This design comes from an exercise in tuning for small area, a short achievable clock period and few clock cycles per item on the open sky130 flow, not from production work.
Where RTL was checked, it was by simulation tests only, not by an equivalence proof against the original.
Not every run is shown, and edits may drop behaviour that the tests do not exercise.
No functional check of the RTL was part of runs 14 to 20.

==> design.v <==
module unpipelined_divider #
(
    parameter N = 32
)
(
    input wire [N-1:0] dividend,
    input wire [N-1:0] divisor,
    input wire start,
    input wire rst,
    input wire clk,
    output wire [N-1:0] quotient,
    output wire [N-1:0] remainder,
    output reg done
);
    reg [N-1:0] rem_reg;    
    reg [N-1:0] dq_reg;     
    reg [4:0]   cnt;        
    reg         busy;
    wire d_nz = |divisor;
    wire sk3 = (|divisor[31:24]) | (d_nz & ~(|dividend[31:8]));
    wire sk2 = (|divisor[31:16]) | (d_nz & ~(|dividend[31:16]));
    wire sk1 = (|divisor[31:8])  | (d_nz & ~(|dividend[31:24]));
    wire [1:0] sh = sk3 ? 2'd3 : sk2 ? 2'd2 : sk1 ? 2'd1 : 2'd0;
    wire [2*N-1:0] load = {{N{1'b0}}, dividend} << {sh, 3'b000};
    wire [N:0] t = {rem_reg, dq_reg[N-1]};
    wire [N-1:0] r_step;
    wire ge;
    div_step #(.N(N)) step (.t(t), .divisor(divisor), .r(r_step), .ge(ge));
    always @(posedge clk) begin
        if (start) begin
            rem_reg <= load[2*N-1:N];
            dq_reg  <= load[N-1:0];
        end else begin
            rem_reg <= r_step;
            dq_reg  <= {dq_reg[N-2:0], ge};
        end
    end
    always @(posedge clk or posedge rst) begin
        if (rst) begin
            busy <= 1'b0;
            done <= 1'b0;
            cnt  <= 5'd0;
        end else begin
            done <= busy && (cnt == 5'd31);
            if (start) begin
                busy <= 1'b1;
                cnt  <= {sh, 3'b000};
            end else if (busy) begin
                cnt <= cnt + 5'd1;
                if (cnt == 5'd31) busy <= 1'b0;
            end
        end
    end
    assign quotient  = dq_reg;
    assign remainder = rem_reg;
endmodule
module div_step #(parameter N = 32) (
    input  wire [N:0]   t,
    input  wire [N-1:0] divisor,
    output wire [N-1:0] r,
    output wire         ge
);
    wire [N-1:0] p = ~(t[N-1:0] ^ divisor);
    wire [N-1:0] g0 = t[N-1:0] & ~divisor;
    wire [N-1:0] gi = {g0[N-1:1], g0[0] | p[0]};
    wire [N-1:0] G [0:5];
    wire [N-1:0] P [0:5];
    assign G[0] = gi;
    assign P[0] = p;
    genvar l, i;
    generate
        for (l = 0; l < 5; l = l + 1) begin : lvl
            for (i = 0; i < N; i = i + 1) begin : bitp
                if ((i >> l) & 1) begin : comb
                    assign G[l+1][i] = G[l][i] | (P[l][i] & G[l][((i >> l) << l) - 1]);
                    assign P[l+1][i] = P[l][i] & P[l][((i >> l) << l) - 1];
                end else begin : pass
                    assign G[l+1][i] = G[l][i];
                    assign P[l+1][i] = P[l][i];
                end
            end
        end
    endgenerate
    wire [N-1:0] cin  = {G[5][N-2:0], 1'b1};
    wire [N-1:0] diff = p ^ cin;
    assign       ge   = t[N] | G[5][N-1];
    assign r = ge ? diff : t[N-1:0];
endmodule
==> flow/run.sh <==
#!/bin/bash
# The standard layout, with the port buffers set to the library's smallest
# plain buffer (buffer_ports otherwise picks a delay cell) and the settings
# below passed to the ORFS make.
set -euo pipefail
export BUFFER_PORTS_ARGS="-buffer_cell sky130_fd_sc_hd__buf_1"

bash standard.sh > standard.log 2>&1
==> standard.sh <==
#!/bin/bash
# synth_recipe.tcl (not shown) runs the flow's synth.tcl, then flattens the netlist and writes it again
# the make line also repeats each setting of config.mk as NAME=value (left out here)
make -C /OpenROAD-flow-scripts/flow DESIGN_CONFIG=/design/flow/config.mk WORK_HOME=/design/flow/orfs CLKGATE_MAP_FILE= SYNTH_SCRIPT=/design/flow/synth_recipe.tcl "${@:-finish}"
==> config.mk <==
export PLATFORM = sky130hd
export DESIGN_NAME = unpipelined_divider
export DESIGN_NICKNAME = unpipelined_divider
export VERILOG_FILES = /design/flow/design.v
export SDC_FILE = /design/flow/constraint.sdc
export NUM_CORES = 4
export LEC_CHECK = 0
export CAP_MARGIN = 20
export CORE_MARGIN = 2
export CORE_UTILIZATION = 40
export CTS_BUF_LIST = sky130_fd_sc_hd__clkbuf_4 sky130_fd_sc_hd__clkbuf_8
export SETUP_SLACK_MARGIN = 1.0
export SLEW_MARGIN = 20
==> constraint.sdc <==
create_clock -name core_clock -period 4.0 [get_ports {clk}]
set_input_delay 0.8000 -clock core_clock [delete_from_list [all_inputs] [get_ports {clk}]]
set_output_delay 0.8000 -clock core_clock [all_outputs]
set_load 0.01 [all_outputs]
Run 1, I/O pins on the die edge:
Scale: 3 px per µm. Pins as bars across the die edge, other pins in grey.
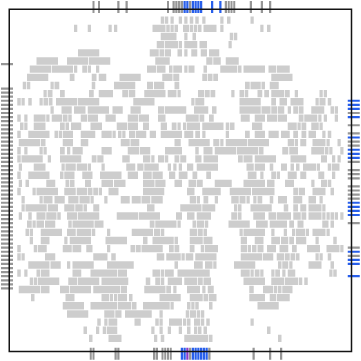
legend:
  done:
    colour: purple
    pins: 1
    direction: output
    edge: south
  divisor:
    colour: blue
    pins: 32
    direction: input
    edge: 16 east, 8 south, 8 north
all pins by edge: 51 west, 32 east, 25 north, 24 south

Run 1, local utilization:
Scale: 3 px per µm. 11 x 11 tiles, from dark blue (low) to red (high), 0 to 100% covered.
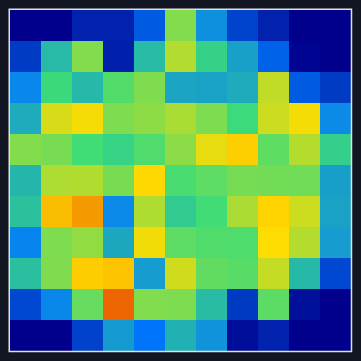
tiles over 75% full: 6.6%
fullest tile: 89%
nearly empty tiles: 9.1%

Run 1, full-chip view from the flow's report step:
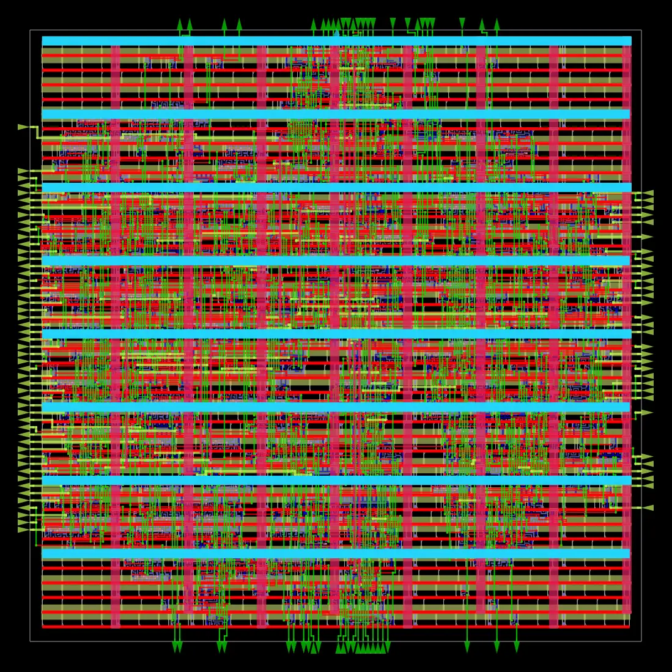
die area: 12,900 µm²
Post-Route WL: 14.4 mm

==> notes.md, run 1 <==
- Crit share post-route: between 70 and 80%
- RSZ-0062 raised after global routing: true
- Post-synthesis register bit count: 71
- Most frequent cells in the layout: buf_1, dfxtp_1, inv_1
- # IOs: 132
- Total core area: approximately 12,000 µm²
- CTS tree: done
- GP Congestion: around 0.94
- Yosys warnings: 2
- Skew final: ~10 ps
- WP data required: between 4000 and 5000 ps
- Delay-heaviest family, CP: compound AO/OA/AOI/OAI gates
- Vias: about 4,600
- Hold Slack: around 320 ps
- Hold crit path type: in2async
- GR met1 Demand/Resource: roughly 28%
- Drt pass-1 iters: 5
- Met3 wire length: 918 µm
- Ys async rst share: under 10%
- Outcome: finished clean
- Hold buffer count at CTS: 0
- Post-synthesis cell type count: 63
- Total grt overflow: 0
- Slew Limit Fails: 0
- Worst Max-Slew Pin Slew: between 600 and 700 ps
- Largest net degree at the start of global routing: slightly below 50
- Metal1 wirelength: roughly 6.4 mm
Testbench counts for the RTL of run 1, summed over its fixed seeds: cycles 10,456, items 512.
-- run 1: synth_stat cells (5+ instances only) --
cell type and number:
xnor2_1 10, o21ai_0 16, nor2_1 43, a21oi_1 46, inv_1 52, ha_1 33, mux2i_1 48, a21o_1 10
clkbuf_1 8, a221oi_1 7, o21ai_1 5, nor4_1 16, a22o_1 8, and2_1 5, nand3_1 9, xor2_1 11
o2bb2ai_1 9, and3_1 6, buf_4 5, fa_1 5, a31oi_1 7, nand2_1 32, dfxtp_1 64, o22ai_1 9
mux2_2 11, dfrtp_1 7, nand4_1 7
-- run 1: area by class of cell --
class,count,area (µm²)
Fill cell,1175,6130
Multi-Input combinational cell,407,3070
Clock buffer,10,131
Tap cell,147,184
Inverter,52,195
Sequential cell,71,1460
Clock inverter,6,70.1
Timing Repair Buffer,144,618
-- run 1: logic make-up after synthesis --
family	share of synthesized area [%]
multiplexers	12.6
buffers and inverters	6.83
adder cells (fa/ha/maj)	10.7
XOR/XNOR	3.83
flip-flops	30.3
AND/OR/NAND/NOR	13.8
AO/OA/AOI/OAI	22.0
==> run 2: changes to the inputs <==
--- a/config.mk
+++ b/config.mk
@@ -5,6 +5,7 @@
 export SDC_FILE = /design/flow/constraint.sdc
 export NUM_CORES = 4
 export LEC_CHECK = 0
+export ABC_AREA = 1
 export CAP_MARGIN = 20
 export CORE_MARGIN = 2
 export CORE_UTILIZATION = 40
Run 2, metal 3:
Scale: 4 px per µm.
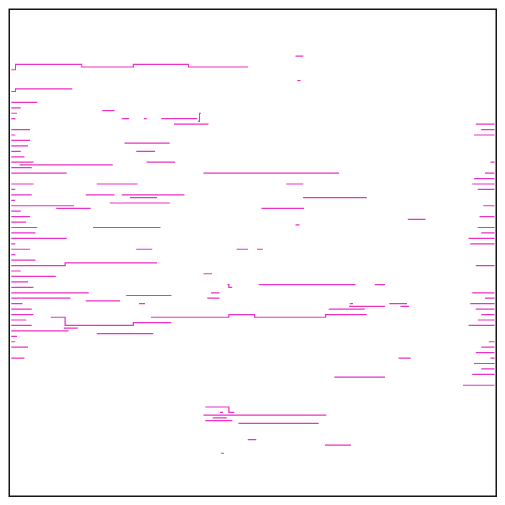
wire length on this layer: 959 µm
longest straight run: 33.6 µm
share of all routed wire: 5.7%

==> run 2 against run 1 <==
Core utilization decreased by 0.51 points. Die area grew 14%. Sequential cell count did not move. Highest routed layer unchanged. Setup slack gained 140 ps.
==> notes.md, run 2 <==
- Outcome: finished clean
- Seq/total area: 22.8% (-2.6 points)
- Post-synthesis cell type count: 37 (-41%)
- GR met1 Demand/Resource: 32.4% (+4.1 points)
- Fill cells: 1,542 (+31%)
- #MultiIn Comb: 636 (+56%)
- Non-clock buffer share: 8.89% (-1.9 points)
- Compound-Gate Fraction of Synth Area: 6.00% (-16 points)
- Skew final: 10.1 ps (-0.340 ps)
- Post-Route WL: 16.8 mm (+17%)
- Non-clk invs: 148 (+180%)
- Post-synthesis register bit count: 71 (unchanged)
- GP Congestion: 0.887 (-6.0%)
- Die width: 121 µm
- Post-synthesis mux area share: 0% (-13 points)
- Seq cells: 71 (unchanged)
- Tap Count: 176 (+20%)
- Root Buffer: clkbuf_8
- Multi-input gate area in the final layout: 3360 µm² (+9.4%)
- CTS tree: done
- RSZ-0062 raised after global routing: false
- Drt pass-1 iters: 5 (unchanged)
- Non-Clock Buffer Count: 141 (-2.1%)
- Crit share post-route: 70.2% (-3.6 points)
- Top class by area: multi-input combinational cells
- Largest net degree at the start of global routing: 38 (-22%)
- Vias: 5,926 (+28%)
- # IOs: 132 (unchanged)
- WP data required: 4310 ps (+80 ps)
- Slew Limit Fails: 0 (unchanged)
- Area contributors post-synth: dfxtp_1, nand2_1, nand3_1
- Largest family of logic cells by synthesized area: simple AND/OR/NAND/NOR gates
- Clock tree cell share of total cell area: 3.35% (-0.16 points)
- Worst Max-Slew Pin Slew: 633 ps (-28.6 ps)
- Multi-input combinational area share: 52.7% (-0.91 points)
- Top-count cell post-synth: nand2_1
- Delay-heaviest family, CP: simple AND/OR/NAND/NOR gates
- WP buf/inv: 3
- Synth Area in Simple Gates: 44.1% (+30 points)
- CTS Buf Count: 9
- Synth Area in Adders: 9.31% (-1.4 points)
- Post-synthesis xor/xnor area fraction: 1.27% (-2.6 points)
- Yosys warnings: 2 (unchanged)
- Clkbuf count: 10 (unchanged)
- Sequential Area: 1460 µm² (unchanged)
- Hold crit path type: in2async
- Metal1 wirelength: 7.94 mm (+24%)
- Total grt overflow: 0 (unchanged)
- Ys async rst share: 9.86% (unchanged)
- Met3 wire length: 959 µm (+4.5%)
- Most frequent cells in the layout: nand2_1, nand3_1, inv_1
Run 2, I/O pins on the die edge:
Scale: 3 px per µm. Pins as bars across the die edge, other pins in grey.
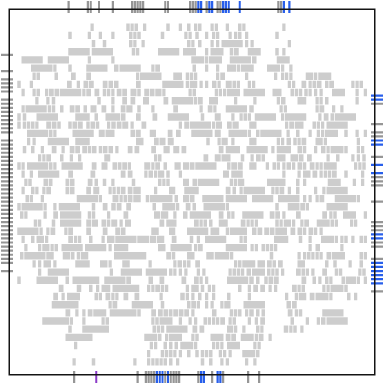
legend:
  done:
    colour: purple
    pins: 1
    direction: output
    edge: south
  divisor:
    colour: blue
    pins: 32
    direction: input
    edge: 14 east, 10 north, 8 south

-- run 2: cell count changes in the layout (fill, tap and decap cells not counted), moves of 20 or more --
cell     change
nand2_1    +222
nand3_1    +149
inv_1       +90
mux2i_1     -47
nand4_1     +26
nor2_1      +20
-- run 2: metrics by stage --
step	hold slack, ps	area [µm²]	instances
finish	316	6380	1188
global placement	448	6100	1166
detailed placement	443	6100	1166
floorplan	456	5510	881
CTS	319	6330	1183
global route	334	6380	1188
-- run 2: worst max path at each step --
stage | start | end | slack (ps) | depth (start not counted)
floorplan | divisor[0] | rem_reg[16]$_DFF_P_ | 1160 | 15
global placement | divisor[0] | rem_reg[29]$_SDFF_PP0_ | 670 | 16
detailed placement | divisor[0] | rem_reg[22]$_DFF_P_ | 580 | 16
CTS | divisor[0] | rem_reg[30]$_SDFF_PP0_ | 1070 | 16
global route | divisor[0] | rem_reg[22]$_DFF_P_ | 1000 | 16
finish | divisor[8] | rem_reg[10]$_DFF_P_ | 1190 | 13
==> run 3: changes to the inputs <==
--- a/config.mk
+++ b/config.mk
@@ -5,10 +5,9 @@
 export SDC_FILE = /design/flow/constraint.sdc
 export NUM_CORES = 4
 export LEC_CHECK = 0
-export ABC_AREA = 1
 export CAP_MARGIN = 20
 export CORE_MARGIN = 2
-export CORE_UTILIZATION = 40
+export CORE_UTILIZATION = 70
 export CTS_BUF_LIST = sky130_fd_sc_hd__clkbuf_4 sky130_fd_sc_hd__clkbuf_8
 export SETUP_SLACK_MARGIN = 1.0
 export SLEW_MARGIN = 20
Run 3, zoomed window:
Window x 23 to 63, y 23 to 63 µm. Cells in grey, sequential cells in the stronger grey; small squares are vias.
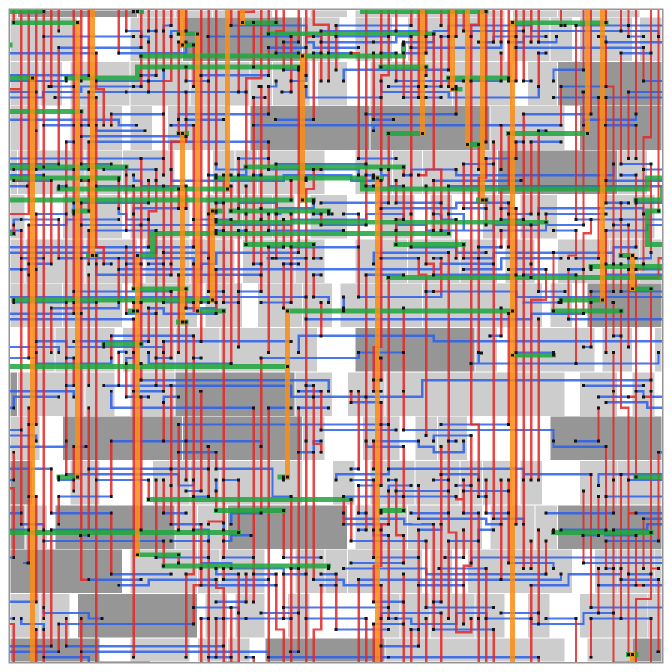
legend:
  M4:
    colour: orange
  M3:
    colour: green
  M1:
    colour: blue
  M2:
    colour: red
sequential cells in the window: 19
netlist names of flops here include: rem_reg (17), dq_reg (2)
cells with their middle in the window: 154
most frequent: dfxtp_1 (19), nand2_1 (16), mux2i_1 (14)

==> run 3 against run 2 <==
Critical endpoint is now rem_reg[26]$_SDFF_PP0_. Still clean. First-iteration DRC count grew 5.3%. Fmax shrank 5.6%. Sequential share of layout area grew 2.3 points. Synthesized cell count shrank 37%. Global-route usage grew 16 points. Wire length shrank 9.6%. Critical path type unchanged. Critical path depth shrank 1. Non-clock buffer count grew 9. Worst hold slack gained 15 ps. Sequential cell count is the same.
==> notes.md, run 3 <==
- Hold Slack: 331 ps (+14.7 ps)
- Most frequent cells in the layout: buf_1, dfxtp_1, inv_1
- CTS clk-pin slew, worst paths: about 80 ps
- Drt pass-1 iters: 5 (unchanged)
- Design Area, Final: 5800 µm² (-9.0%)
- Post-synthesis cell type count: 63 (+70%)
- Yosys warnings: 2 (unchanged)
- Hold crit path type: in2async
- WP depth: 12 (-1)
- # IOs: 132 (unchanged)
- WP buf/inv: 3 (unchanged)
- Initial antenna violation count: 0
- Hold buffer count at CTS: 0
- Top-count cell post-synth: dfxtp_1
- CTS tree: done
- First-pass GRT wire length: approximately 23 mm
- Root Buffer: clkbuf_8
- Fill cells: 389 (-75%)
- CTS Buf Count: 9 (unchanged)
- Worst Max-Slew Pin Slew: 709 ps (+76.1 ps)
- GR met1 Demand/Resource: 47.2% (+15 points)
- Delay-heaviest family, CP: compound AO/OA/AOI/OAI gates
- Worst setup endpoint: rem_reg[26]$_SDFF_PP0_
- PortBufs: between 100 and 150
- Outcome: finished clean
- WP data required: 4210 ps (-100 ps)
- Placed cell count: 749 (-36%)
- Skew final: 9.50 ps (-0.612 ps)
- Final Non-Filler Cells: 776 (-35%)
- Die width: 86.8 µm (-28%)
- Post-Route WL: 15.2 mm (-9.6%)
- Largest net degree at the start of global routing: 49 (+29%)
- Crit share post-route: 74.4% (+4.2 points)
- Ys flop type: dfxtp_1
- Placed cell area: 5340 µm² (-12%)
- Nature of the critical path startpoint: input pin
- Ys async rst share: 9.86% (unchanged)
- Vias: 5,137 (-13%)
- Total grt overflow: 0 (unchanged)
- Slew Limit Fails: 0 (unchanged)
- Critical path origin: divisor[11]
Run 3, I/O pins on the die edge:
Scale: 4 px per µm. Pins as bars across the die edge, other pins in grey.
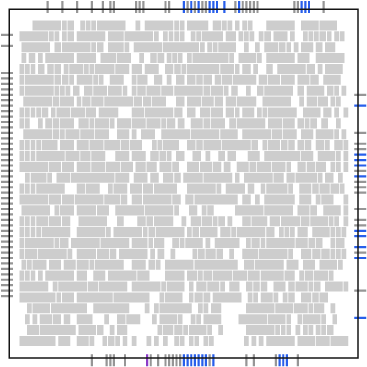
legend:
  divisor:
    colour: blue
    pins: 32
    direction: input
    edge: 11 south, 11 north, 10 east
  done:
    colour: purple
    pins: 1
    direction: output
    edge: south
all pins by edge: 44 west, 36 north, 29 south, 23 east

run 3: logic make-up (layout without fill, tap and decap cells):
group | after synthesis | count (layout) | share of synthesized area (%)
and+or+nand+nor | 136 | 136 | 13.8
xor gates and xnor gates | 21 | 21 | 3.83
DFF | 71 | 71 | 30.3
AOI/OAI and AO/OA | 153 | 153 | 22.0
adders and majority gates | 38 | 38 | 10.7
muxes | 59 | 59 | 12.6
buffers and inverters | 75 | 218 | 6.83
run 3: area by class of cell:
type	instances	area [µm²]	share of cell area (%)
well taps	80	100	1.73
inverters	52	195	3.36
clock buffers	11	145	2.50
clock inverters	5	106	1.83
repair buffers	150	686	11.8
multi-input cells	407	3110	53.6
flip-flops and latches	71	1460	25.1
run 3: what timing repair did:
action                                  4_1_cts  5_1_grt
pin swaps                                     4       10
cloned                                        0        1
setup buffers                                 4        6
gates resized for setup                       5       15
endpoints found under the setup margin       34       44
endpoints found under the hold margin         0        0
run 3: metal layers:
layer | up-vias | part of all wire (%)
li1 | 2288 | -
met1 | 2385 | 38
met2 | 365 | 48
met3 | 99 | 8.0
met4 | 0 | 6.0
met5 | - | 0
==> run 4: changes to the inputs <==
--- a/config.mk
+++ b/config.mk
@@ -7,7 +7,7 @@
 export LEC_CHECK = 0
 export CAP_MARGIN = 20
 export CORE_MARGIN = 2
-export CORE_UTILIZATION = 70
+export CORE_UTILIZATION = 55
 export CTS_BUF_LIST = sky130_fd_sc_hd__clkbuf_4 sky130_fd_sc_hd__clkbuf_8
 export SETUP_SLACK_MARGIN = 1.0
 export SLEW_MARGIN = 20
Run 4, full-chip view from the flow's report step:
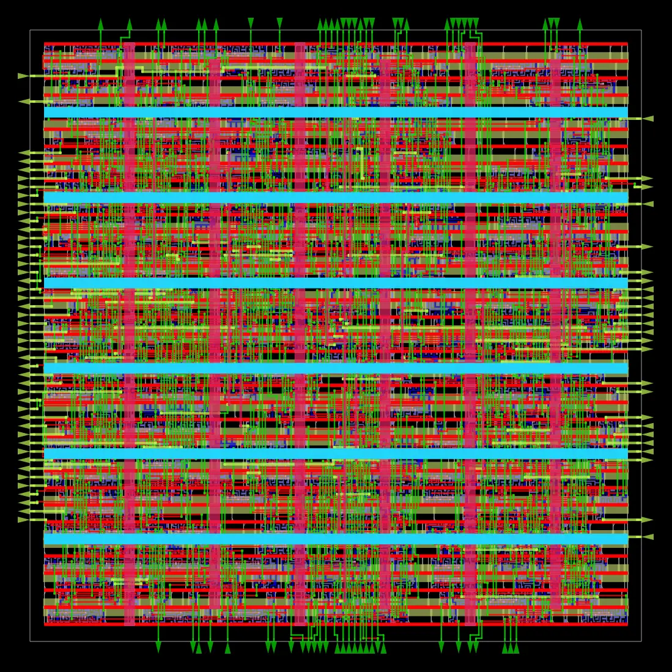
Post-Route WL: 14.3 mm
row cnt: 34
die area: 9490 µm²
chip height: 97.4 µm

==> run 4 against run 3 <==
Wire length is 5.7% lower. Worst hold slack worse by 21 ps. Sequential cell count stayed put. First-iteration DRC count is 43% lower. Cell area is 2.3% lower. Fmax is 2.7% higher. Via count is 8.0% lower. Largest cell class unchanged.
==> notes.md, run 4 <==
- Placed cell count: 778 (+3.9%)
- Outcome: finished clean
- First-pass GRT wire length: 22.3 mm (-2.4%)
- Yosys warnings: 2 (unchanged)
- Ys async rst share: 9.86% (unchanged)
- Post-synthesis cell type count: 63 (unchanged)
- CTS clk-pin slew, worst paths: 100 ps (+20 ps)
- Synth Area in Adders: 10.7% (unchanged)
- Root Buffer: clkbuf_8
- CTS tree: done
- WP data required: 4320 ps (+110 ps)
- Compound-Gate Fraction of Synth Area: 22.0% (unchanged)
- Post-synthesis mux area share: 12.6% (unchanged)
- Worst Max-Slew Pin Slew: 764 ps (+55.2 ps)
- Multi-input gate area in the final layout: 3090 µm² (-0.60%)
- CTS Buf Count: 9 (unchanged)
- Drt pass-1 iters: 5 (unchanged)
- Hold Slack: 310 ps (-21.2 ps)
- Hold buffer count at CTS: 0 (unchanged)
- Ys flop type: dfxtp_1
- Worst setup endpoint: rem_reg[31]$_SDFF_PP0_
- # IOs: 132 (unchanged)
- Final Non-Filler Cells: 797 (+2.7%)
- Top-count cell post-synth: dfxtp_1
- Sequential Area: 1460 µm² (unchanged)
Run 4, metal 3:
Scale: 6 px per µm.
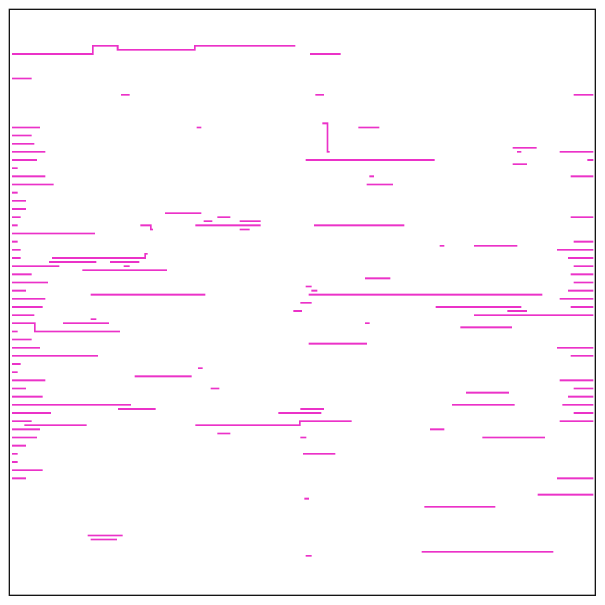
met3 Track Usage GR: 4.10%
vias: 4,728

## run 4: kinds of logic (layout without fill, tap and decap cells)
family	Yosys count	count (layout)
simple gates	136	136
compound gates	153	153
buf+inv	75	211
fa+ha+maj	38	38
mux	59	59
xor+xnor	21	21
flops	71	71
## run 4: cell type report
class                           count  area share, %
Multi-Input combinational cell    407           54.6
Sequential cell                    71           25.7
Timing Repair Buffer              143           10.4
Inverter                           52           3.44
Tap cell                          108           2.38
Clock buffer                        9           2.19
Clock inverter                      7           1.30
## run 4: repair_timing
item,4_1_cts,5_1_grt
setup endpoints to repair,24,35
gates cloned,0,0
pin swaps,2,3
setup buffers,2,1
resized for setup,3,11
## run 4: metrics by stage
step | util, % | area (µm²)
after floorplan | - | 4800
after global placement | 62.5 | 5370
after detailed placement | 62.5 | 5370
after CTS | 65.1 | 5600
after global routing | 66.0 | 5670
final | 66.0 | 5670
==> run 5: changes to the inputs <==
--- a/flow/run.sh
+++ b/flow/run.sh
@@ -4,5 +4,5 @@
 # below passed to the ORFS make.
 set -euo pipefail
 export BUFFER_PORTS_ARGS="-buffer_cell sky130_fd_sc_hd__buf_1"
-
+export RECOVER_POWER=50
 bash standard.sh > standard.log 2>&1
Run 5, local utilization:
Scale: 4 px per µm. 10 x 10 tiles, from dark blue (low) to red (high), 0 to 100% covered.
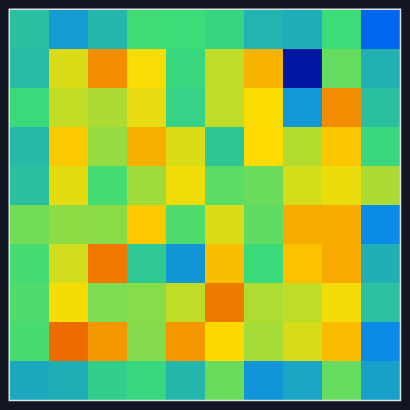
fullest tile: 88%
mean over tiles: 58%
tiles over 75% full: 20%

==> run 5 against run 4 <==
Highest routed layer unchanged. Sequential cell count unchanged. Die area unchanged. The layout now fails its checks (max-capacitance violations, max-slew violations). Synthesized cell count stayed put. Critical path type unchanged. Cell area is essentially flat. Setup slack worse by 54 ps. Non-clock buffer count is the same. Synthesized area did not move. Core utilization decreased by 0.058 points. Clock skew is essentially flat. Fmax shrank 1.8%.
==> notes.md, run 5 <==
- Row cnt: 34 (unchanged)
- Drt pass-1 iters: 5 (unchanged)
- DRC Markers: 0
- Commonest cells post-synth: dfxtp_1, inv_1, mux2i_1
- Max Cap Viol: 1
- Clock Latency Late Sink: around 370 ps
- Top-count cell post-synth: dfxtp_1
- Ys async rst share: 9.86% (unchanged)
- Post-Route WL: 14.4 mm (about the same)
- Post-synth EDFFs: 0
- Post-synthesis cell type count: 63 (unchanged)
- Worst setup endpoint: rem_reg[4]$_DFF_P_
- Chip height: 97.4 µm (unchanged)
- DRT iter0 DRCs: approximately 210
- Vias: 4,724 (-0.085%)
- Most common cell after layout, fill and taps aside: buf_1
- Ys flop type: dfxtp_1
- Root Buffer: clkbuf_8
- Max Freq: between 0.3 and 0.4 GHz
- DP HPWL: 11.0 mm
- Met3 Track Usage GR: 4.10% (unchanged)
- Flop2flop setup slack: between 1000 and 1500 ps
- Slew Limit Fails: between 40 and 50
- Hold crit path type: in2async
- Outcome: complete, but fails checks
- Busiest grt layer: met2
- Post-synthesis register bit count: just over 70
- WP data required: 4180 ps (-140 ps)
- Final Non-Filler Cells: 797 (unchanged)
- Fraction of layout cells with a size suffix above 1: under 10%
- Largest area contributor in the netlist: dfxtp_1
- First-pass GRT wire length: 22.3 mm (unchanged)
- Area grow syn2layout: 18.0%
- CP Data Arrival Time: approximately 3100 ps
- Placed cell count: 778 (unchanged)
- Critical R2R Launch: dq_reg[31]$_DFF_P_
- Die width: 97.4 µm
- CTS clk-pin slew, worst paths: 100 ps (about the same)
- Critical path origin: divisor[25]
- Worst R2R Path Depth: 11
- # IOs: 132 (unchanged)
- CTS tree: done
- Die area: 9490 µm² (unchanged)
- Critical path's most frequent cell: a21oi_1
- Metal1 wirelength: roughly 6 mm
- Worst Max-Slew Pin Slew: 2070 ps (+1300 ps)
- CTS Buf Count: 9 (unchanged)
- Cells after Synth: around 550
- Yosys warnings: 2 (unchanged)
- Most frequent cells in the layout: buf_1, dfxtp_1, inv_1
- SO Viols: max-capacitance violations, max-slew violations
Run 5, I/O pins on the die edge:
Scale: 4 px per µm. Pins as bars across the die edge, other pins in grey.
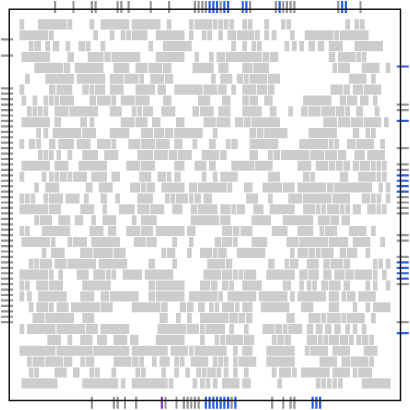
legend:
  divisor:
    colour: blue
    pins: 32
    direction: input
    edge: 11 south, 11 east, 10 north
  done:
    colour: purple
    pins: 1
    direction: output
    edge: south

[run 5: per-stage QoR]
step           setup WS, ps  util [%]  area, µm²  hold slack [ps]
2_1_floorplan           960         -       4800              488
3_3_place_gp            584      62.5       5370              441
3_5_place_dp            508      62.5       5370              446
4_1_cts                1040      65.1       5600              322
5_1_grt                 908      65.9       5660              351
6_report               1050      65.9       5660              309
[run 5: area by class of cell]
type / count / area, µm² / area share, %
Multi-Input combinational cell: 407 / 3090 / 54.6
Sequential cell: 71 / 1460 / 25.7
Timing Repair Buffer: 143 / 586 / 10.3
Inverter: 52 / 195 / 3.45
Tap cell: 108 / 135 / 2.39
Clock buffer: 9 / 124 / 2.19
Clock inverter: 7 / 73.8 / 1.30
[run 5: timing repair]
action,CTS,global route
hold buffers,0,0
pin swaps,2,3
gates resized for setup,3,11
setup buffers,2,1
cloned,0,0
setup endpoints to repair,24,35
[run 5: kinds of logic (layout without fill, tap and decap cells)]
logic type,Yosys count,after routing,synth area share [%]
compound gates,153,153,22.0
simple gates,136,136,13.8
flops,71,71,30.3
xor+xnor,21,21,3.83
mux,59,59,12.6
fa+ha+maj,38,38,10.7
buf+inv,75,211,6.83
==> run 6: changes to the inputs <==
--- a/flow/run.sh
+++ b/flow/run.sh
@@ -4,5 +4,5 @@
 # below passed to the ORFS make.
 set -euo pipefail
 export BUFFER_PORTS_ARGS="-buffer_cell sky130_fd_sc_hd__buf_1"
-export RECOVER_POWER=50
+
 bash standard.sh > standard.log 2>&1
--- a/config.mk
+++ b/config.mk
@@ -9,5 +9,6 @@
 export CORE_MARGIN = 2
 export CORE_UTILIZATION = 55
 export CTS_BUF_LIST = sky130_fd_sc_hd__clkbuf_4 sky130_fd_sc_hd__clkbuf_8
+export PLACE_DENSITY = 0.8
 export SETUP_SLACK_MARGIN = 1.0
 export SLEW_MARGIN = 20
Run 6, zoomed window:
Window x 29 to 69, y 29 to 69 µm. Cells in grey, sequential cells in the stronger grey; small squares are vias.
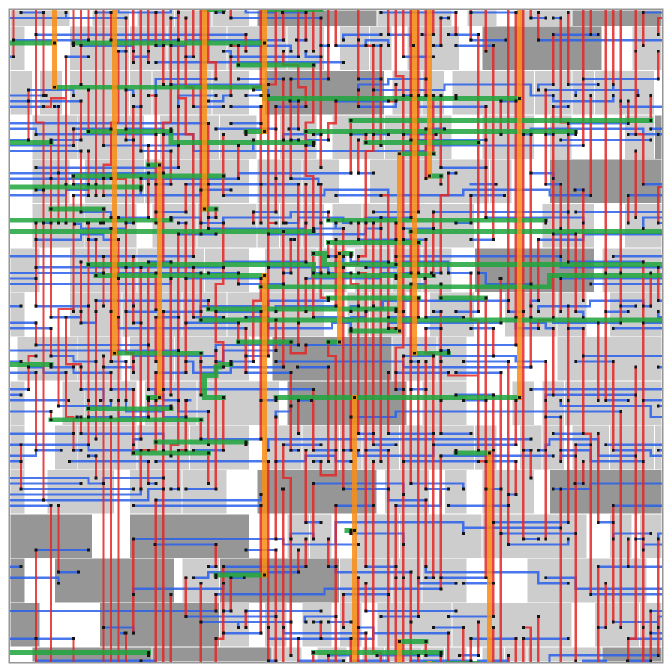

==> run 6 against run 5 <==
The run now finishes clean. First-iteration DRC count grew 48%. Cell area grew 2.2%. Clock-buffer cell count is the same.
==> notes.md, run 6 <==
- Outcome: finished clean
- Die area: 9490 µm² (unchanged)
- Row cnt: 34 (unchanged)
- Post-synth EDFFs: 0 (unchanged)
- DRC Markers: 0 (unchanged)
- WP data required: 4280 ps (+100 ps)
- Post-synthesis mux area share: 12.6% (unchanged)
- Drt pass-1 iters: 5 (unchanged)
- Area grow syn2layout: 20.6%
- CTS clk-pin slew, worst paths: 90 ps (about the same)
- Top-count cell post-synth: dfxtp_1
- Ys flop type: dfxtp_1
- Cells after Synth: 553 (unchanged)
- DP HPWL: 11.2 mm (+1.0%)
- Placed cell count: 776 (-0.26%)
- Max Cap Viol: 0 (-1)
- Placed cell area: 5370 µm² (about the same)
- First-pass GRT wire length: 22.8 mm (+2.2%)
- Critical R2R Launch: dq_reg[31]$_DFF_P_
- DRT iter0 DRCs: 309 (+48%)
- Largest area contributor in the netlist: dfxtp_1
- Hold buffer count at CTS: 0 (unchanged)
- Commonest cells post-synth: dfxtp_1, inv_1, mux2i_1
- Post-synthesis xor/xnor area fraction: 3.83% (unchanged)
- Final Non-Filler Cells: 805 (+1.0%)
- Fraction of layout cells with a size suffix above 1: 11.0% (+2.0 points)
- Multi-input gate area in the final layout: 3140 µm² (+1.5%)
- Vias: 4,902 (+3.8%)
- Worst Max-Slew Pin Slew: 878 ps (-1190 ps)
- Post-layout util: 67.4% (+1.5 points)
- Root Buffer: clkbuf_8
- Clock Latency Late Sink: 370 ps (about the same)
- # IOs: 132 (unchanged)
- Met3 Track Usage GR: 6.33% (+2.2 points)
- Post-synthesis cell type count: 63 (unchanged)
- Most frequent cells in the layout: buf_1, dfxtp_1, inv_1
- Hold Slack: 327 ps (+18.6 ps)
- Flop2flop setup slack: 1170 ps (-50 ps)
- Worst R2R Path Depth: 12 (+1)
- Ys async rst share: 9.86% (unchanged)
- Setup ws final: 1030 ps (-18.6 ps)
- Busiest grt layer: met2
- CTS tree: done
- Placement Setup Slack: 509 ps (+0.951 ps)
- Post-Route WL: 14.6 mm (+2.0%)
- Design Area, Final: 5790 µm² (+2.2%)
- Largest family of logic cells by synthesized area: compound AO/OA/AOI/OAI gates
- Post-synthesis register bit count: 71 (unchanged)
Run 6, I/O pins on the die edge:
Scale: 4 px per µm. Pins as bars across the die edge, other pins in grey.
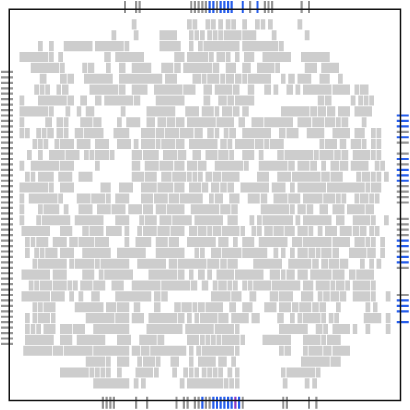
die width: 97.4 µm
PortBufs: 131

[run 6: cell counts after synthesis]
No cell type changed its count.
[run 6: how the worst max path moves through the flow]
stage	from	end	slack [ps]	cells after the start
floorplan	divisor[0]	rem_reg[18]$_DFF_P_	960	10
detailed placement	divisor[30]	dq_reg[18]$_DFF_P_	510	10
global placement	divisor[30]	dq_reg[18]$_DFF_P_	610	10
CTS	divisor[0]	rem_reg[6]$_DFF_P_	1020	11
global route	divisor[0]	rem_reg[6]$_DFF_P_	940	11
finish	divisor[0]	rem_reg[26]$_SDFF_PP0_	1030	12
[run 6: layout make-up]
| cell class | instances | area share [%] |
|---|---|---|
| Inverter | 52 | 3.37 |
| Timing Repair Buffer | 151 | 11.5 |
| Tap cell | 108 | 2.33 |
| Multi-Input combinational cell | 407 | 54.2 |
| Clock buffer | 9 | 2.14 |
| Clock inverter | 7 | 1.25 |
| Sequential cell | 71 | 25.2 |
[run 6: what timing repair did]
item / in CTS / in global routing
endpoints found under the setup margin: 26 / 34
resized for setup: 2 / 19
setup buffers: 5 / 8
pin swaps: 2 / 9
[run 6: per-layer routing]
metal  wire [µm]  vias up
met4         408        0
met1        5880     2334
met2        7220      229
met3        1130       46
li1            -     2293
met5           0        -
==> run 7: changes to the inputs <==
--- a/config.mk
+++ b/config.mk
@@ -9,6 +9,6 @@
 export CORE_MARGIN = 2
 export CORE_UTILIZATION = 55
 export CTS_BUF_LIST = sky130_fd_sc_hd__clkbuf_4 sky130_fd_sc_hd__clkbuf_8
-export PLACE_DENSITY = 0.8
 export SETUP_SLACK_MARGIN = 1.0
 export SLEW_MARGIN = 20
+export TNS_END_PERCENT = 20
Run 7, zoomed window:
Window x 29 to 69, y 29 to 69 µm. Cells in grey, sequential cells in the stronger grey; small squares are vias.
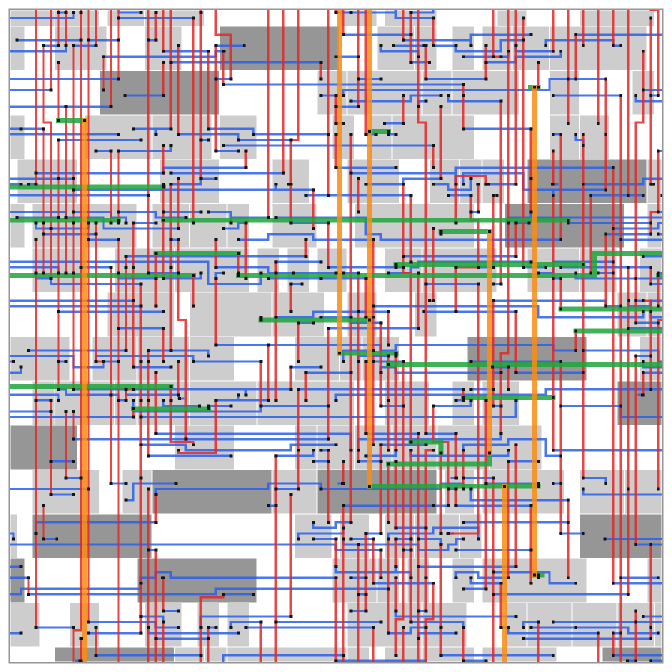
legend:
  M4:
    colour: orange
  M1:
    colour: blue
  M2:
    colour: red
  M3:
    colour: green
netlist names of flops here include: rem_reg (9), dq_reg (2)
cells with their middle in the window: 116
most frequent: a21oi_1 (11), dfxtp_1 (11), nand2_1 (10)
sequential cells in the window: 11

==> run 7 against run 6 <==
Critical path depth down 3. Critical path type unchanged. Largest cell class unchanged. Clock-buffer cell count unchanged. Clock skew down 2.3 ps. Via count down 5.0%. Core utilization down 1.5 points. Non-clock buffer count down 6. Global-route usage down 1.6 points. Fmax about the same. Cell area down 2.2%. Final cell count down 0.75%.
==> notes.md, run 7 <==
- Vias: 4,656 (-5.0%)
- Critical path origin: divisor[15]
- CTS clk-pin slew, worst paths: 90 ps (about the same)
- Ys flop type: dfxtp_1
- Seq cells: 71 (unchanged)
- Placement Setup Slack: 564 ps (+54.8 ps)
- Post-synth EDFFs: 0 (unchanged)
- Drt pass-1 iters: 4 (-1)
- PortBufs: 131 (unchanged)
- Non-Clock Buffer Count: 145 (-4.0%)
- Commonest cells post-synth: dfxtp_1, inv_1, mux2i_1
- Top-count cell post-synth: dfxtp_1
- Max Cap Viol: 0 (unchanged)
- Die width: 97.4 µm (unchanged)
- Cells after Synth: 553 (unchanged)
- Outcome: finished clean
- Seq/total area: 25.7% (+0.58 points)
- Area grow syn2layout: 17.9%
- Ys async rst share: 9.86% (unchanged)
- Most frequent cells in the layout: buf_1, dfxtp_1, inv_1
- Multi-input gate area in the final layout: 3090 µm² (-1.6%)
- CTS tree: done
- Die area: 9490 µm² (unchanged)
- Non-clock buffer share: 10.6% (-0.95 points)
- Row cnt: 34 (unchanged)
- Multi-input combinational area share: 54.6% (+0.36 points)
- Met3 wire length: 898 µm (-21%)
- Clock tree cell share of total cell area: 3.27% (-0.12 points)
- First-pass GRT wire length: 21.4 mm (-6.2%)
- Post-synthesis register bit count: 71 (unchanged)
- # IOs: 132 (unchanged)
- WP data required: 4240 ps (-40 ps)
- Clock Latency Late Sink: 360 ps (about the same)
- Non-clk invs: 52 (unchanged)
- DRC Markers: 0 (unchanged)
- Fraction of layout cells with a size suffix above 1: 9.41% (-1.6 points)
Run 7, local utilization:
Scale: 4 px per µm. 10 x 10 tiles, from dark blue (low) to red (high), 0 to 100% covered.
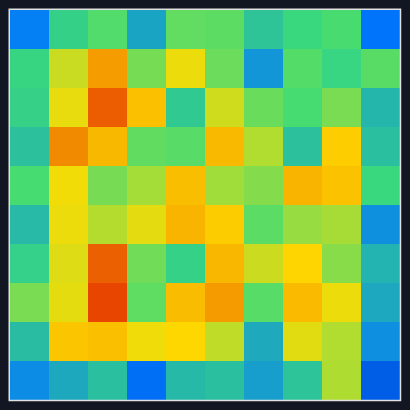
mean over tiles: 58%
fullest tile: 92%
tiles over 75% full: 22%

run 7: cell count changes in the layout (fill, tap and decap cells not counted), sizes merged:
cell,delta
inv,+4
buf,-6
bufinv,-1
clkinv,-3
run 7: worst max-delay path by stage:
stage	cells after the start	end
floorplan	10	rem_reg[18]$_DFF_P_
global placement	11	dq_reg[19]$_DFF_P_
detailed placement	11	dq_reg[20]$_DFF_P_
CTS	12	rem_reg[15]$_DFF_P_
global route	12	rem_reg[8]$_DFF_P_
finish	9	rem_reg[1]$_DFF_P_
run 7: through the flow:
step	std cells	hold slack, ps	utilization, %
final	799	325	65.9
after CTS	795	328	64.8
after global placement	779	440	62.6
after detailed placement	779	444	62.6
after global routing	799	357	65.9
after floorplan	553	488	-
run 7: what timing repair did:
item / in CTS / in global routing
setup buffers: 0 / 3
setup endpoints to repair: 12 / 31
hold buffers: 0 / 0
pin swaps: 0 / 2
gates cloned: 0 / 1
resized for setup: 1 / 11
run 7: logic make-up after synthesis:
group | synth area share (%)
AOI/OAI and AO/OA | 22.0
and+or+nand+nor | 13.8
DFF | 30.3
muxes | 12.6
xor gates and xnor gates | 3.83
buffers and inverters | 6.83
adders and majority gates | 10.7
==> run 8: changes to the inputs <==
--- a/config.mk
+++ b/config.mk
@@ -9,6 +9,7 @@
 export CORE_MARGIN = 2
 export CORE_UTILIZATION = 55
 export CTS_BUF_LIST = sky130_fd_sc_hd__clkbuf_4 sky130_fd_sc_hd__clkbuf_8
+export CTS_CLUSTER_DIAMETER = 200
+export CTS_CLUSTER_SIZE = 40
 export SETUP_SLACK_MARGIN = 1.0
 export SLEW_MARGIN = 20
-export TNS_END_PERCENT = 20
Run 8, local utilization:
Scale: 4 px per µm. 10 x 10 tiles, from dark blue (low) to red (high), 0 to 100% covered.
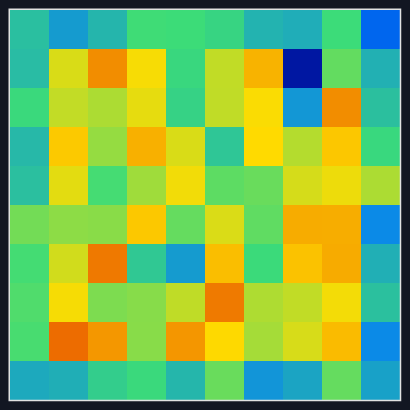
fullest tile: 88%
tiles over 75% full: 20%
emptiest ninth of the die: north-east
mean over tiles: 58%

==> run 8 against run 7 <==
Register-to-register slack improved by 30 ps. Core utilization grew 0.10 points. Setup slack better by 74 ps. Clock-buffer cell count unchanged. Fmax grew 2.6%. Final cell count down 0.25%. Cell area increased by 0.15%. Via count rose by 1.5%. Wire length rose by 3.7%. Die area is the same.
==> notes.md, run 8 <==
- Cells after Synth: 553 (unchanged)
- Die width: 97.4 µm (unchanged)
- PortBufs: 131 (unchanged)
- Fraction of layout cells with a size suffix above 1: 9.29% (-0.12 points)
- Initial Utilization: 55.9%
- Worst setup endpoint: rem_reg[31]$_SDFF_PP0_
- Clock Latency Late Sink: 370 ps (about the same)
- Area grow syn2layout: 18.1%
- Top-count cell post-synth: dfxtp_1
- Die area: 9490 µm² (unchanged)
- WP buf/inv: 3
- Commonest cells post-synth: dfxtp_1, inv_1, mux2i_1
- Post-synth EDFFs: 0 (unchanged)
- Outcome: finished clean
- First-pass GRT wire length: 22.3 mm (+4.4%)
- WP depth: 12 (+3)
- Vias: 4,728 (+1.5%)
- Endpoints failing setup: 0
- CTS clk-pin slew, worst paths: 100 ps (about the same)
- Drt pass-1 iters: 5 (+1)
- Hold buffer count at CTS: 0 (unchanged)
- Placement Setup Slack: 508 ps (-55.8 ps)
- Row cnt: 34 (unchanged)
- Post-synth top area share: between 20% and 30%
- Total core area: 8590 µm²
- DRC Markers: 0 (unchanged)
- Most frequent cells in the layout: buf_1, dfxtp_1, inv_1
- Ys async rst share: 9.86% (unchanged)
- Crit-path max cell delay: about 400 ps
- Ys flop type: dfxtp_1
- Final Non-Filler Cells: 797 (-0.25%)
- DP HPWL: 11.0 mm
- Design Area, Final: ~5700 µm²
- Critical path origin: divisor[13]
- Crit end category: flip-flop
- Largest area contributor in the netlist: dfxtp_1
- CTS tree: done
- Most common cell after layout, fill and taps aside: buf_1
- Cell area after synthesis: a little under 5000 µm²
- Crit share post-route: between 70% and 80%
- WP data required: 4320 ps (+80 ps)
- # IOs: 132 (unchanged)
- Post-synthesis register bit count: 71 (unchanged)
- Placed cell count: 778 (-0.13%)
- Critical path's slowest cell: a221o_1
- Hold Slack: 310 ps (-14.8 ps)
- Post-layout util: 66.0% (+0.10 points)
- Max Cap Viol: 0 (unchanged)
Run 8, zoomed window:
Window x 29 to 69, y 29 to 69 µm. Cells in grey, sequential cells in the stronger grey; small squares are vias.
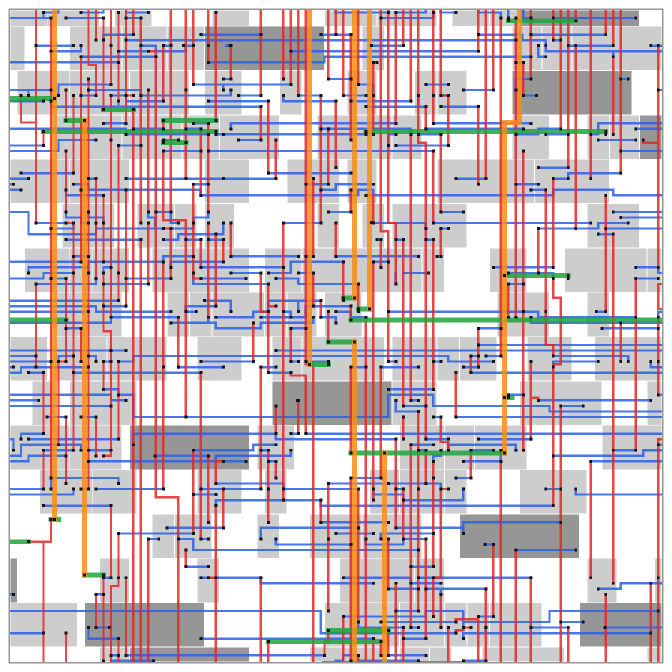
legend:
  M4:
    colour: orange
  M2:
    colour: red
  M3:
    colour: green
  M1:
    colour: blue
most frequent: a21oi_1 (10), nand2_1 (8), mux2i_1 (8)
netlist names of flops here include: rem_reg (6), dq_reg (1)
sequential cells in the window: 7
cells with their middle in the window: 111

## run 8: cell counts after synthesis
Identical to the previous run, type by type.
## run 8: repair_timing
item / in CTS / in global routing
gates resized for setup: 3 / 11
buffers inserted: 2 / 1
endpoints found under the setup margin: 24 / 35
pin swaps: 2 / 3
## run 8: layout make-up
class	count	area (µm²)
timing repair buffer	143	591
multi-input combinational	407	3090
clock inverter	7	73.8
tap	108	135
fill	779	2930
inverter	52	195
sequential	71	1460
clock buffer	9	124
## run 8: metal layers
layer  part of all wire (%)  vias up  global-route usage, %
met2                     49      173                   49.9
li1                       -     2279                      -
met5                      0        -                      0
met3                    5.3       31                   4.10
met1                     43     2245                   37.3
met4                    2.8        0                   12.3
## run 8: cells by family after synthesis
logic type                 after synthesis  synth area share, %
AOI/OAI and AO/OA                      153                 22.0
adders and majority gates               38                 10.7
muxes                                   59                 12.6
buffers and inverters                   75                 6.83
DFF                                     71                 30.3
xor gates and xnor gates                21                 3.83
and+or+nand+nor                        136                 13.8
==> run 9: changes to the inputs <==
--- a/config.mk
+++ b/config.mk
@@ -9,7 +9,5 @@
 export CORE_MARGIN = 2
 export CORE_UTILIZATION = 55
 export CTS_BUF_LIST = sky130_fd_sc_hd__clkbuf_4 sky130_fd_sc_hd__clkbuf_8
-export CTS_CLUSTER_DIAMETER = 200
-export CTS_CLUSTER_SIZE = 40
-export SETUP_SLACK_MARGIN = 1.0
+export SETUP_SLACK_MARGIN = 1.1
 export SLEW_MARGIN = 20
Run 9, local utilization:
Scale: 4 px per µm. 10 x 10 tiles, from dark blue (low) to red (high), 0 to 100% covered.
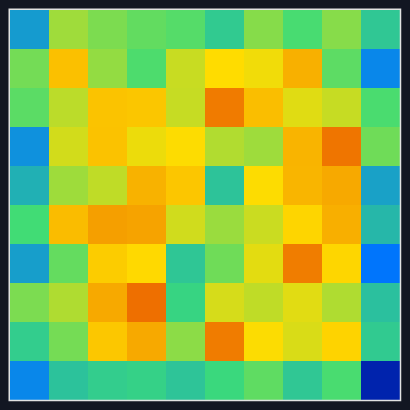
post-layout util: 70.1%
Initial Utilization: 55.9%
total core area: 8590 µm²

==> run 9 against run 8 <==
Setup slack better by 7.0 ps. Register-to-register slack got worse by 50 ps. Wire length down 0.41%. Non-clock buffer count grew 16. Clock-buffer cell count unchanged. Critical path depth shrank 1. Clock skew is 0.89 ps lower. Fmax increased by 0.24%. Critical endpoint is now rem_reg[18]$_DFF_P_. Highest routed layer unchanged.
==> notes.md, run 9 <==
- Met3 wire length: 884 µm (+17%)
- DRC Markers: 0 (unchanged)
- WP data required: 4250 ps (-70 ps)
- CTS clk-pin slew, worst paths: 90 ps (about the same)
- Ys async rst share: 9.86% (unchanged)
- Commonest cells post-synth: dfxtp_1, inv_1, mux2i_1
- Crit end category: flip-flop
- DR top layer: met4
- GR met1 Demand/Resource: 40.9% (+3.6 points)
- Met2 usage: 46.7% (-3.2 points)
- Hold Slack: 326 ps (+15.8 ps)
- Endpoints failing setup: 0 (unchanged)
- Clock Latency Late Sink: 360 ps (about the same)
- Drt pass-1 iters: 4 (-1)
- Post-synth top area share: 26.7% (unchanged)
- Top-count cell post-synth: dfxtp_1
- Post-cts repair resize count: 17 (+14)
- Area grow syn2layout: 25.4%
- Most frequent cells in the layout: buf_1, dfxtp_1, inv_1
- Design Area, Final: 6020 µm² (+6.2%)
- Vias: 4,753 (+0.53%)
- Metal1 wirelength: 6.58 mm (+6.7%)
- Row cnt: 34 (unchanged)
- Final Non-Filler Cells: 814 (+2.1%)
- Max Cap Viol: 0 (unchanged)
- Placement Setup Slack: 273 ps (-235 ps)
- Worst setup endpoint: rem_reg[18]$_DFF_P_
- Outcome: finished clean
- First-pass GRT wire length: 22.6 mm (+1.3%)
- Crit share post-route: 72.2% (-0.17 points)
- PortBufs: 131 (unchanged)
- CTS tree: done
- Most common cell after layout, fill and taps aside: buf_1
- Busiest grt layer: met2
- Cells after Synth: 553 (unchanged)
- Fraction of layout cells with a size suffix above 1: 14.4% (+5.2 points)
- Die width: 97.4 µm (unchanged)
- Largest area contributor in the netlist: dfxtp_1
Run 9, metal 3:
Scale: 6 px per µm.
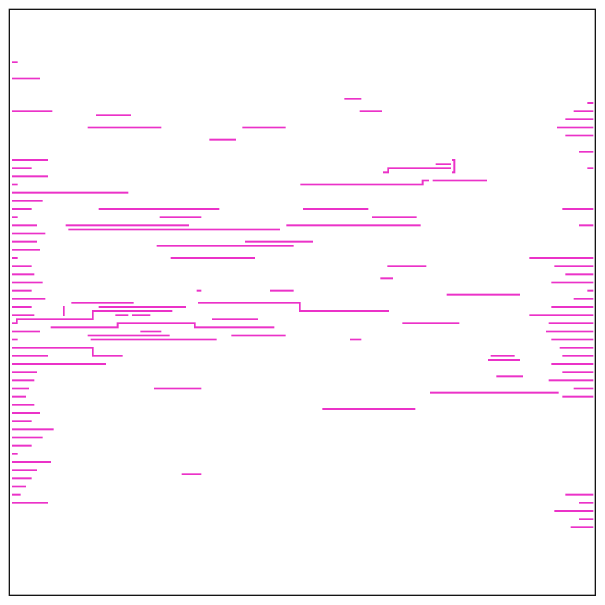
longest straight run: 35.0 µm
main direction: horizontal
wire length on this layer: 885 µm
nets with wire on the layer: 115
share of all routed wire: 6.2%

-- run 9: cell counts after synthesis --
Identical to the previous run, type by type.
-- run 9: worst max-delay path, cell delays in order --
cell	delay (ps)
buf_6	100
ha_4	150
fa_2	330
nand2b_4	150
a21o_1	210
a211o_4	380
a31oi_4	260
a21oi_4	150
buf_6	150
a32o_1	240
a31o_2	200
-- run 9: final cells by class --
cell class	instances	area, µm²
multi-input combinational	408	3250
inverter	52	195
clock buffer	9	124
tap	108	135
fill	737	2570
clock inverter	7	103
sequential	71	1460
timing repair buffer	159	753
-- run 9: cells by family (layout without fill, tap and decap cells) --
| kind of cell | count (synthesis) | after routing | synth area share (%) |
|---|---|---|---|
| multiplexers | 59 | 59 | 12.6 |
| buffers and inverters | 75 | 227 | 6.83 |
| AO/OA/AOI/OAI | 153 | 154 | 22.0 |
| flip-flops | 71 | 71 | 30.3 |
| XOR/XNOR | 21 | 21 | 3.83 |
| adder cells (fa/ha/maj) | 38 | 38 | 10.7 |
| AND/OR/NAND/NOR | 136 | 136 | 13.8 |
==> run 10: changes to the inputs <==
--- a/config.mk
+++ b/config.mk
@@ -7,7 +7,7 @@
 export LEC_CHECK = 0
 export CAP_MARGIN = 20
 export CORE_MARGIN = 2
-export CORE_UTILIZATION = 55
+export CORE_UTILIZATION = 40
 export CTS_BUF_LIST = sky130_fd_sc_hd__clkbuf_4 sky130_fd_sc_hd__clkbuf_8
-export SETUP_SLACK_MARGIN = 1.1
+export SETUP_SLACK_MARGIN = 1.5
 export SLEW_MARGIN = 20
Run 10, zoomed window:
Window x 37 to 77, y 37 to 77 µm. Cells in grey, sequential cells in the stronger grey; small squares are vias.
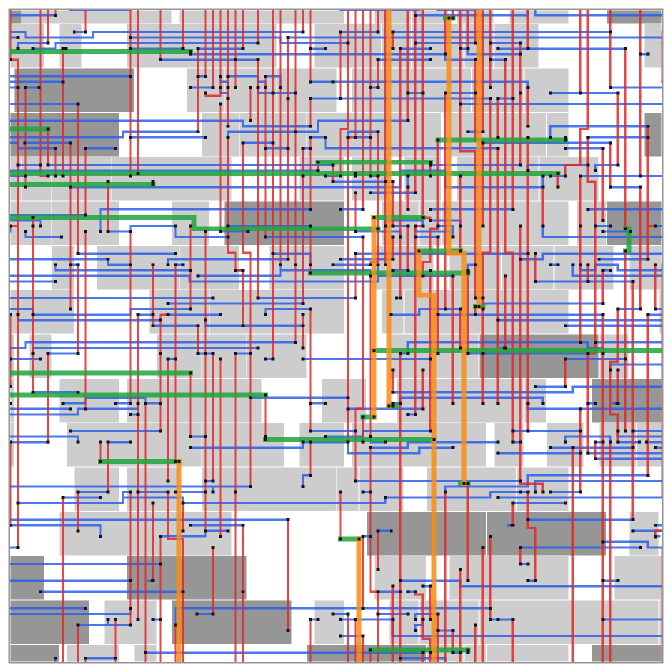

==> run 10 against run 9 <==
Sequential share of layout area fell by 2.6 points. Fmax down 0.37%. Non-clock buffer count increased by 16. Still clean on timing, DRC and antenna. Synthesized cell count unchanged. Clock skew shrank 13 ps. First-iteration DRC count increased by 12%. Final cell count is 6.6% higher. Critical path depth stayed put.
==> notes.md, run 10 <==
- Max Cap Viol: 0 (unchanged)
- Most common cell after layout, fill and taps aside: buf_1
- Ys async rst share: 9.86% (unchanged)
- Clock Latency Late Sink: 360 ps (about the same)
- Initial Utilization: 40.5% (-15 points)
- PortBufs: 131 (unchanged)
- Post-synthesis xor/xnor area fraction: 3.83% (unchanged)
- CTS tree: done
- Area grow syn2layout: 40.8%
- Vias: 4,909 (+3.3%)
- Synth Area in Adders: 10.7% (unchanged)
- Hold Slack: 330 ps (+4.20 ps)
- Top-count cell post-synth: dfxtp_1
- First-pass GRT wire length: 24.9 mm (+10%)
- Metal1 wirelength: 7.17 mm (+9.0%)
- DR top layer: met4
- Placement Setup Slack: 481 ps (+208 ps)
- Crit end category: flip-flop
- Post-cts repair resize count: 70 (+53)
- GR met1 Demand/Resource: 32.7% (-8.1 points)
- Post-synth top area share: 26.7% (unchanged)
- Largest area contributor in the netlist: dfxtp_1
- Commonest cells post-synth: dfxtp_1, inv_1, mux2i_1
- Post-layout util: 57.0% (-13 points)
- Cells after Synth: 553 (unchanged)
- Synth Area in Simple Gates: 13.8% (unchanged)
- Fill cells: 1,088 (+48%)
- Met3 wire length: 871 µm (-1.5%)
- Outcome: finished clean
- Drt pass-1 iters: 5 (+1)
- Die width: 114 µm (+17%)
- Endpoints failing setup: 0 (unchanged)
- Crit-path cells: buf_8 -> ha_4 -> fa_2 -> nand2b_4 -> a21o_1 -> a211o_4 -> a311o_1 -> a21oi_2 -> xnor2_1 -> a21oi_1 -> a22o_1
- Busiest grt layer: met2
Run 10, full-chip view from the flow's report step:
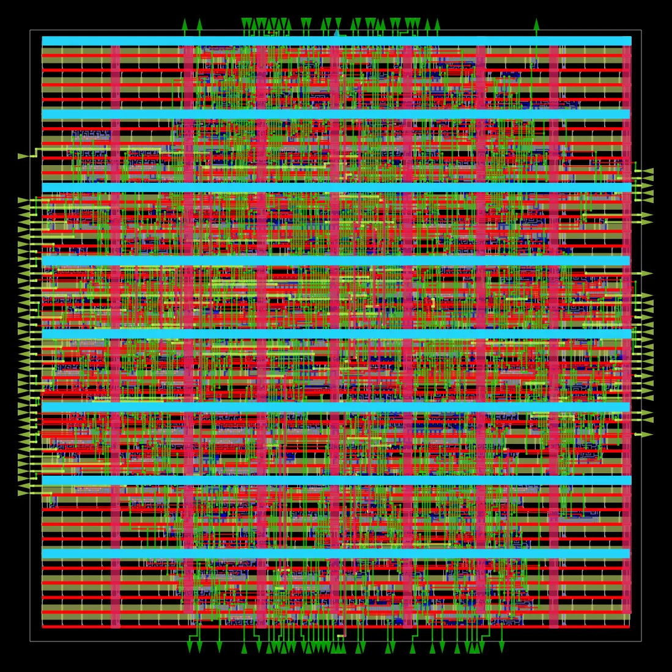
chip height: 114 µm
row cnt: 40
# IOs: 132

[run 10: area by class of cell]
type | instances | area [µm²] | share of cell area [%]
multi-input combinational | 407 | 3600 | 53.3
sequential | 71 | 1460 | 21.6
timing repair buffer | 175 | 1100 | 16.3
inverter | 52 | 203 | 3.00
tap | 147 | 184 | 2.72
clock buffer | 11 | 151 | 2.24
clock inverter | 5 | 56.3 | 0.833
[run 10: worst max-delay path, delay by kind of cell]
family                   cells  cell delay, ps
AO/OA/AOI/OAI                6            1450
adder cells (fa/ha/maj)      2             480
XOR/XNOR                     1             160
AND/OR/NAND/NOR              1             150
buffers and inverters        1             100
[run 10: worst max-delay path by stage]
stage	end	slack, ps	depth (start not counted)
after CTS	rem_reg[23]$_DFF_P_	1090	11
after global routing	rem_reg[3]$_DFF_P_	1050	12
final	rem_reg[23]$_DFF_P_	1100	11
after detailed placement	rem_reg[10]$_DFF_P_	480	11
after global placement	dq_reg[16]$_DFF_P_	550	10
after floorplan	rem_reg[18]$_DFF_P_	1110	10
[run 10: kinds of logic after synthesis]
group,Yosys count
buffers and inverters,75
adders and majority gates,38
xor gates and xnor gates,21
and+or+nand+nor,136
muxes,59
AOI/OAI and AO/OA,153
DFF,71
==> run 11: changes to the inputs <==
--- a/config.mk
+++ b/config.mk
@@ -9,5 +9,5 @@
 export CORE_MARGIN = 2
 export CORE_UTILIZATION = 40
 export CTS_BUF_LIST = sky130_fd_sc_hd__clkbuf_4 sky130_fd_sc_hd__clkbuf_8
-export SETUP_SLACK_MARGIN = 1.5
+export SETUP_SLACK_MARGIN = 0.5
 export SLEW_MARGIN = 20
Run 11, zoomed window:
Window x 37 to 77, y 37 to 77 µm. Cells in grey, sequential cells in the stronger grey; small squares are vias.
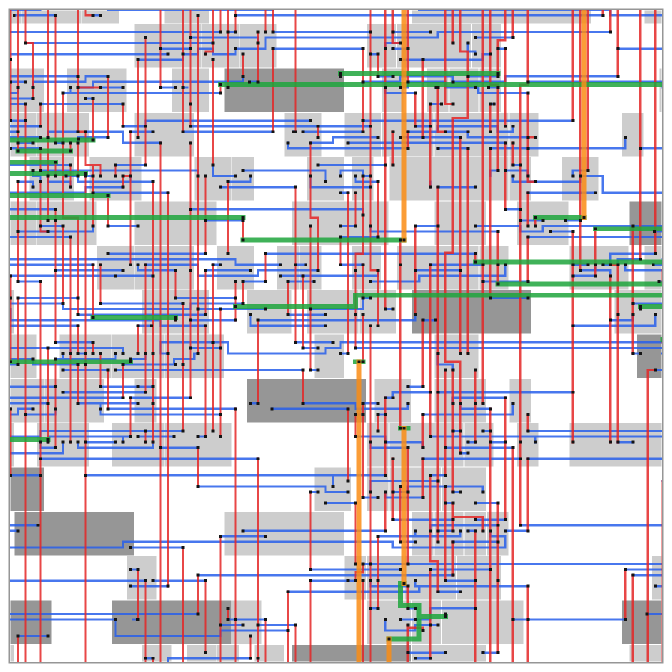
legend:
  M4:
    colour: orange
  M2:
    colour: red
  M3:
    colour: green
  M1:
    colour: blue
sequential cells in the window: 5
netlist names of flops here include: rem_reg (4), dq_reg (1)
cells with their middle in the window: 94
most frequent: a21oi_1 (9), nor2_1 (7), a221oi_1 (7)

==> run 11 against run 10 <==
Still clean. Fmax down 10%. Critical path depth unchanged. Non-clock buffer count down 35. Sequential cell count unchanged. Via count down 5.1%. Final cell count down 4.0%. First-iteration DRC count up 16%. Register-to-register slack worse by 290 ps. Critical endpoint is now rem_reg[19]$_DFF_P_.
==> notes.md, run 11 <==
- Outcome: finished clean
- Cells after Synth: 553 (unchanged)
- Area grow syn2layout: 18.5%
- Post-synth top area share: 26.7% (unchanged)
- Metal1 wirelength: 6.45 mm (-10%)
- Sequential Area: 1460 µm² (about the same)
- PortBufs: 131 (unchanged)
- Die width: 114 µm (unchanged)
- CTS tree: done
- Ys async rst share: 9.86% (unchanged)
- Met3 wire length: 1.08 mm (+23%)
- Initial Utilization: 40.5% (unchanged)
- Tap Count: 147 (unchanged)
- Non-Clock Buffer Count: 140 (-20%)
- Vias: 4,659 (-5.1%)
- Clock Latency Late Sink: 360 ps (about the same)
- DR top layer: met4
- Multi-input gate area in the final layout: 3020 µm² (-16%)
- Seq cells: 71 (unchanged)
- Most common cell after layout, fill and taps aside: buf_1
- Seq/total area: 25.6% (+4.0 points)
- Max Cap Viol: 0 (unchanged)
- Multi-input combinational area share: 53.2% (-0.18 points)
- Non-clock buffer share: 10.3% (-6.0 points)
- Drt pass-1 iters: 5 (unchanged)
- Endpoints failing setup: 0 (unchanged)
- First-pass GRT wire length: 22.8 mm (-8.6%)
- Chip height: 114 µm (unchanged)
Run 11, metal 3:
Scale: 4 px per µm.
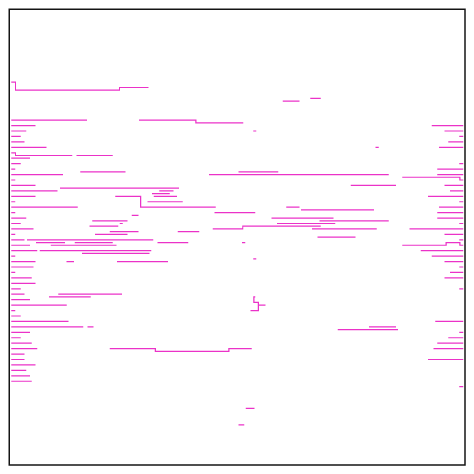
main direction: horizontal
share of all routed wire: 7.4%
wire length on this layer: 1,080 µm
nets with wire on the layer: 121
longest straight run: 44.6 µm

run 11: cell families (layout without fill, tap and decap cells):
kind of cell,Yosys count,after routing,share of synthesized area [%]
fa+ha+maj,38,38,10.7
mux,59,59,12.6
xor+xnor,21,21,3.83
simple gates,136,136,13.8
buf+inv,75,208,6.83
flops,71,71,30.3
compound gates,153,153,22.0
run 11: worst paths after layout:
path                            cells after the start                  end                from  slack [ps]
worst max-delay path                               11  rem_reg[19]$_DFF_P_          divisor[0]         780
worst min-delay path                                2   cnt[1]$_DFFE_PP0P_                 rst         330
worst max register to register                     11  rem_reg[19]$_DFF_P_  dq_reg[31]$_DFF_P_         890
worst min register to register                      2   dq_reg[20]$_DFF_P_  dq_reg[19]$_DFF_P_         470
max in group asynchronous                           2   cnt[2]$_DFFE_PP0P_                 rst        3460
min in group core_clock                             2   dq_reg[20]$_DFF_P_  dq_reg[19]$_DFF_P_         470
==> run 12: changes to the inputs <==
--- a/config.mk
+++ b/config.mk
@@ -9,5 +9,5 @@
 export CORE_MARGIN = 2
 export CORE_UTILIZATION = 40
 export CTS_BUF_LIST = sky130_fd_sc_hd__clkbuf_4 sky130_fd_sc_hd__clkbuf_8
-export SETUP_SLACK_MARGIN = 0.5
+export SETUP_SLACK_MARGIN = 1.25
 export SLEW_MARGIN = 20
Run 12, local utilization:
Scale: 3 px per µm. 11 x 11 tiles, from dark blue (low) to red (high), 0 to 100% covered.
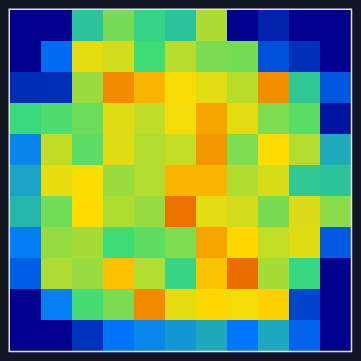
nearly empty tiles: 11%
mean over tiles: 50%
emptiest ninth of the die: north-east

==> run 12 against run 11 <==
Still clean. Setup slack improved by 360 ps. Synthesized cell count did not move. Clock-buffer cell count rose by 2.
==> notes.md, run 12 <==
- Vias: 4,877 (+4.7%)
- Critical R2R Launch: dq_reg[31]$_DFF_P_
- Worst Max-Slew Pin Slew: a little over 600 ps
- Post-synth top area share: 26.7% (unchanged)
- Chip height: 114 µm (unchanged)
- Area grow syn2layout: 37.0%
- Seq cells: 71 (unchanged)
- Endpoints failing setup: 0 (unchanged)
- Worst R2R Path Depth: 12 (+1)
- PortBufs: 131 (unchanged)
- Non-Clock Buffer Count: 175 (+25%)
- Multi-input combinational area share: 52.5% (-0.65 points)
- Clock Latency Late Sink: 360 ps (about the same)
- CTS tree: done
- Worst r2r dst: rem_reg[29]$_SDFF_PP0_
- Flop2flop setup slack: 1220 ps (+330 ps)
- Sequential Area: 1460 µm² (about the same)
- Tap Count: 147 (unchanged)
- Ys async rst share: 9.86% (unchanged)
- Seq/total area: 22.2% (-3.4 points)
- Outcome: finished clean
- Cells after Synth: 553 (unchanged)
- Multi-input gate area in the final layout: 3450 µm² (+14%)
- Max Cap Viol: 0 (unchanged)
- Non-clock buffer share: 15.2% (+4.9 points)
- Drt pass-1 iters: 5 (unchanged)
- Die width: 114 µm (unchanged)
- Nature of the critical path startpoint: input pin
Run 12, metal 3:
Scale: 4 px per µm.
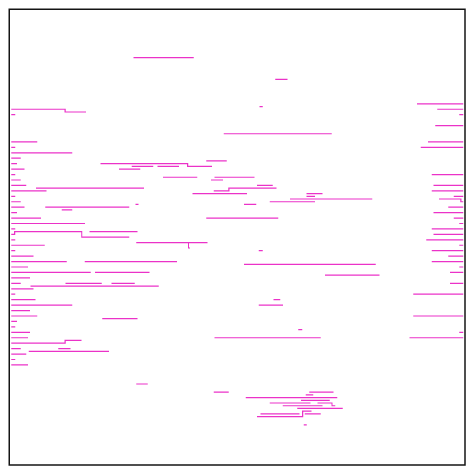
wire length on this layer: 1,020 µm
nets with wire on the layer: 115
longest straight run: 32.7 µm
main direction: horizontal

[run 12: cells by family after synthesis]
| family | share of synthesized area, % |
|---|---|
| adder cells (fa/ha/maj) | 10.7 |
| XOR/XNOR | 3.83 |
| AND/OR/NAND/NOR | 13.8 |
| AO/OA/AOI/OAI | 22.0 |
| flip-flops | 30.3 |
| multiplexers | 12.6 |
| buffers and inverters | 6.83 |
[run 12: metal layers]
metal / GRT usage (%) / vias to the layer above / share of wire [%]
met5: 0 / - / 0
met4: 5.85 / 0 / 1.8
li1: - / 2340 / -
met1: 32.1 / 2339 / 45
met2: 36.7 / 175 / 47
met3: 3.88 / 23 / 6.3
[run 12: how the worst max path moves through the flow]
stage / startpoint / endpoint / slack (ps) / depth (start not counted)
after floorplan: divisor[0] / rem_reg[18]$_DFF_P_ / 1110 / 10
after global placement: divisor[30] / dq_reg[18]$_DFF_P_ / 540 / 10
after detailed placement: divisor[30] / dq_reg[21]$_DFF_P_ / 420 / 10
after CTS: divisor[0] / rem_reg[10]$_DFF_P_ / 1130 / 11
after global routing: divisor[0] / rem_reg[29]$_SDFF_PP0_ / 1080 / 12
final: divisor[0] / rem_reg[29]$_SDFF_PP0_ / 1140 / 12
==> run 13: changes to the inputs <==
--- a/config.mk
+++ b/config.mk
@@ -9,5 +9,5 @@
 export CORE_MARGIN = 2
 export CORE_UTILIZATION = 40
 export CTS_BUF_LIST = sky130_fd_sc_hd__clkbuf_4 sky130_fd_sc_hd__clkbuf_8
-export SETUP_SLACK_MARGIN = 1.25
+export SETUP_SLACK_MARGIN = 0.75
 export SLEW_MARGIN = 20
Run 13, I/O pins on the die edge:
Scale: 3 px per µm. Pins as bars across the die edge, other pins in grey.
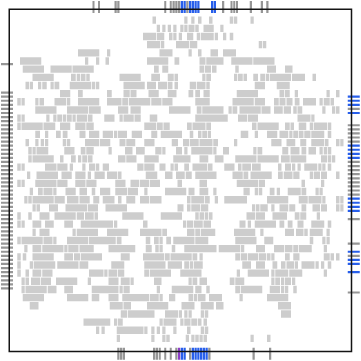
die width: 114 µm

==> run 13 against run 12 <==
Synthesized area did not move. Critical path type unchanged. Setup slack got worse by 240 ps. Critical endpoint is now dq_reg[16]$_DFF_P_. Highest routed layer unchanged. Final cell count decreased by 4.0%. Wire length shrank 10%. Clock skew decreased by 1.3 ps. Non-clock buffer count is 35 lower. Core utilization shrank 7.5 points. Critical path depth shrank 2. Fmax fell by 7.8%.
==> notes.md, run 13 <==
- DP HPWL: ~12 mm
- Critical path fanouts, max: 16
- Met2 usage: 36.9% (+0.16 points)
- Post-synth top area share: 26.7% (unchanged)
- Cells after Synth: 553 (unchanged)
- Area grow syn2layout: 18.5%
- Max Freq: around 0.32 GHz
- Multi-input gate area in the final layout: 3030 µm² (-12%)
- Ys async rst share: 9.86% (unchanged)
- Endpoints failing setup: 0 (unchanged)
- Clock Latency Late Sink: 360 ps (about the same)
- Clock Path Buffers: 2
- Busiest grt layer: met2
- Worst R2R Path Depth: 12 (unchanged)
- Drt pass-1 iters: 4 (-1)
- Initial Utilization: a little over 40%
- Worst setup endpoint: dq_reg[16]$_DFF_P_
- Worst r2r dst: rem_reg[15]$_DFF_P_
- Sequential Area: 1460 µm² (about the same)
- Hold crit path type: in2async
- PortBufs: 131 (unchanged)
- Sequential element share of the synthesized area: a little under a third
- Max Cap Viol: 0 (unchanged)
- Avg Inst Size Synth: between 8 and 9 µm²
- Critical path origin: divisor[30]
- Fill cells: ~1,200
- Worst Max-Slew Pin Slew: 765 ps (+148 ps)
- Outcome: finished clean
- CTS tree: done
- Flop2flop setup slack: 1020 ps (-200 ps)
- Final setup TNS: 0 ps
- Nature of the critical path startpoint: input pin
- Hold buffer count at CTS: 0
- Critical R2R Launch: dq_reg[31]$_DFF_P_
- Global-route usage over all layers: between 20 and 25%
- Met3 Track Usage GR: 4.57% (+0.69 points)
- Vias: 4,637 (-4.9%)
- Kind of critical path: in2reg
- WP depth: 10 (-2)
- Syn Nets: about 660
- GR met1 Demand/Resource: 30.0% (-2.1 points)
Run 13, full-chip view from the flow's report step:
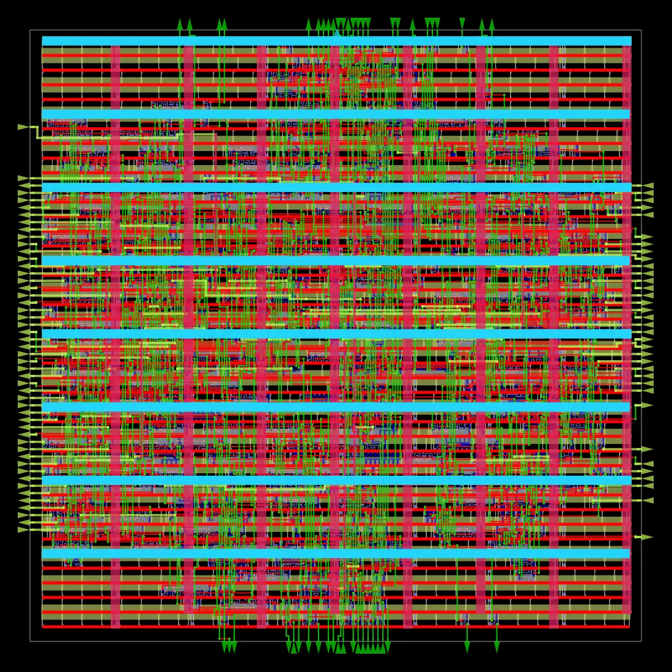
Post-Route WL: 14.5 mm
die area: 12,900 µm²
post-layout util: 48.0%
Design Area, Final: 5690 µm²
Final Non-Filler Cells: 833

[run 13: kinds of logic after synthesis]
kind of cell	count (synthesis)	share of synthesized area, %
XOR/XNOR	21	3.83
multiplexers	59	12.6
buffers and inverters	75	6.83
adder cells (fa/ha/maj)	38	10.7
AO/OA/AOI/OAI	153	22.0
flip-flops	71	30.3
AND/OR/NAND/NOR	136	13.8
[run 13: what timing repair did]
item | in CTS | in global routing
endpoints found under the setup margin | 0 | 14
hold endpoints to repair | 0 | 0
resized for setup | 0 | 1
[run 13: worst register-to-register path, cell delays in order (launching register included)]
cell and delay [ps]:
dfxtp_1 380, inv_1 60, ha_1 190, fa_1 370
nand2b_1 200, a21o_1 200, a211o_1 350, a31oi_4 260
a21oi_2 140, buf_12 180, and2_1 160, a41oi_1 190
o22ai_1 150
[run 13: cell type report]
type                       instances  share of cell area [%]
tap                              147                    3.23
clock buffer                       9                    2.18
timing repair buffer             140                    10.3
multi-input combinational        407                    53.2
sequential                        71                    25.6
inverter                          52                    3.43
clock inverter                     7                    2.11
[run 13: metal layers]
layer | part of all wire, % | up-vias
li1 | - | 2269
met1 | 45 | 2186
met2 | 47 | 165
met3 | 6.9 | 17
met4 | 1.5 | 0
met5 | 0 | -
==> run 14: changes to the inputs <==
--- a/design.v
+++ b/design.v
@@ -35,20 +35,20 @@
             dq_reg  <= {dq_reg[N-2:0], ge};
         end
     end
+    always @(posedge clk) begin
+        if (start) cnt <= {sh, 3'b000};
+        else       cnt <= cnt + 5'd1;
+    end
     always @(posedge clk or posedge rst) begin
         if (rst) begin
             busy <= 1'b0;
             done <= 1'b0;
-            cnt  <= 5'd0;
         end else begin
             done <= busy && (cnt == 5'd31);
-            if (start) begin
+            if (start)
                 busy <= 1'b1;
-                cnt  <= {sh, 3'b000};
-            end else if (busy) begin
-                cnt <= cnt + 5'd1;
-                if (cnt == 5'd31) busy <= 1'b0;
-            end
+            else if (cnt == 5'd31)
+                busy <= 1'b0;
         end
     end
     assign quotient  = dq_reg;
--- a/config.mk
+++ b/config.mk
@@ -7,7 +7,7 @@
 export LEC_CHECK = 0
 export CAP_MARGIN = 20
 export CORE_MARGIN = 2
-export CORE_UTILIZATION = 40
+export CORE_UTILIZATION = 55
 export CTS_BUF_LIST = sky130_fd_sc_hd__clkbuf_4 sky130_fd_sc_hd__clkbuf_8
-export SETUP_SLACK_MARGIN = 0.75
+export SETUP_SLACK_MARGIN = 1.0
 export SLEW_MARGIN = 20
Run 14, local utilization:
Scale: 4 px per µm. 10 x 10 tiles, from dark blue (low) to red (high), 0 to 100% covered.
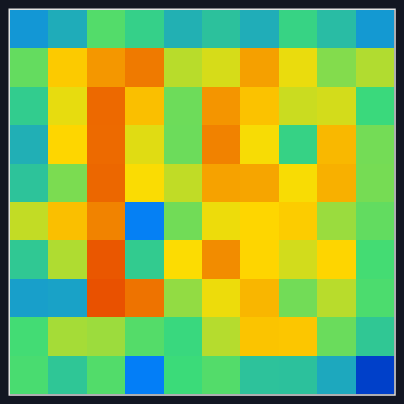
mean over tiles: 62%
fullest tile: 91%
tiles over 75% full: 29%

==> run 14 against run 13 <==
Global-route usage up 7.3 points. First-iteration DRC count down 9.4%. Critical endpoint is now dq_reg[25]$_DFF_P_. Still clean.
==> notes.md, run 14 <==
- Hold buffer count at CTS: 0 (unchanged)
- Post-synth top area share: 29.6% (+3.0 points)
- Post-synthesis xor/xnor area fraction: 3.01% (-0.82 points)
- DR top layer: met4
- WP data required: between 4000 and 5000 ps
- DP HPWL: 10.4 mm (-9.9%)
- Area grow syn2layout: 25.2%
- Clock Path Buffers: 2 (unchanged)
- Synth Area in Adders: 11.0% (+0.32 points)
- Nature of the critical path startpoint: input pin
- PortBufs: 131 (unchanged)
- Hold crit path type: in2async
- Critical R2R Launch: dq_reg[31]$_DFF_P_
- Die width: 96.1 µm (-15%)
- Post-Route WL: 13.8 mm (-5.0%)
- Metal1 wirelength: 5.97 mm (-8.3%)
- Final hold violations: 0
- Synth Area in Simple Gates: 14.2% (+0.47 points)
- Sequential element share of the synthesized area: 30.7% (+0.38 points)
- Met2 usage: 50.0% (+13 points)
- Met3 wire length: 808 µm (-19%)
- Worst r2r dst: rem_reg[4]$_DFF_P_
- Cells after Synth: 519 (-6.1%)
- Largest family of logic cells by synthesized area: compound AO/OA/AOI/OAI gates
- Endpoints failing setup: 0 (unchanged)
- GR met1 Demand/Resource: 38.5% (+8.5 points)
- Max Cap Viol: 0 (unchanged)
- Compound-Gate Fraction of Synth Area: 20.3% (-1.6 points)
- Ys async rst share: 2.82% (-7.0 points)
- Busiest grt layer: met2
- Met3 Track Usage GR: 4.62% (+0.051 points)
- Final Non-Filler Cells: 767 (-7.9%)
- Clock Latency Late Sink: 350 ps (about the same)
- Post-layout util: 71.0% (+23 points)
- Critical path fanouts, max: 34 (+18)
- CTS tree: done
- Worst Max-Slew Pin Slew: 1080 ps (+313 ps)
- Initial Utilization: 56.7% (+16 points)
- Max Freq: 0.339 GHz (+5.0%)
- Avg Inst Size Synth: 8.98 µm² (+3.4%)
- Outcome: finished clean
- Drt pass-1 iters: 5 (+1)
- Die area: 9230 µm² (-28%)
- Kind of critical path: in2reg
Run 14, zoomed window:
Window x 28 to 68, y 28 to 68 µm. Cells in grey, sequential cells in the stronger grey; small squares are vias.
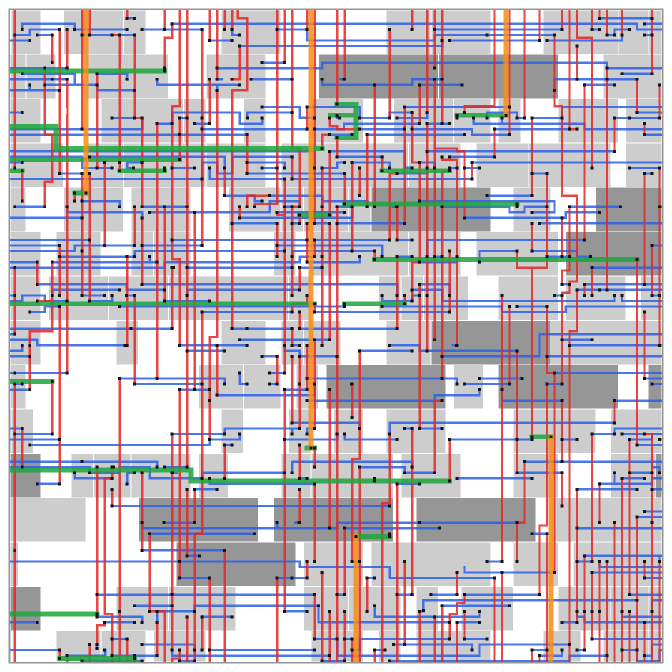
legend:
  M2:
    colour: red
  M1:
    colour: blue
  M3:
    colour: green
  M4:
    colour: orange
netlist names of flops here include: rem_reg (12)
most frequent: mux2i_1 (16), dfxtp_1 (12), nand2_1 (10)
sequential cells in the window: 12
cells with their middle in the window: 115

[run 14: critical path, cell delays in order]
cell and delay, ps:
buf_1 140, or4_1 550, nor2_2 190, a41oi_1 220, a21oi_4 240, buf_12 250, mux2i_1 370, mux2i_1 130
mux2_2 270
[run 14: layout make-up]
type	count	area [µm²]
fillers	702	2380
multi-input cells	378	3190
well taps	105	131
clock buffers	9	124
flip-flops and latches	71	1430
repair buffers	149	671
inverters	48	180
clock inverters	7	103
[run 14: worst max path at each step]
| stage | start | endpoint | slack, ps | cells after the start |
|---|---|---|---|---|
| detailed placement | divisor[8] | rem_reg[4]$_DFF_P_ | 380 | 12 |
| global placement | divisor[0] | rem_reg[19]$_DFF_P_ | 470 | 12 |
| CTS | divisor[10] | rem_reg[29]$_SDFF_PP0_ | 1000 | 12 |
| floorplan | divisor[0] | rem_reg[22]$_DFF_P_ | 870 | 12 |
| global route | divisor[0] | rem_reg[24]$_SDFF_PP0_ | 980 | 13 |
| finish | dividend[29] | dq_reg[25]$_DFF_P_ | 1050 | 9 |
[run 14: repair_timing]
action	CTS	global route
endpoints found under the setup margin	30	27
resized for setup	12	31
buffers inserted	4	8
gates cloned	0	0
pin swaps	5	9
==> run 15: changes to the inputs <==
==> design.v (replaced) <==
module unpipelined_divider #
(
    parameter N = 32
)
(
    input wire [N-1:0] dividend,
    input wire [N-1:0] divisor,
    input wire start,
    input wire rst,
    input wire clk,
    output wire [N-1:0] quotient,
    output wire [N-1:0] remainder,
    output reg done
);
    reg [N-1:0] rem_reg;    
    reg [N-1:0] dq_reg;     
    reg [4:0]   cnt;        
    reg         busy;
    wire d_nz = |divisor;
    wire sk3 = (|divisor[31:24]) | (d_nz & ~(|dividend[31:8]));
    wire sk2 = (|divisor[31:16]) | (d_nz & ~(|dividend[31:16]));
    wire sk1 = (|divisor[31:8])  | (d_nz & ~(|dividend[31:24]));
    wire [1:0] sh = sk3 ? 2'd3 : sk2 ? 2'd2 : sk1 ? 2'd1 : 2'd0;
    wire [2*N-1:0] load = {{N{1'b0}}, dividend} << {sh, 3'b000};
    wire [N:0] t = {rem_reg, dq_reg[N-1]};
    wire [N-1:0] p = ~(t[N-1:0] ^ divisor);
    wire [N-1:0] g0 = t[N-1:0] & ~divisor;
    wire [N-1:0] gi = {g0[N-1:1], g0[0] | p[0]};
    wire [N-1:0] G [0:5];
    wire [N-1:0] P [0:5];
    assign G[0] = gi;
    assign P[0] = p;
    genvar l, i;
    generate
        for (l = 0; l < 5; l = l + 1) begin : lvl
            for (i = 0; i < N; i = i + 1) begin : bitp
                if ((i >> l) & 1) begin : comb
                    assign G[l+1][i] = G[l][i] | (P[l][i] & G[l][((i >> l) << l) - 1]);
                    assign P[l+1][i] = P[l][i] & P[l][((i >> l) << l) - 1];
                end else begin : pass
                    assign G[l+1][i] = G[l][i];
                    assign P[l+1][i] = P[l][i];
                end
            end
        end
    endgenerate
    wire [N-1:0] cin  = {G[5][N-2:0], 1'b1};
    wire [N-1:0] diff = p ^ cin;
    wire         ge   = t[N] | G[5][N-1];
    always @(posedge clk) begin
        if (start) begin
            rem_reg <= load[2*N-1:N];
            dq_reg  <= load[N-1:0];
        end else begin
            rem_reg <= ge ? diff : t[N-1:0];
            dq_reg  <= {dq_reg[N-2:0], ge};
        end
    end
    always @(posedge clk or posedge rst) begin
        if (rst) begin
            busy <= 1'b0;
            done <= 1'b0;
            cnt  <= 5'd0;
        end else begin
            done <= busy && (cnt == 5'd31);
            if (start) begin
                busy <= 1'b1;
                cnt  <= {sh, 3'b000};
            end else if (busy) begin
                cnt <= cnt + 5'd1;
                if (cnt == 5'd31) busy <= 1'b0;
            end
        end
    end
    assign quotient  = dq_reg;
    assign remainder = rem_reg;
endmodule
--- a/config.mk
+++ b/config.mk
@@ -7,7 +7,7 @@
 export LEC_CHECK = 0
 export CAP_MARGIN = 20
 export CORE_MARGIN = 2
-export CORE_UTILIZATION = 55
+export CORE_UTILIZATION = 40
 export CTS_BUF_LIST = sky130_fd_sc_hd__clkbuf_4 sky130_fd_sc_hd__clkbuf_8
 export SETUP_SLACK_MARGIN = 1.0
 export SLEW_MARGIN = 20
Run 15, I/O pins on the die edge:
Scale: 3 px per µm. Pins as bars across the die edge, other pins in grey.
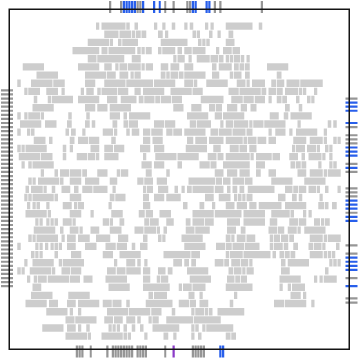
legend:
  divisor:
    colour: blue
    pins: 32
    direction: input
    edge: 18 east, 12 north, 2 south
  done:
    colour: purple
    pins: 1
    direction: output
    edge: south
all pins by edge: 49 west, 34 east, 26 south, 23 north

==> run 15 against run 14 <==
Final cell count grew 7.2%. Core utilization decreased by 18 points. Non-clock buffer count increased by 4. Highest routed layer unchanged. Global-route usage fell by 6.6 points. Cell area rose by 3.4%. Sequential cell count did not move. Die area increased by 38%. Synthesized area is 1.6% higher. Critical path depth up 4. First-iteration DRC count rose by 25%.
==> notes.md, run 15 <==
- Outcome: finished clean
- CTS tree: done
- Hold buffer count at CTS: 0 (unchanged)
- Clock Path Buffers: 2 (unchanged)
- Initial Utilization: 41.3% (-15 points)
- Met3 Track Usage GR: 4.66% (+0.040 points)
- GR met1 Demand/Resource: 30.3% (-8.2 points)
- Endpoints failing setup: 0 (unchanged)
- Worst r2r dst: rem_reg[17]$_DFF_P_
- Critical R2R Launch: dq_reg[31]$_DFF_P_
- Critical path origin: divisor[3]
- Met3 wire length: 979 µm (+21%)
- Crit-path cells: buf_1 -> inv_1 -> ha_4 -> o211a_1 -> o31a_1 -> o211ai_1 -> buf_4 -> a21oi_4 -> or2_4 -> fa_2 -> xor2_1 -> mux2i_1 -> o21ai_1
- Max Cap Viol: 0 (unchanged)
- DR top layer: met4
- Post-cts repair resize count: 12 (unchanged)
- Area grow syn2layout: 27.3%
- Die area: 12,700 µm² (+38%)
- Post-CTS setup buffer count: 4 (unchanged)
- Critical path fanouts, max: 3 (-91%)
- Met2 usage: 38.4% (-12 points)
- DP HPWL: 11.7 mm (+13%)
- Critical path's slowest cell: fa_2
- Clock Latency Late Sink: 360 ps (about the same)
- Final hold violations: 0 (unchanged)
- Busiest grt layer: met2
- Final Non-Filler Cells: 822 (+7.2%)
- Kind of critical path: in2reg
- Worst setup endpoint: rem_reg[17]$_DFF_P_
- Post-synth top area share: 27.1% (-2.6 points)
- WP depth: 13 (+4)
- Cells after Synth: 532 (+2.5%)
- PortBufs: 131 (unchanged)
- Fill cells: 1,107 (+58%)
- Nature of the critical path startpoint: input pin
- Sequential element share of the synthesized area: 30.8% (+0.042 points)
- Max Freq: 0.338 GHz (about the same)
- Metal1 wirelength: 6.73 mm (+13%)
Run 15, full-chip view from the flow's report step:
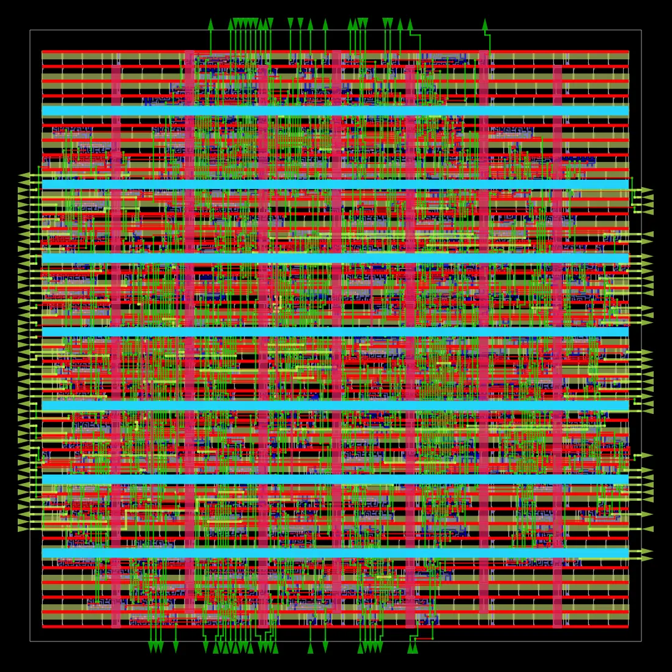
die width: 113 µm
post-layout util: 52.6%
row cnt: 39
chip height: 113 µm

## run 15: changes by cell type after synthesis, sizes merged, moves of 6 or more
cell    before  now
a21o         3    9
nand2       27   20
nand3       16    8
nor2        37   57
inv         48   42
a221oi       2    9
a21oi       19   36
## run 15: stage by stage
step	hold WS (ps)	instance area [µm²]
after CTS	328	5870
final	334	6030
after global routing	339	6030
after global placement	450	5580
after floorplan	488	4910
after detailed placement	439	5580
## run 15: final cells by class
type	instances	area [µm²]	share of cell area [%]
multi-input combinational	397	3310	54.9
sequential	71	1460	24.1
timing repair buffer	153	731	12.1
tap	143	179	2.97
inverter	42	164	2.72
clock buffer	9	124	2.05
clock inverter	7	68.8	1.14
## run 15: kinds of logic after synthesis
family / Yosys count / synth area share [%]
flip-flops: 71 / 30.8
buffers and inverters: 64 / 5.87
adder cells (fa/ha/maj): 38 / 10.8
AO/OA/AOI/OAI: 138 / 20.3
AND/OR/NAND/NOR: 133 / 13.7
XOR/XNOR: 21 / 3.88
multiplexers: 67 / 14.6
==> run 16: changes to the inputs <==
--- a/flow/run.sh
+++ b/flow/run.sh
@@ -4,5 +4,5 @@
 # below passed to the ORFS make.
 set -euo pipefail
 export BUFFER_PORTS_ARGS="-buffer_cell sky130_fd_sc_hd__buf_1"
-
+export ADDER_MAP_FILE=
 bash standard.sh > standard.log 2>&1
--- a/config.mk
+++ b/config.mk
@@ -8,6 +8,5 @@
 export CAP_MARGIN = 20
 export CORE_MARGIN = 2
 export CORE_UTILIZATION = 40
-export CTS_BUF_LIST = sky130_fd_sc_hd__clkbuf_4 sky130_fd_sc_hd__clkbuf_8
 export SETUP_SLACK_MARGIN = 1.0
 export SLEW_MARGIN = 20
Run 16, local utilization:
Scale: 3 px per µm. 11 x 11 tiles, from dark blue (low) to red (high), 0 to 100% covered.
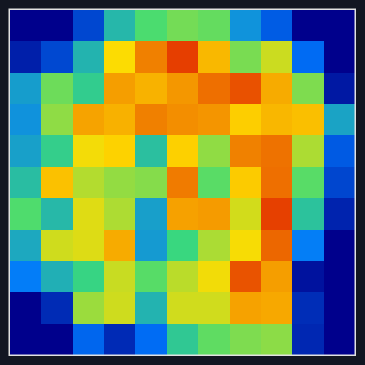
fullest tile: 93%
mean over tiles: 51%
nearly empty tiles: 9.9%
tiles over 75% full: 28%
densest ninth of the die: north

==> run 16 against run 15 <==
Cell area increased by 15%. First-iteration DRC count rose by 20%. Die area grew 3.7%. Global-route usage is 1.2 points higher. Critical path depth unchanged. Critical endpoint is now rem_reg[29]$_SDFF_PP0_. Highest routed layer unchanged.
==> notes.md, run 16 <==
- Outcome: finished clean
- Top class by area: multi-input combinational cells
- Critical path's slowest cell: or4_4
- Clkbuf count: 10 (+1)
- Max Cap Viol: 0 (unchanged)
- Post-synth top area share: 26.1% (-0.99 points)
- Critical R2R Launch: rem_reg[3]$_DFF_P_
- Critical path fanouts, max: 5 (+2)
- Initial Utilization: 40.9% (-0.37 points)
- Seq cells: 71 (unchanged)
- Met3 Track Usage GR: 4.69% (+0.032 points)
- Tap Count: 147 (+2.8%)
- DR top layer: met4
- Cells after Synth: 603 (+13%)
- Hold buffer count at CTS: 0 (unchanged)
- Sequential element share of the synthesized area: 29.6% (-1.1 points)
- Nature of the critical path startpoint: input pin
- Clock Path Buffers: 2 (unchanged)
- GR met1 Demand/Resource: 30.5% (+0.17 points)
- Final hold violations: 0 (unchanged)
- Kind of critical path: in2reg
- #MultiIn Comb: 469 (+18%)
- Row cnt: 40 (+2.6%)
- Non-Clock Buffer Count: 178 (+16%)
- Multi-input combinational area share: 54.6% (-0.29 points)
- DP HPWL: 11.4 mm (-3.0%)
- PortBufs: 131 (unchanged)
- WP depth: 13 (unchanged)
- Non-clk invs: 40 (-4.8%)
- Metal1 wirelength: 6.96 mm (+3.5%)
- Sequential Area: 1460 µm² (about the same)
- Endpoints failing setup: 0 (unchanged)
Run 16, full-chip view from the flow's report step:
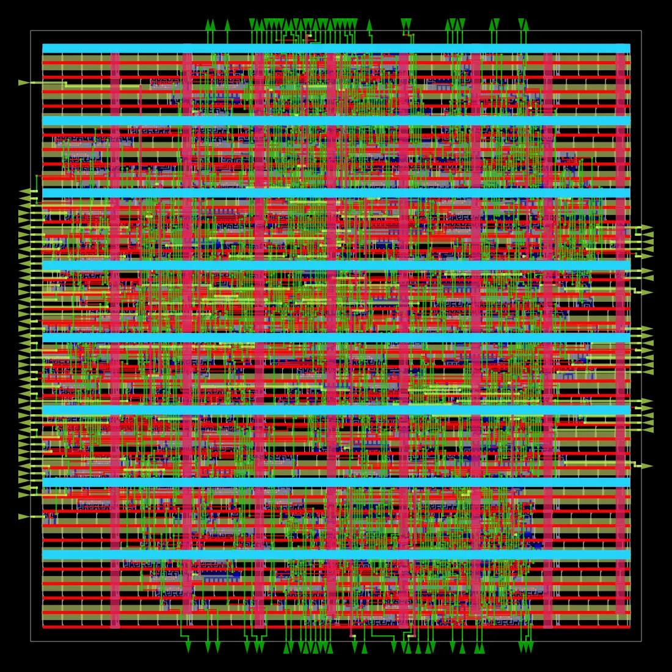
post-layout util: 57.7%
Final Non-Filler Cells: 921
die width: 115 µm
Post-Route WL: 16.1 mm
Design Area, Final: 6930 µm²

-- run 16: cell count changes in the layout (fill, tap and decap cells not counted), moves of 17 or more --
cell,before,now
nor2_4,1,18
nand2_1,19,38
nor2_1,56,31
buf_4,17,36
xnor2_1,13,34
ha_1,20,0
-- run 16: through the flow --
| step | util [%] | hold WS (ps) |
|---|---|---|
| final | 57.7 | 359 |
| after global routing | 57.7 | 375 |
| after CTS | 55.9 | 363 |
| after detailed placement | 47.3 | 454 |
| after global placement | 47.3 | 443 |
| after floorplan | - | 474 |
-- run 16: cells by family after synthesis --
group | count (synthesis) | share of synthesized area [%]
adder cells (fa/ha/maj) | 15 | 3.21
buffers and inverters | 64 | 5.22
AND/OR/NAND/NOR | 204 | 22.3
flip-flops | 71 | 29.6
multiplexers | 55 | 11.4
XOR/XNOR | 66 | 11.8
AO/OA/AOI/OAI | 128 | 16.5
-- run 16: timing repair --
action,CTS,global route
hold endpoints to repair,0,0
cloned,3,0
setup buffers,26,6
pin swaps,63,35
setup endpoints to repair,44,34
gates resized for setup,106,46
==> run 17: changes to the inputs <==
--- a/config.mk
+++ b/config.mk
@@ -8,5 +8,4 @@
 export CAP_MARGIN = 20
 export CORE_MARGIN = 2
 export CORE_UTILIZATION = 40
-export SETUP_SLACK_MARGIN = 1.0
 export SLEW_MARGIN = 20
Run 17, zoomed window:
Window x 37 to 77, y 37 to 77 µm. Cells in grey, sequential cells in the stronger grey; small squares are vias.
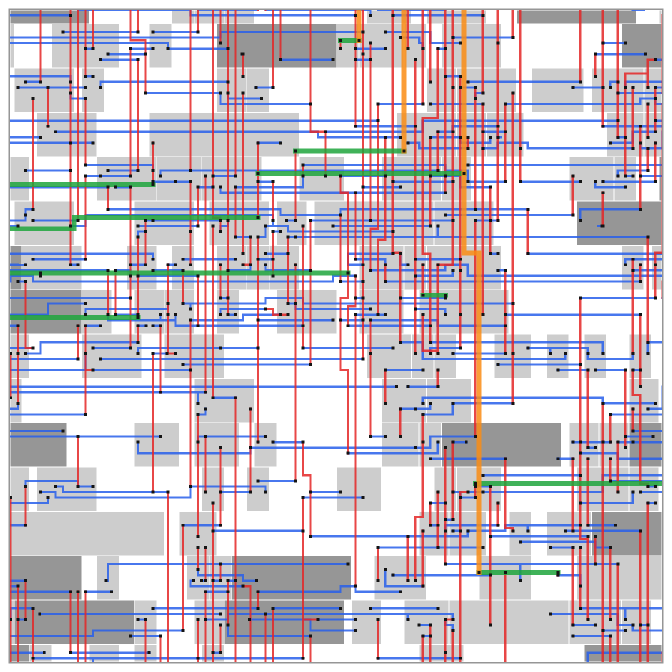
legend:
  M2:
    colour: red
  M4:
    colour: orange
  M3:
    colour: green
  M1:
    colour: blue
netlist names of flops here include: dq_reg (5), rem_reg (4)
sequential cells in the window: 9
most frequent: mux2i_1 (18), nand2_1 (14), dfxtp_1 (9)
cells with their middle in the window: 110

==> run 17 against run 16 <==
Sequential cell count unchanged. Clock skew down 5.5 ps. Cell area down 14%.
==> notes.md, run 17 <==
- Outcome: finished clean
- Top class by area: multi-input combinational cells
- Multi-input combinational area share: 54.0% (-0.57 points)
- Critical R2R Launch: rem_reg[1]$_DFF_P_
- Post-Route WL: 14.3 mm (-11%)
- Nature of the critical path startpoint: input pin
- #MultiIn Comb: 468 (-0.21%)
- Final Non-Filler Cells: 888 (-3.6%)
- Post-synth top area share: 26.1% (unchanged)
- Met3 Track Usage GR: 6.01% (+1.3 points)
- Sequential element share of the synthesized area: 29.6% (unchanged)
- WP depth: 13 (unchanged)
- Clkbuf count: 10 (unchanged)
- Non-Clock Buffer Count: 146 (-18%)
- Max Cap Viol: 0 (unchanged)
- GR met1 Demand/Resource: 28.9% (-1.6 points)
- Non-clk invs: 40 (unchanged)
- Cells after Synth: 603 (unchanged)
- Post-cts repair resize count: 0 (-100%)
- Post-CTS setup buffer count: 0 (-100%)
- Kind of critical path: in2reg
- Sequential Area: 1460 µm² (about the same)
Run 17, local utilization:
Scale: 3 px per µm. 11 x 11 tiles, from dark blue (low) to red (high), 0 to 100% covered.
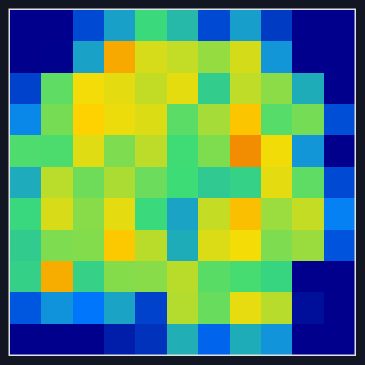
nearly empty tiles: 15%
mean over tiles: 44%
fullest tile: 84%
tiles over 75% full: 5.8%

## run 17: how the worst min path moves through the flow
| stage | from | end | slack, ps |
|---|---|---|---|
| 5_1_grt | rst | cnt[1]$_DFFE_PP0P_ | 360 |
| 3_3_place_gp | dq_reg[4]$_DFF_P_ | dq_reg[5]$_DFF_P_ | 440 |
| 2_1_floorplan | dq_reg[0]$_DFF_P_ | dq_reg[1]$_DFF_P_ | 470 |
| 6_report | rst | busy$_DFF_PP0_ | 340 |
| 4_1_cts | rst | busy$_DFF_PP0_ | 340 |
| 3_5_place_dp | dq_reg[5]$_DFF_P_ | dq_reg[6]$_DFF_P_ | 450 |
## run 17: cell families after synthesis
family | Yosys count | synth area share (%)
fa+ha+maj | 15 | 3.21
xor+xnor | 66 | 11.8
flops | 71 | 29.6
buf+inv | 64 | 5.22
compound gates | 128 | 16.5
simple gates | 204 | 22.3
mux | 55 | 11.4
## run 17: per-layer routing
layer  routed length (µm)  vias up  share of wire (%)
met5                    0        -                  0
met2                 6720      120                 47
li1                     -     2380                  -
met4                  167        0                1.2
met3                  850       15                6.0
met1                 6540     2254                 46
==> run 18: changes to the inputs <==
--- a/flow/run.sh
+++ b/flow/run.sh
@@ -4,5 +4,5 @@
 # below passed to the ORFS make.
 set -euo pipefail
 export BUFFER_PORTS_ARGS="-buffer_cell sky130_fd_sc_hd__buf_1"
-export ADDER_MAP_FILE=
+
 bash standard.sh > standard.log 2>&1
--- a/config.mk
+++ b/config.mk
@@ -7,5 +7,6 @@
 export LEC_CHECK = 0
 export CAP_MARGIN = 20
 export CORE_MARGIN = 2
-export CORE_UTILIZATION = 40
+export CORE_UTILIZATION = 65
+export SETUP_SLACK_MARGIN = 1.0
 export SLEW_MARGIN = 20
Run 18, metal 3:
Scale: 6 px per µm.
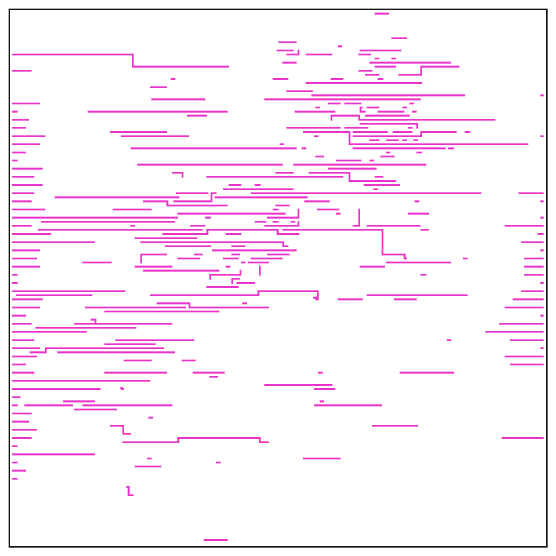
vias: 5,063
met3 Track Usage GR: 7.94%
Post-Route WL: 15.7 mm

==> run 18 against run 17 <==
Highest routed layer unchanged. Still clean on timing, DRC and antenna. Critical endpoint is now rem_reg[16]$_DFF_P_. Critical path type unchanged. Register-to-register slack better by 260 ps. Cell area up 0.59%. Critical path depth down 1. Worst hold slack worse by 22 ps. Sequential share of layout area down 0.14 points. Core utilization up 34 points.
==> notes.md, run 18 <==
- Outcome: finished clean
- First-pass GRT wire length: roughly 22 mm
- Final Non-Filler Cells: 779 (-12%)
- Max Cap Viol: 0 (unchanged)
- Kind of critical path: in2reg
- Post-synthesis xor/xnor area fraction: 3.88% (-7.9 points)
- Largest area contributor in the netlist: dfxtp_1
- Metal1 wirelength: 6.03 mm (-7.7%)
- DR top layer: met4
- GR met1 Demand/Resource: 44.3% (+15 points)
- Post-synthesis mux area share: 14.6% (+3.2 points)
- Nature of the critical path startpoint: input pin
- Met3 wire length: 1.65 mm (+95%)
- Final hold violations: 0
- Hold Slack: between 300 and 400 ps
- Top-count cell post-synth: dfxtp_1
- Post-cts repair resize count: 8 (+8)
- Critical R2R Launch: rem_reg[15]$_DFF_P_
- DR WL met2: 7.38 mm (+9.8%)
- Worst R2R Path Depth: 10
- Tmin final: 3180 ps
- Row cnt: 31
- Synth Area in Adders: 10.8% (+7.6 points)
- Post-CTS setup buffer count: 6 (+6)
- Global-route usage over all layers: a little over a third
- Sequential element share of the synthesized area: 30.8% (+1.1 points)
- Largest family of logic cells by synthesized area: compound AO/OA/AOI/OAI gates
- Yosys warnings: 1
- Critical path origin: divisor[9]
- Compound-Gate Fraction of Synth Area: 20.3% (+3.8 points)
- Post-synth top area share: 27.1% (+0.99 points)
- Synth Area in Simple Gates: 13.7% (-8.6 points)
- Avg Inst Size Synth: slightly below 9 µm²
- Fraction of layout cells with a size suffix above 1: between 10% and 20%
- Cells after Synth: 532 (-12%)
Run 18, I/O pins on the die edge:
Scale: 4 px per µm. Pins as bars across the die edge, other pins in grey.
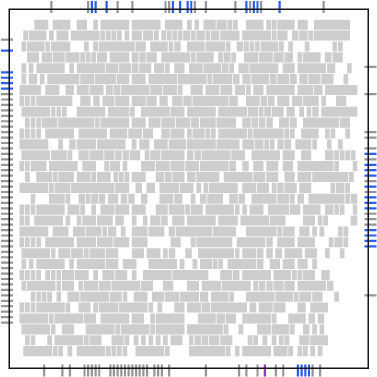
legend:
  done:
    colour: purple
    pins: 1
    direction: output
    edge: south
  divisor:
    colour: blue
    pins: 32
    direction: input
    edge: 12 east, 11 north, 5 west, 4 south

run 18: cell types whose count changed in the layout (fill, tap and decap cells not counted), moves of 9 or more:
cell,change
or4_1,-9
nor2b_1,-22
ha_1,+23
ha_4,+10
nand2_1,-19
nand2b_1,-13
o2bb2ai_1,+9
a21oi_1,-15
maj3_1,-9
mux2_2,+9
o21ai_0,-17
clkbuf_8,+9
xnor2_1,-37
run 18: worst max-delay path, cell delays in order:
cell and delay (ps):
buf_1 130, inv_1 90, ha_1 370, a21o_1 210, a31oi_1 250, o21a_1 290
a211oi_4 120, o21a_4 270, a31oi_4 310, buf_4 180, mux2i_1 260, o21ai_1 110
run 18: cell type report:
cell class | instances | area, µm² | share of cell area, %
inverters | 42 | 161 | 2.70
clock inverters | 6 | 73.8 | 1.23
flip-flops and latches | 71 | 1460 | 24.4
multi-input cells | 398 | 3300 | 55.2
clock buffers | 10 | 138 | 2.30
well taps | 99 | 124 | 2.07
repair buffers | 153 | 726 | 12.1
==> run 19: changes to the inputs <==
==> flow/run.sh (replaced) <==
#!/bin/bash
# The standard layout, except that the port buffers are the library's
# smallest plain buffer instead of the delay cell buffer_ports picks.
set -euo pipefail
export BUFFER_PORTS_ARGS="-buffer_cell sky130_fd_sc_hd__buf_1"
bash standard.sh > standard.log 2>&1
--- a/config.mk
+++ b/config.mk
@@ -7,6 +7,6 @@
 export LEC_CHECK = 0
 export CAP_MARGIN = 20
 export CORE_MARGIN = 2
-export CORE_UTILIZATION = 65
+export CORE_UTILIZATION = 40
 export SETUP_SLACK_MARGIN = 1.0
 export SLEW_MARGIN = 20
Run 19, full-chip view from the flow's report step:
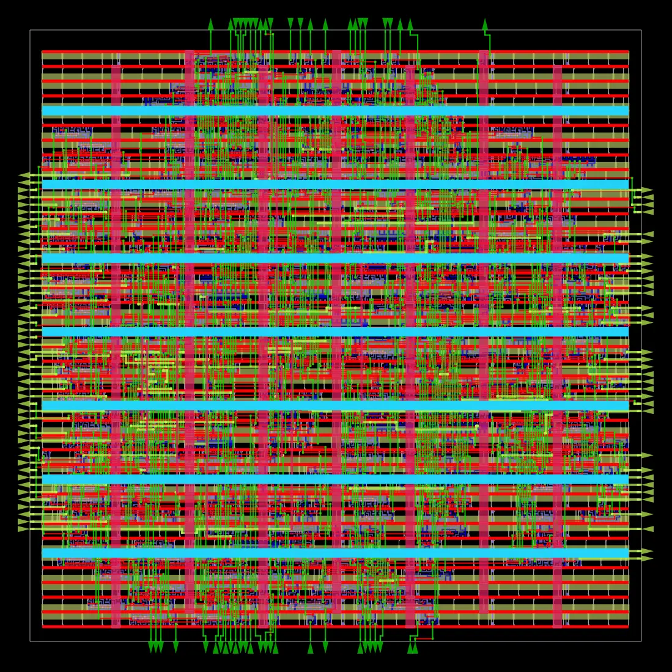
Final Non-Filler Cells: 826
die area: 12,700 µm²
Post-Route WL: 15.1 mm

==> run 19 against run 18 <==
Critical endpoint is now rem_reg[26]$_SDFF_PP0_. Register-to-register slack better by 160 ps. Wire length decreased by 3.9%. Sequential share of layout area down 0.59 points. Synthesized area is the same. Setup slack better by 210 ps. Clock skew barely moved. Non-clock buffer count grew 4.
==> notes.md, run 19 <==
- Post-synthesis mux area share: 14.6% (unchanged)
- Critical path origin: divisor[0]
- Vias: 4,656 (-8.0%)
- Critical R2R Launch: dq_reg[31]$_DFF_P_
- Crit end category: flip-flop
- Kind of critical path: in2reg
- CTS Buf Count: 9
- First-pass GRT wire length: 23.5 mm (+8.2%)
- Hold Slack: 356 ps (+35.0 ps)
- Row cnt: 39 (+26%)
- Post-synth top area share: 27.1% (unchanged)
- Sequential element share of the synthesized area: 30.8% (unchanged)
- Metal1 wirelength: 6.67 mm (+11%)
- Area grow syn2layout: 29.4%
- Nature of the critical path startpoint: input pin
- Largest family of logic cells by synthesized area: compound AO/OA/AOI/OAI gates
- Critical path's slowest cell: fa_2
- Compound-Gate Fraction of Synth Area: 20.3% (unchanged)
- Crit-path cells: buf_4 -> ha_4 -> fa_2 -> nor2b_4 -> o31a_1 -> o211ai_1 -> a211oi_2 -> o21a_4 -> a31oi_4 -> buf_8 -> or3b_1 -> a21oi_1
- Setup ws final: 1040 ps
- Outcome: finished clean
- GR met1 Demand/Resource: 30.6% (-14 points)
- Avg Inst Size Synth: 8.90 µm² (unchanged)
- DR top layer: met4
- Synth Area in Adders: 10.8% (unchanged)
- Cells after Synth: 532 (unchanged)
- Max Cap Viol: 0 (unchanged)
- Post-synthesis xor/xnor area fraction: 3.88% (unchanged)
- Fraction of layout cells with a size suffix above 1: 18.4% (+2.1 points)
- Tmin final: 2960 ps (-213 ps)
- Met3 Track Usage GR: 4.50% (-3.4 points)
- Initial antenna violation count: 0
- DR WL met2: 7.08 mm (-4.2%)
- Final hold violations: 0 (unchanged)
- Diodes inserted: 0
- Global-route usage over all layers: 23.1% (-12 points)
- Post-synth EDFFs: 0
- Met3 wire length: 1.03 mm (-38%)
- Largest area contributor in the netlist: dfxtp_1
- Yosys warnings: 1 (unchanged)
- Busiest grt layer: met2
- Top-count cell post-synth: dfxtp_1
- Placement Setup Slack: about 150 ps
- Worst R2R Path Depth: 12 (+2)
- Synth Area in Simple Gates: 13.7% (unchanged)
- Worst r2r dst: rem_reg[26]$_SDFF_PP0_
- Worst Max-Slew Pin Slew: roughly 540 ps
- Post-synthesis cell type count: 65
- Crit-path max cell delay: 380 ps (about the same)
Run 19, I/O pins on the die edge:
Scale: 3 px per µm. Pins as bars across the die edge, other pins in grey.
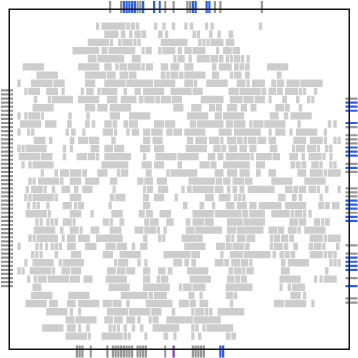
legend:
  divisor:
    colour: blue
    pins: 32
    direction: input
    edge: 18 east, 12 north, 2 south
  done:
    colour: purple
    pins: 1
    direction: output
    edge: south

## run 19: cell counts after synthesis
No cell type changed its count.
## run 19: layout make-up
type	count	area, µm²	area share, %
flip-flops and latches	71	1460	23.8
clock inverters	7	68.8	1.12
multi-input cells	397	3290	53.6
well taps	143	179	2.92
inverters	42	164	2.68
repair buffers	157	747	12.2
clock buffers	9	225	3.68
## run 19: worst max-delay path, delay by kind of cell
kind                     cells  cell delay, ps
AND/OR/NAND/NOR              2             500
buffers and inverters        2             300
adder cells (fa/ha/maj)      2             530
AO/OA/AOI/OAI                6            1100
## run 19: repair_timing
item                                    in CTS  in global routing
endpoints found under the setup margin      59                 35
pin swaps                                    7                  8
setup buffers                                5                  9
gates resized for setup                     15                 30
==> run 20: changes to the inputs <==
--- a/config.mk
+++ b/config.mk
@@ -8,5 +8,4 @@
 export CAP_MARGIN = 20
 export CORE_MARGIN = 2
 export CORE_UTILIZATION = 40
-export SETUP_SLACK_MARGIN = 1.0
 export SLEW_MARGIN = 20
Run 20, full-chip view from the flow's report step:
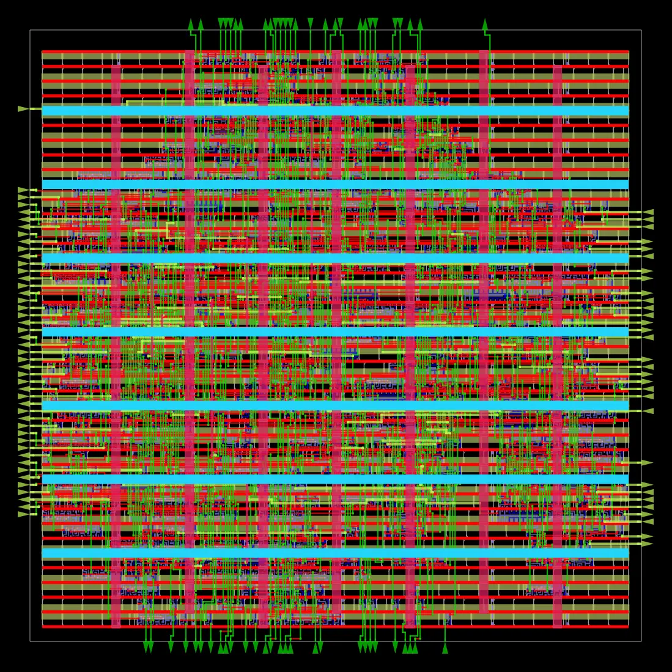
Final Non-Filler Cells: 811
die width: 113 µm
Design Area, Final: 5670 µm²

==> run 20 against run 19 <==
Still clean. Critical path depth is 1 lower. Worst hold slack got worse by 11 ps. Register-to-register slack got worse by 400 ps. Clock skew down 2.0 ps. Via count down 2.2%. Global-route usage is 1.1 points lower. Synthesized area did not move. Fmax shrank 14%. Sequential share of layout area up 1.9 points. Critical endpoint is now rem_reg[4]$_DFF_P_.
==> notes.md, run 20 <==
- Outcome: finished clean
- Post-synthesis cell type count: 65 (unchanged)
- Kind of critical path: in2reg
- Tap Count: 143 (unchanged)
- Yosys warnings: 1 (unchanged)
- Skew final: roughly 8.5 ps
- Vias: 4,554 (-2.2%)
- Multi-input gate area in the final layout: 3010 µm² (-8.3%)
- Setup ws final: 561 ps (-477 ps)
- Placement Setup Slack: 241 ps (+92.6 ps)
- Sequential Area: 1460 µm² (unchanged)
- #MultiIn Comb: 397 (unchanged)
- Initial Utilization: 41.3%
- Largest area contributor in the netlist: dfxtp_1
- Hold Slack: 345 ps (-11.4 ps)
- Final setup TNS: 0 ps
- Post-synth EDFFs: 0 (unchanged)
- Critical path fanouts, max: 17
- Area grow syn2layout: 19.7%
- Post-Route WL: 14.2 mm (-5.6%)
- Hold crit path type: in2async
- Tmin final: 3440 ps (+477 ps)
- Non-clk invs: 42 (unchanged)
- Commonest cells post-synth: dfxtp_1, nor2_1, mux2i_1
- Crit end category: flip-flop
- Avg Inst Size Synth: 8.90 µm² (unchanged)
- Non-Clock Buffer Count: 142 (-9.6%)
- Clock tree cell share of total cell area: 4.86% (+0.057 points)
- Seq/total area: 25.7% (+1.9 points)
- Worst R2R Path Depth: 12 (unchanged)
- Sequential element share of the synthesized area: 30.8% (unchanged)
- Critical R2R Launch: dq_reg[31]$_DFF_P_
- Most frequent cells in the layout: buf_1, dfxtp_1, nor2_1
- Final hold violations: 0 (unchanged)
- First-pass GRT wire length: 22.4 mm (-4.8%)
- Initial antenna violation count: 0 (unchanged)
- Worst r2r dst: rem_reg[15]$_DFF_P_
- Fraction of layout cells with a size suffix above 1: 8.38% (-10 points)
- Top-count cell post-synth: dfxtp_1
- Diodes inserted: 0 (unchanged)
- Multi-input combinational area share: 53.1% (-0.50 points)
- Top class by area: multi-input combinational cells
- Post-cts repair resize count: 0 (-15)
- Post-synth top area share: 27.1% (unchanged)
- Global-route usage over all layers: 22.0% (-1.1 points)
- Seq cells: 71 (unchanged)
- CTS Buf Count: 9 (unchanged)
- Row cnt: 39 (unchanged)
- Max Cap Viol: 0 (unchanged)
Run 20, zoomed window:
Window x 36 to 76, y 36 to 76 µm. Cells in grey, sequential cells in the stronger grey; small squares are vias.
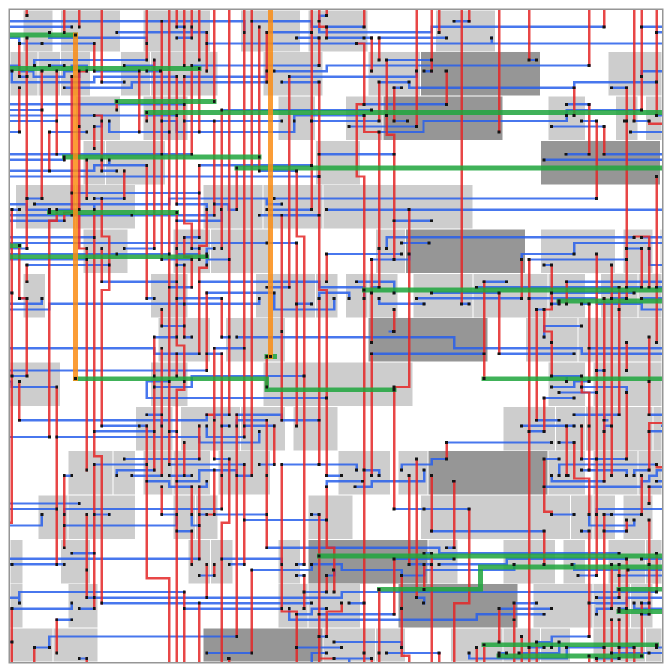

-- run 20: kinds of logic after synthesis --
kind of cell,after synthesis,synth area share (%)
compound gates,138,20.3
fa+ha+maj,38,10.8
xor+xnor,21,3.88
buf+inv,64,5.87
flops,71,30.8
simple gates,133,13.7
mux,67,14.6
-- run 20: critical path: stages --
cell	delay, ps
buf_1	130
inv_1	60
ha_1	370
and4_4	230
and3_4	170
a221o_1	350
or2_4	260
o21a_4	230
a31oi_4	550
mux2_2	400
a21oi_1	140
-- run 20: worst max path at each step --
stage | startpoint | endpoint | slack [ps]
finish | divisor[20] | rem_reg[4]$_DFF_P_ | 560
global route | divisor[0] | rem_reg[13]$_DFF_P_ | 350
detailed placement | divisor[20] | rem_reg[1]$_DFF_P_ | 240
global placement | divisor[15] | dq_reg[30]$_DFF_P_ | 240
CTS | divisor[20] | rem_reg[1]$_DFF_P_ | 600
floorplan | divisor[0] | rem_reg[15]$_DFF_P_ | 760
-- run 20: per-layer routing --
layer	vias up	share of wire [%]	global-route usage, %
met5	-	0	0
met4	0	0.90	5.77
met3	13	7.9	6.11
met2	168	48	36.6
met1	2164	43	28.3
li1	2209	-	-

## static timing again, ports no longer ideal
The flow's constraints put no driver on any port. The routed layouts listed below were extracted and timed again, unchanged, in two steps.
Step 1 sets driving cells, clkbuf_16 on the clock port and buf_2 on the other inputs (assumed; they add their load-dependent delay and slew).
Step 2 moves the port delays by t, midway between the first and last clock arrival at a register: inputs arrive t later, outputs are due t later. That takes back most of the time a late clock gives input paths.
a / b / c = ideal / step 1 / step 2; a / b = the first two.
| run | t (ns) | setup WS [ns] | worst register clock-pin slew, ns | worst slew at a driven data input, ns | cell pins on the clock port's net |
|---|---|---|---|---|---|
| run 1 | 0.386 | 1.048 / 1.057 / 0.671 | 0.08 / 0.08 | 0.04 | 1 |
| run 2 | 0.401 | 1.192 / 1.207 / 0.806 | 0.09 / 0.09 | 0.05 | 1 |
| run 3 | 0.380 | 1.025 / 1.037 / 0.657 | 0.08 / 0.08 | 0.04 | 1 |
| run 4 | 0.391 | 1.104 / 1.107 / 0.717 | 0.10 / 0.10 | 0.04 | 1 |
| run 5 | 0.393 | 1.050 / 1.064 / 0.671 | 0.10 / 0.10 | 0.04 | 1 |
| run 6 | 0.394 | 1.032 / 1.040 / 0.647 | 0.09 / 0.09 | 0.04 | 1 |
| run 7 | 0.390 | 1.030 / 1.043 / 0.654 | 0.09 / 0.09 | 0.04 | 1 |
| run 8 | 0.391 | 1.104 / 1.107 / 0.717 | 0.10 / 0.10 | 0.04 | 1 |
| run 9 | 0.386 | 1.111 / 1.113 / 0.727 | 0.09 / 0.09 | 0.05 | 1 |
| run 10 | 0.386 | 1.100 / 1.092 / 0.706 | 0.08 / 0.08 | 0.06 | 1 |
| run 11 | 0.385 | 0.776 / 0.783 / 0.398 | 0.09 / 0.09 | 0.04 | 1 |
| run 12 | 0.386 | 1.140 / 1.133 / 0.748 | 0.08 / 0.08 | 0.05 | 1 |
| run 13 | 0.385 | 0.899 / 0.907 / 0.522 | 0.08 / 0.08 | 0.04 | 1 |
| run 14 | 0.378 | 1.047 / 1.061 / 0.683 | 0.09 / 0.09 | 0.05 | 1 |
| run 15 | 0.383 | 1.045 / 1.025 / 0.642 | 0.10 / 0.10 | 0.05 | 1 |
| run 16 | 0.372 | 0.732 / 0.728 / 0.356 | 0.06 / 0.06 | 0.06 | 1 |
| run 17 | 0.372 | 0.453 / 0.467 / 0.094 | 0.06 / 0.06 | 0.06 | 1 |
| run 18 | 0.391 | 0.824 / 0.820 / 0.429 | 0.09 / 0.09 | 0.05 | 1 |
| run 19 | 0.373 | 1.038 / 1.041 / 0.667 | 0.07 / 0.07 | 0.04 | 1 |
| run 20 | 0.377 | 0.561 / 0.578 / 0.201 | 0.06 / 0.06 | 0.05 | 1 |
For run 15, which loses most, drivers alone change the setup slack by -0.020 ns; drivers and shift together by -0.403 ns.
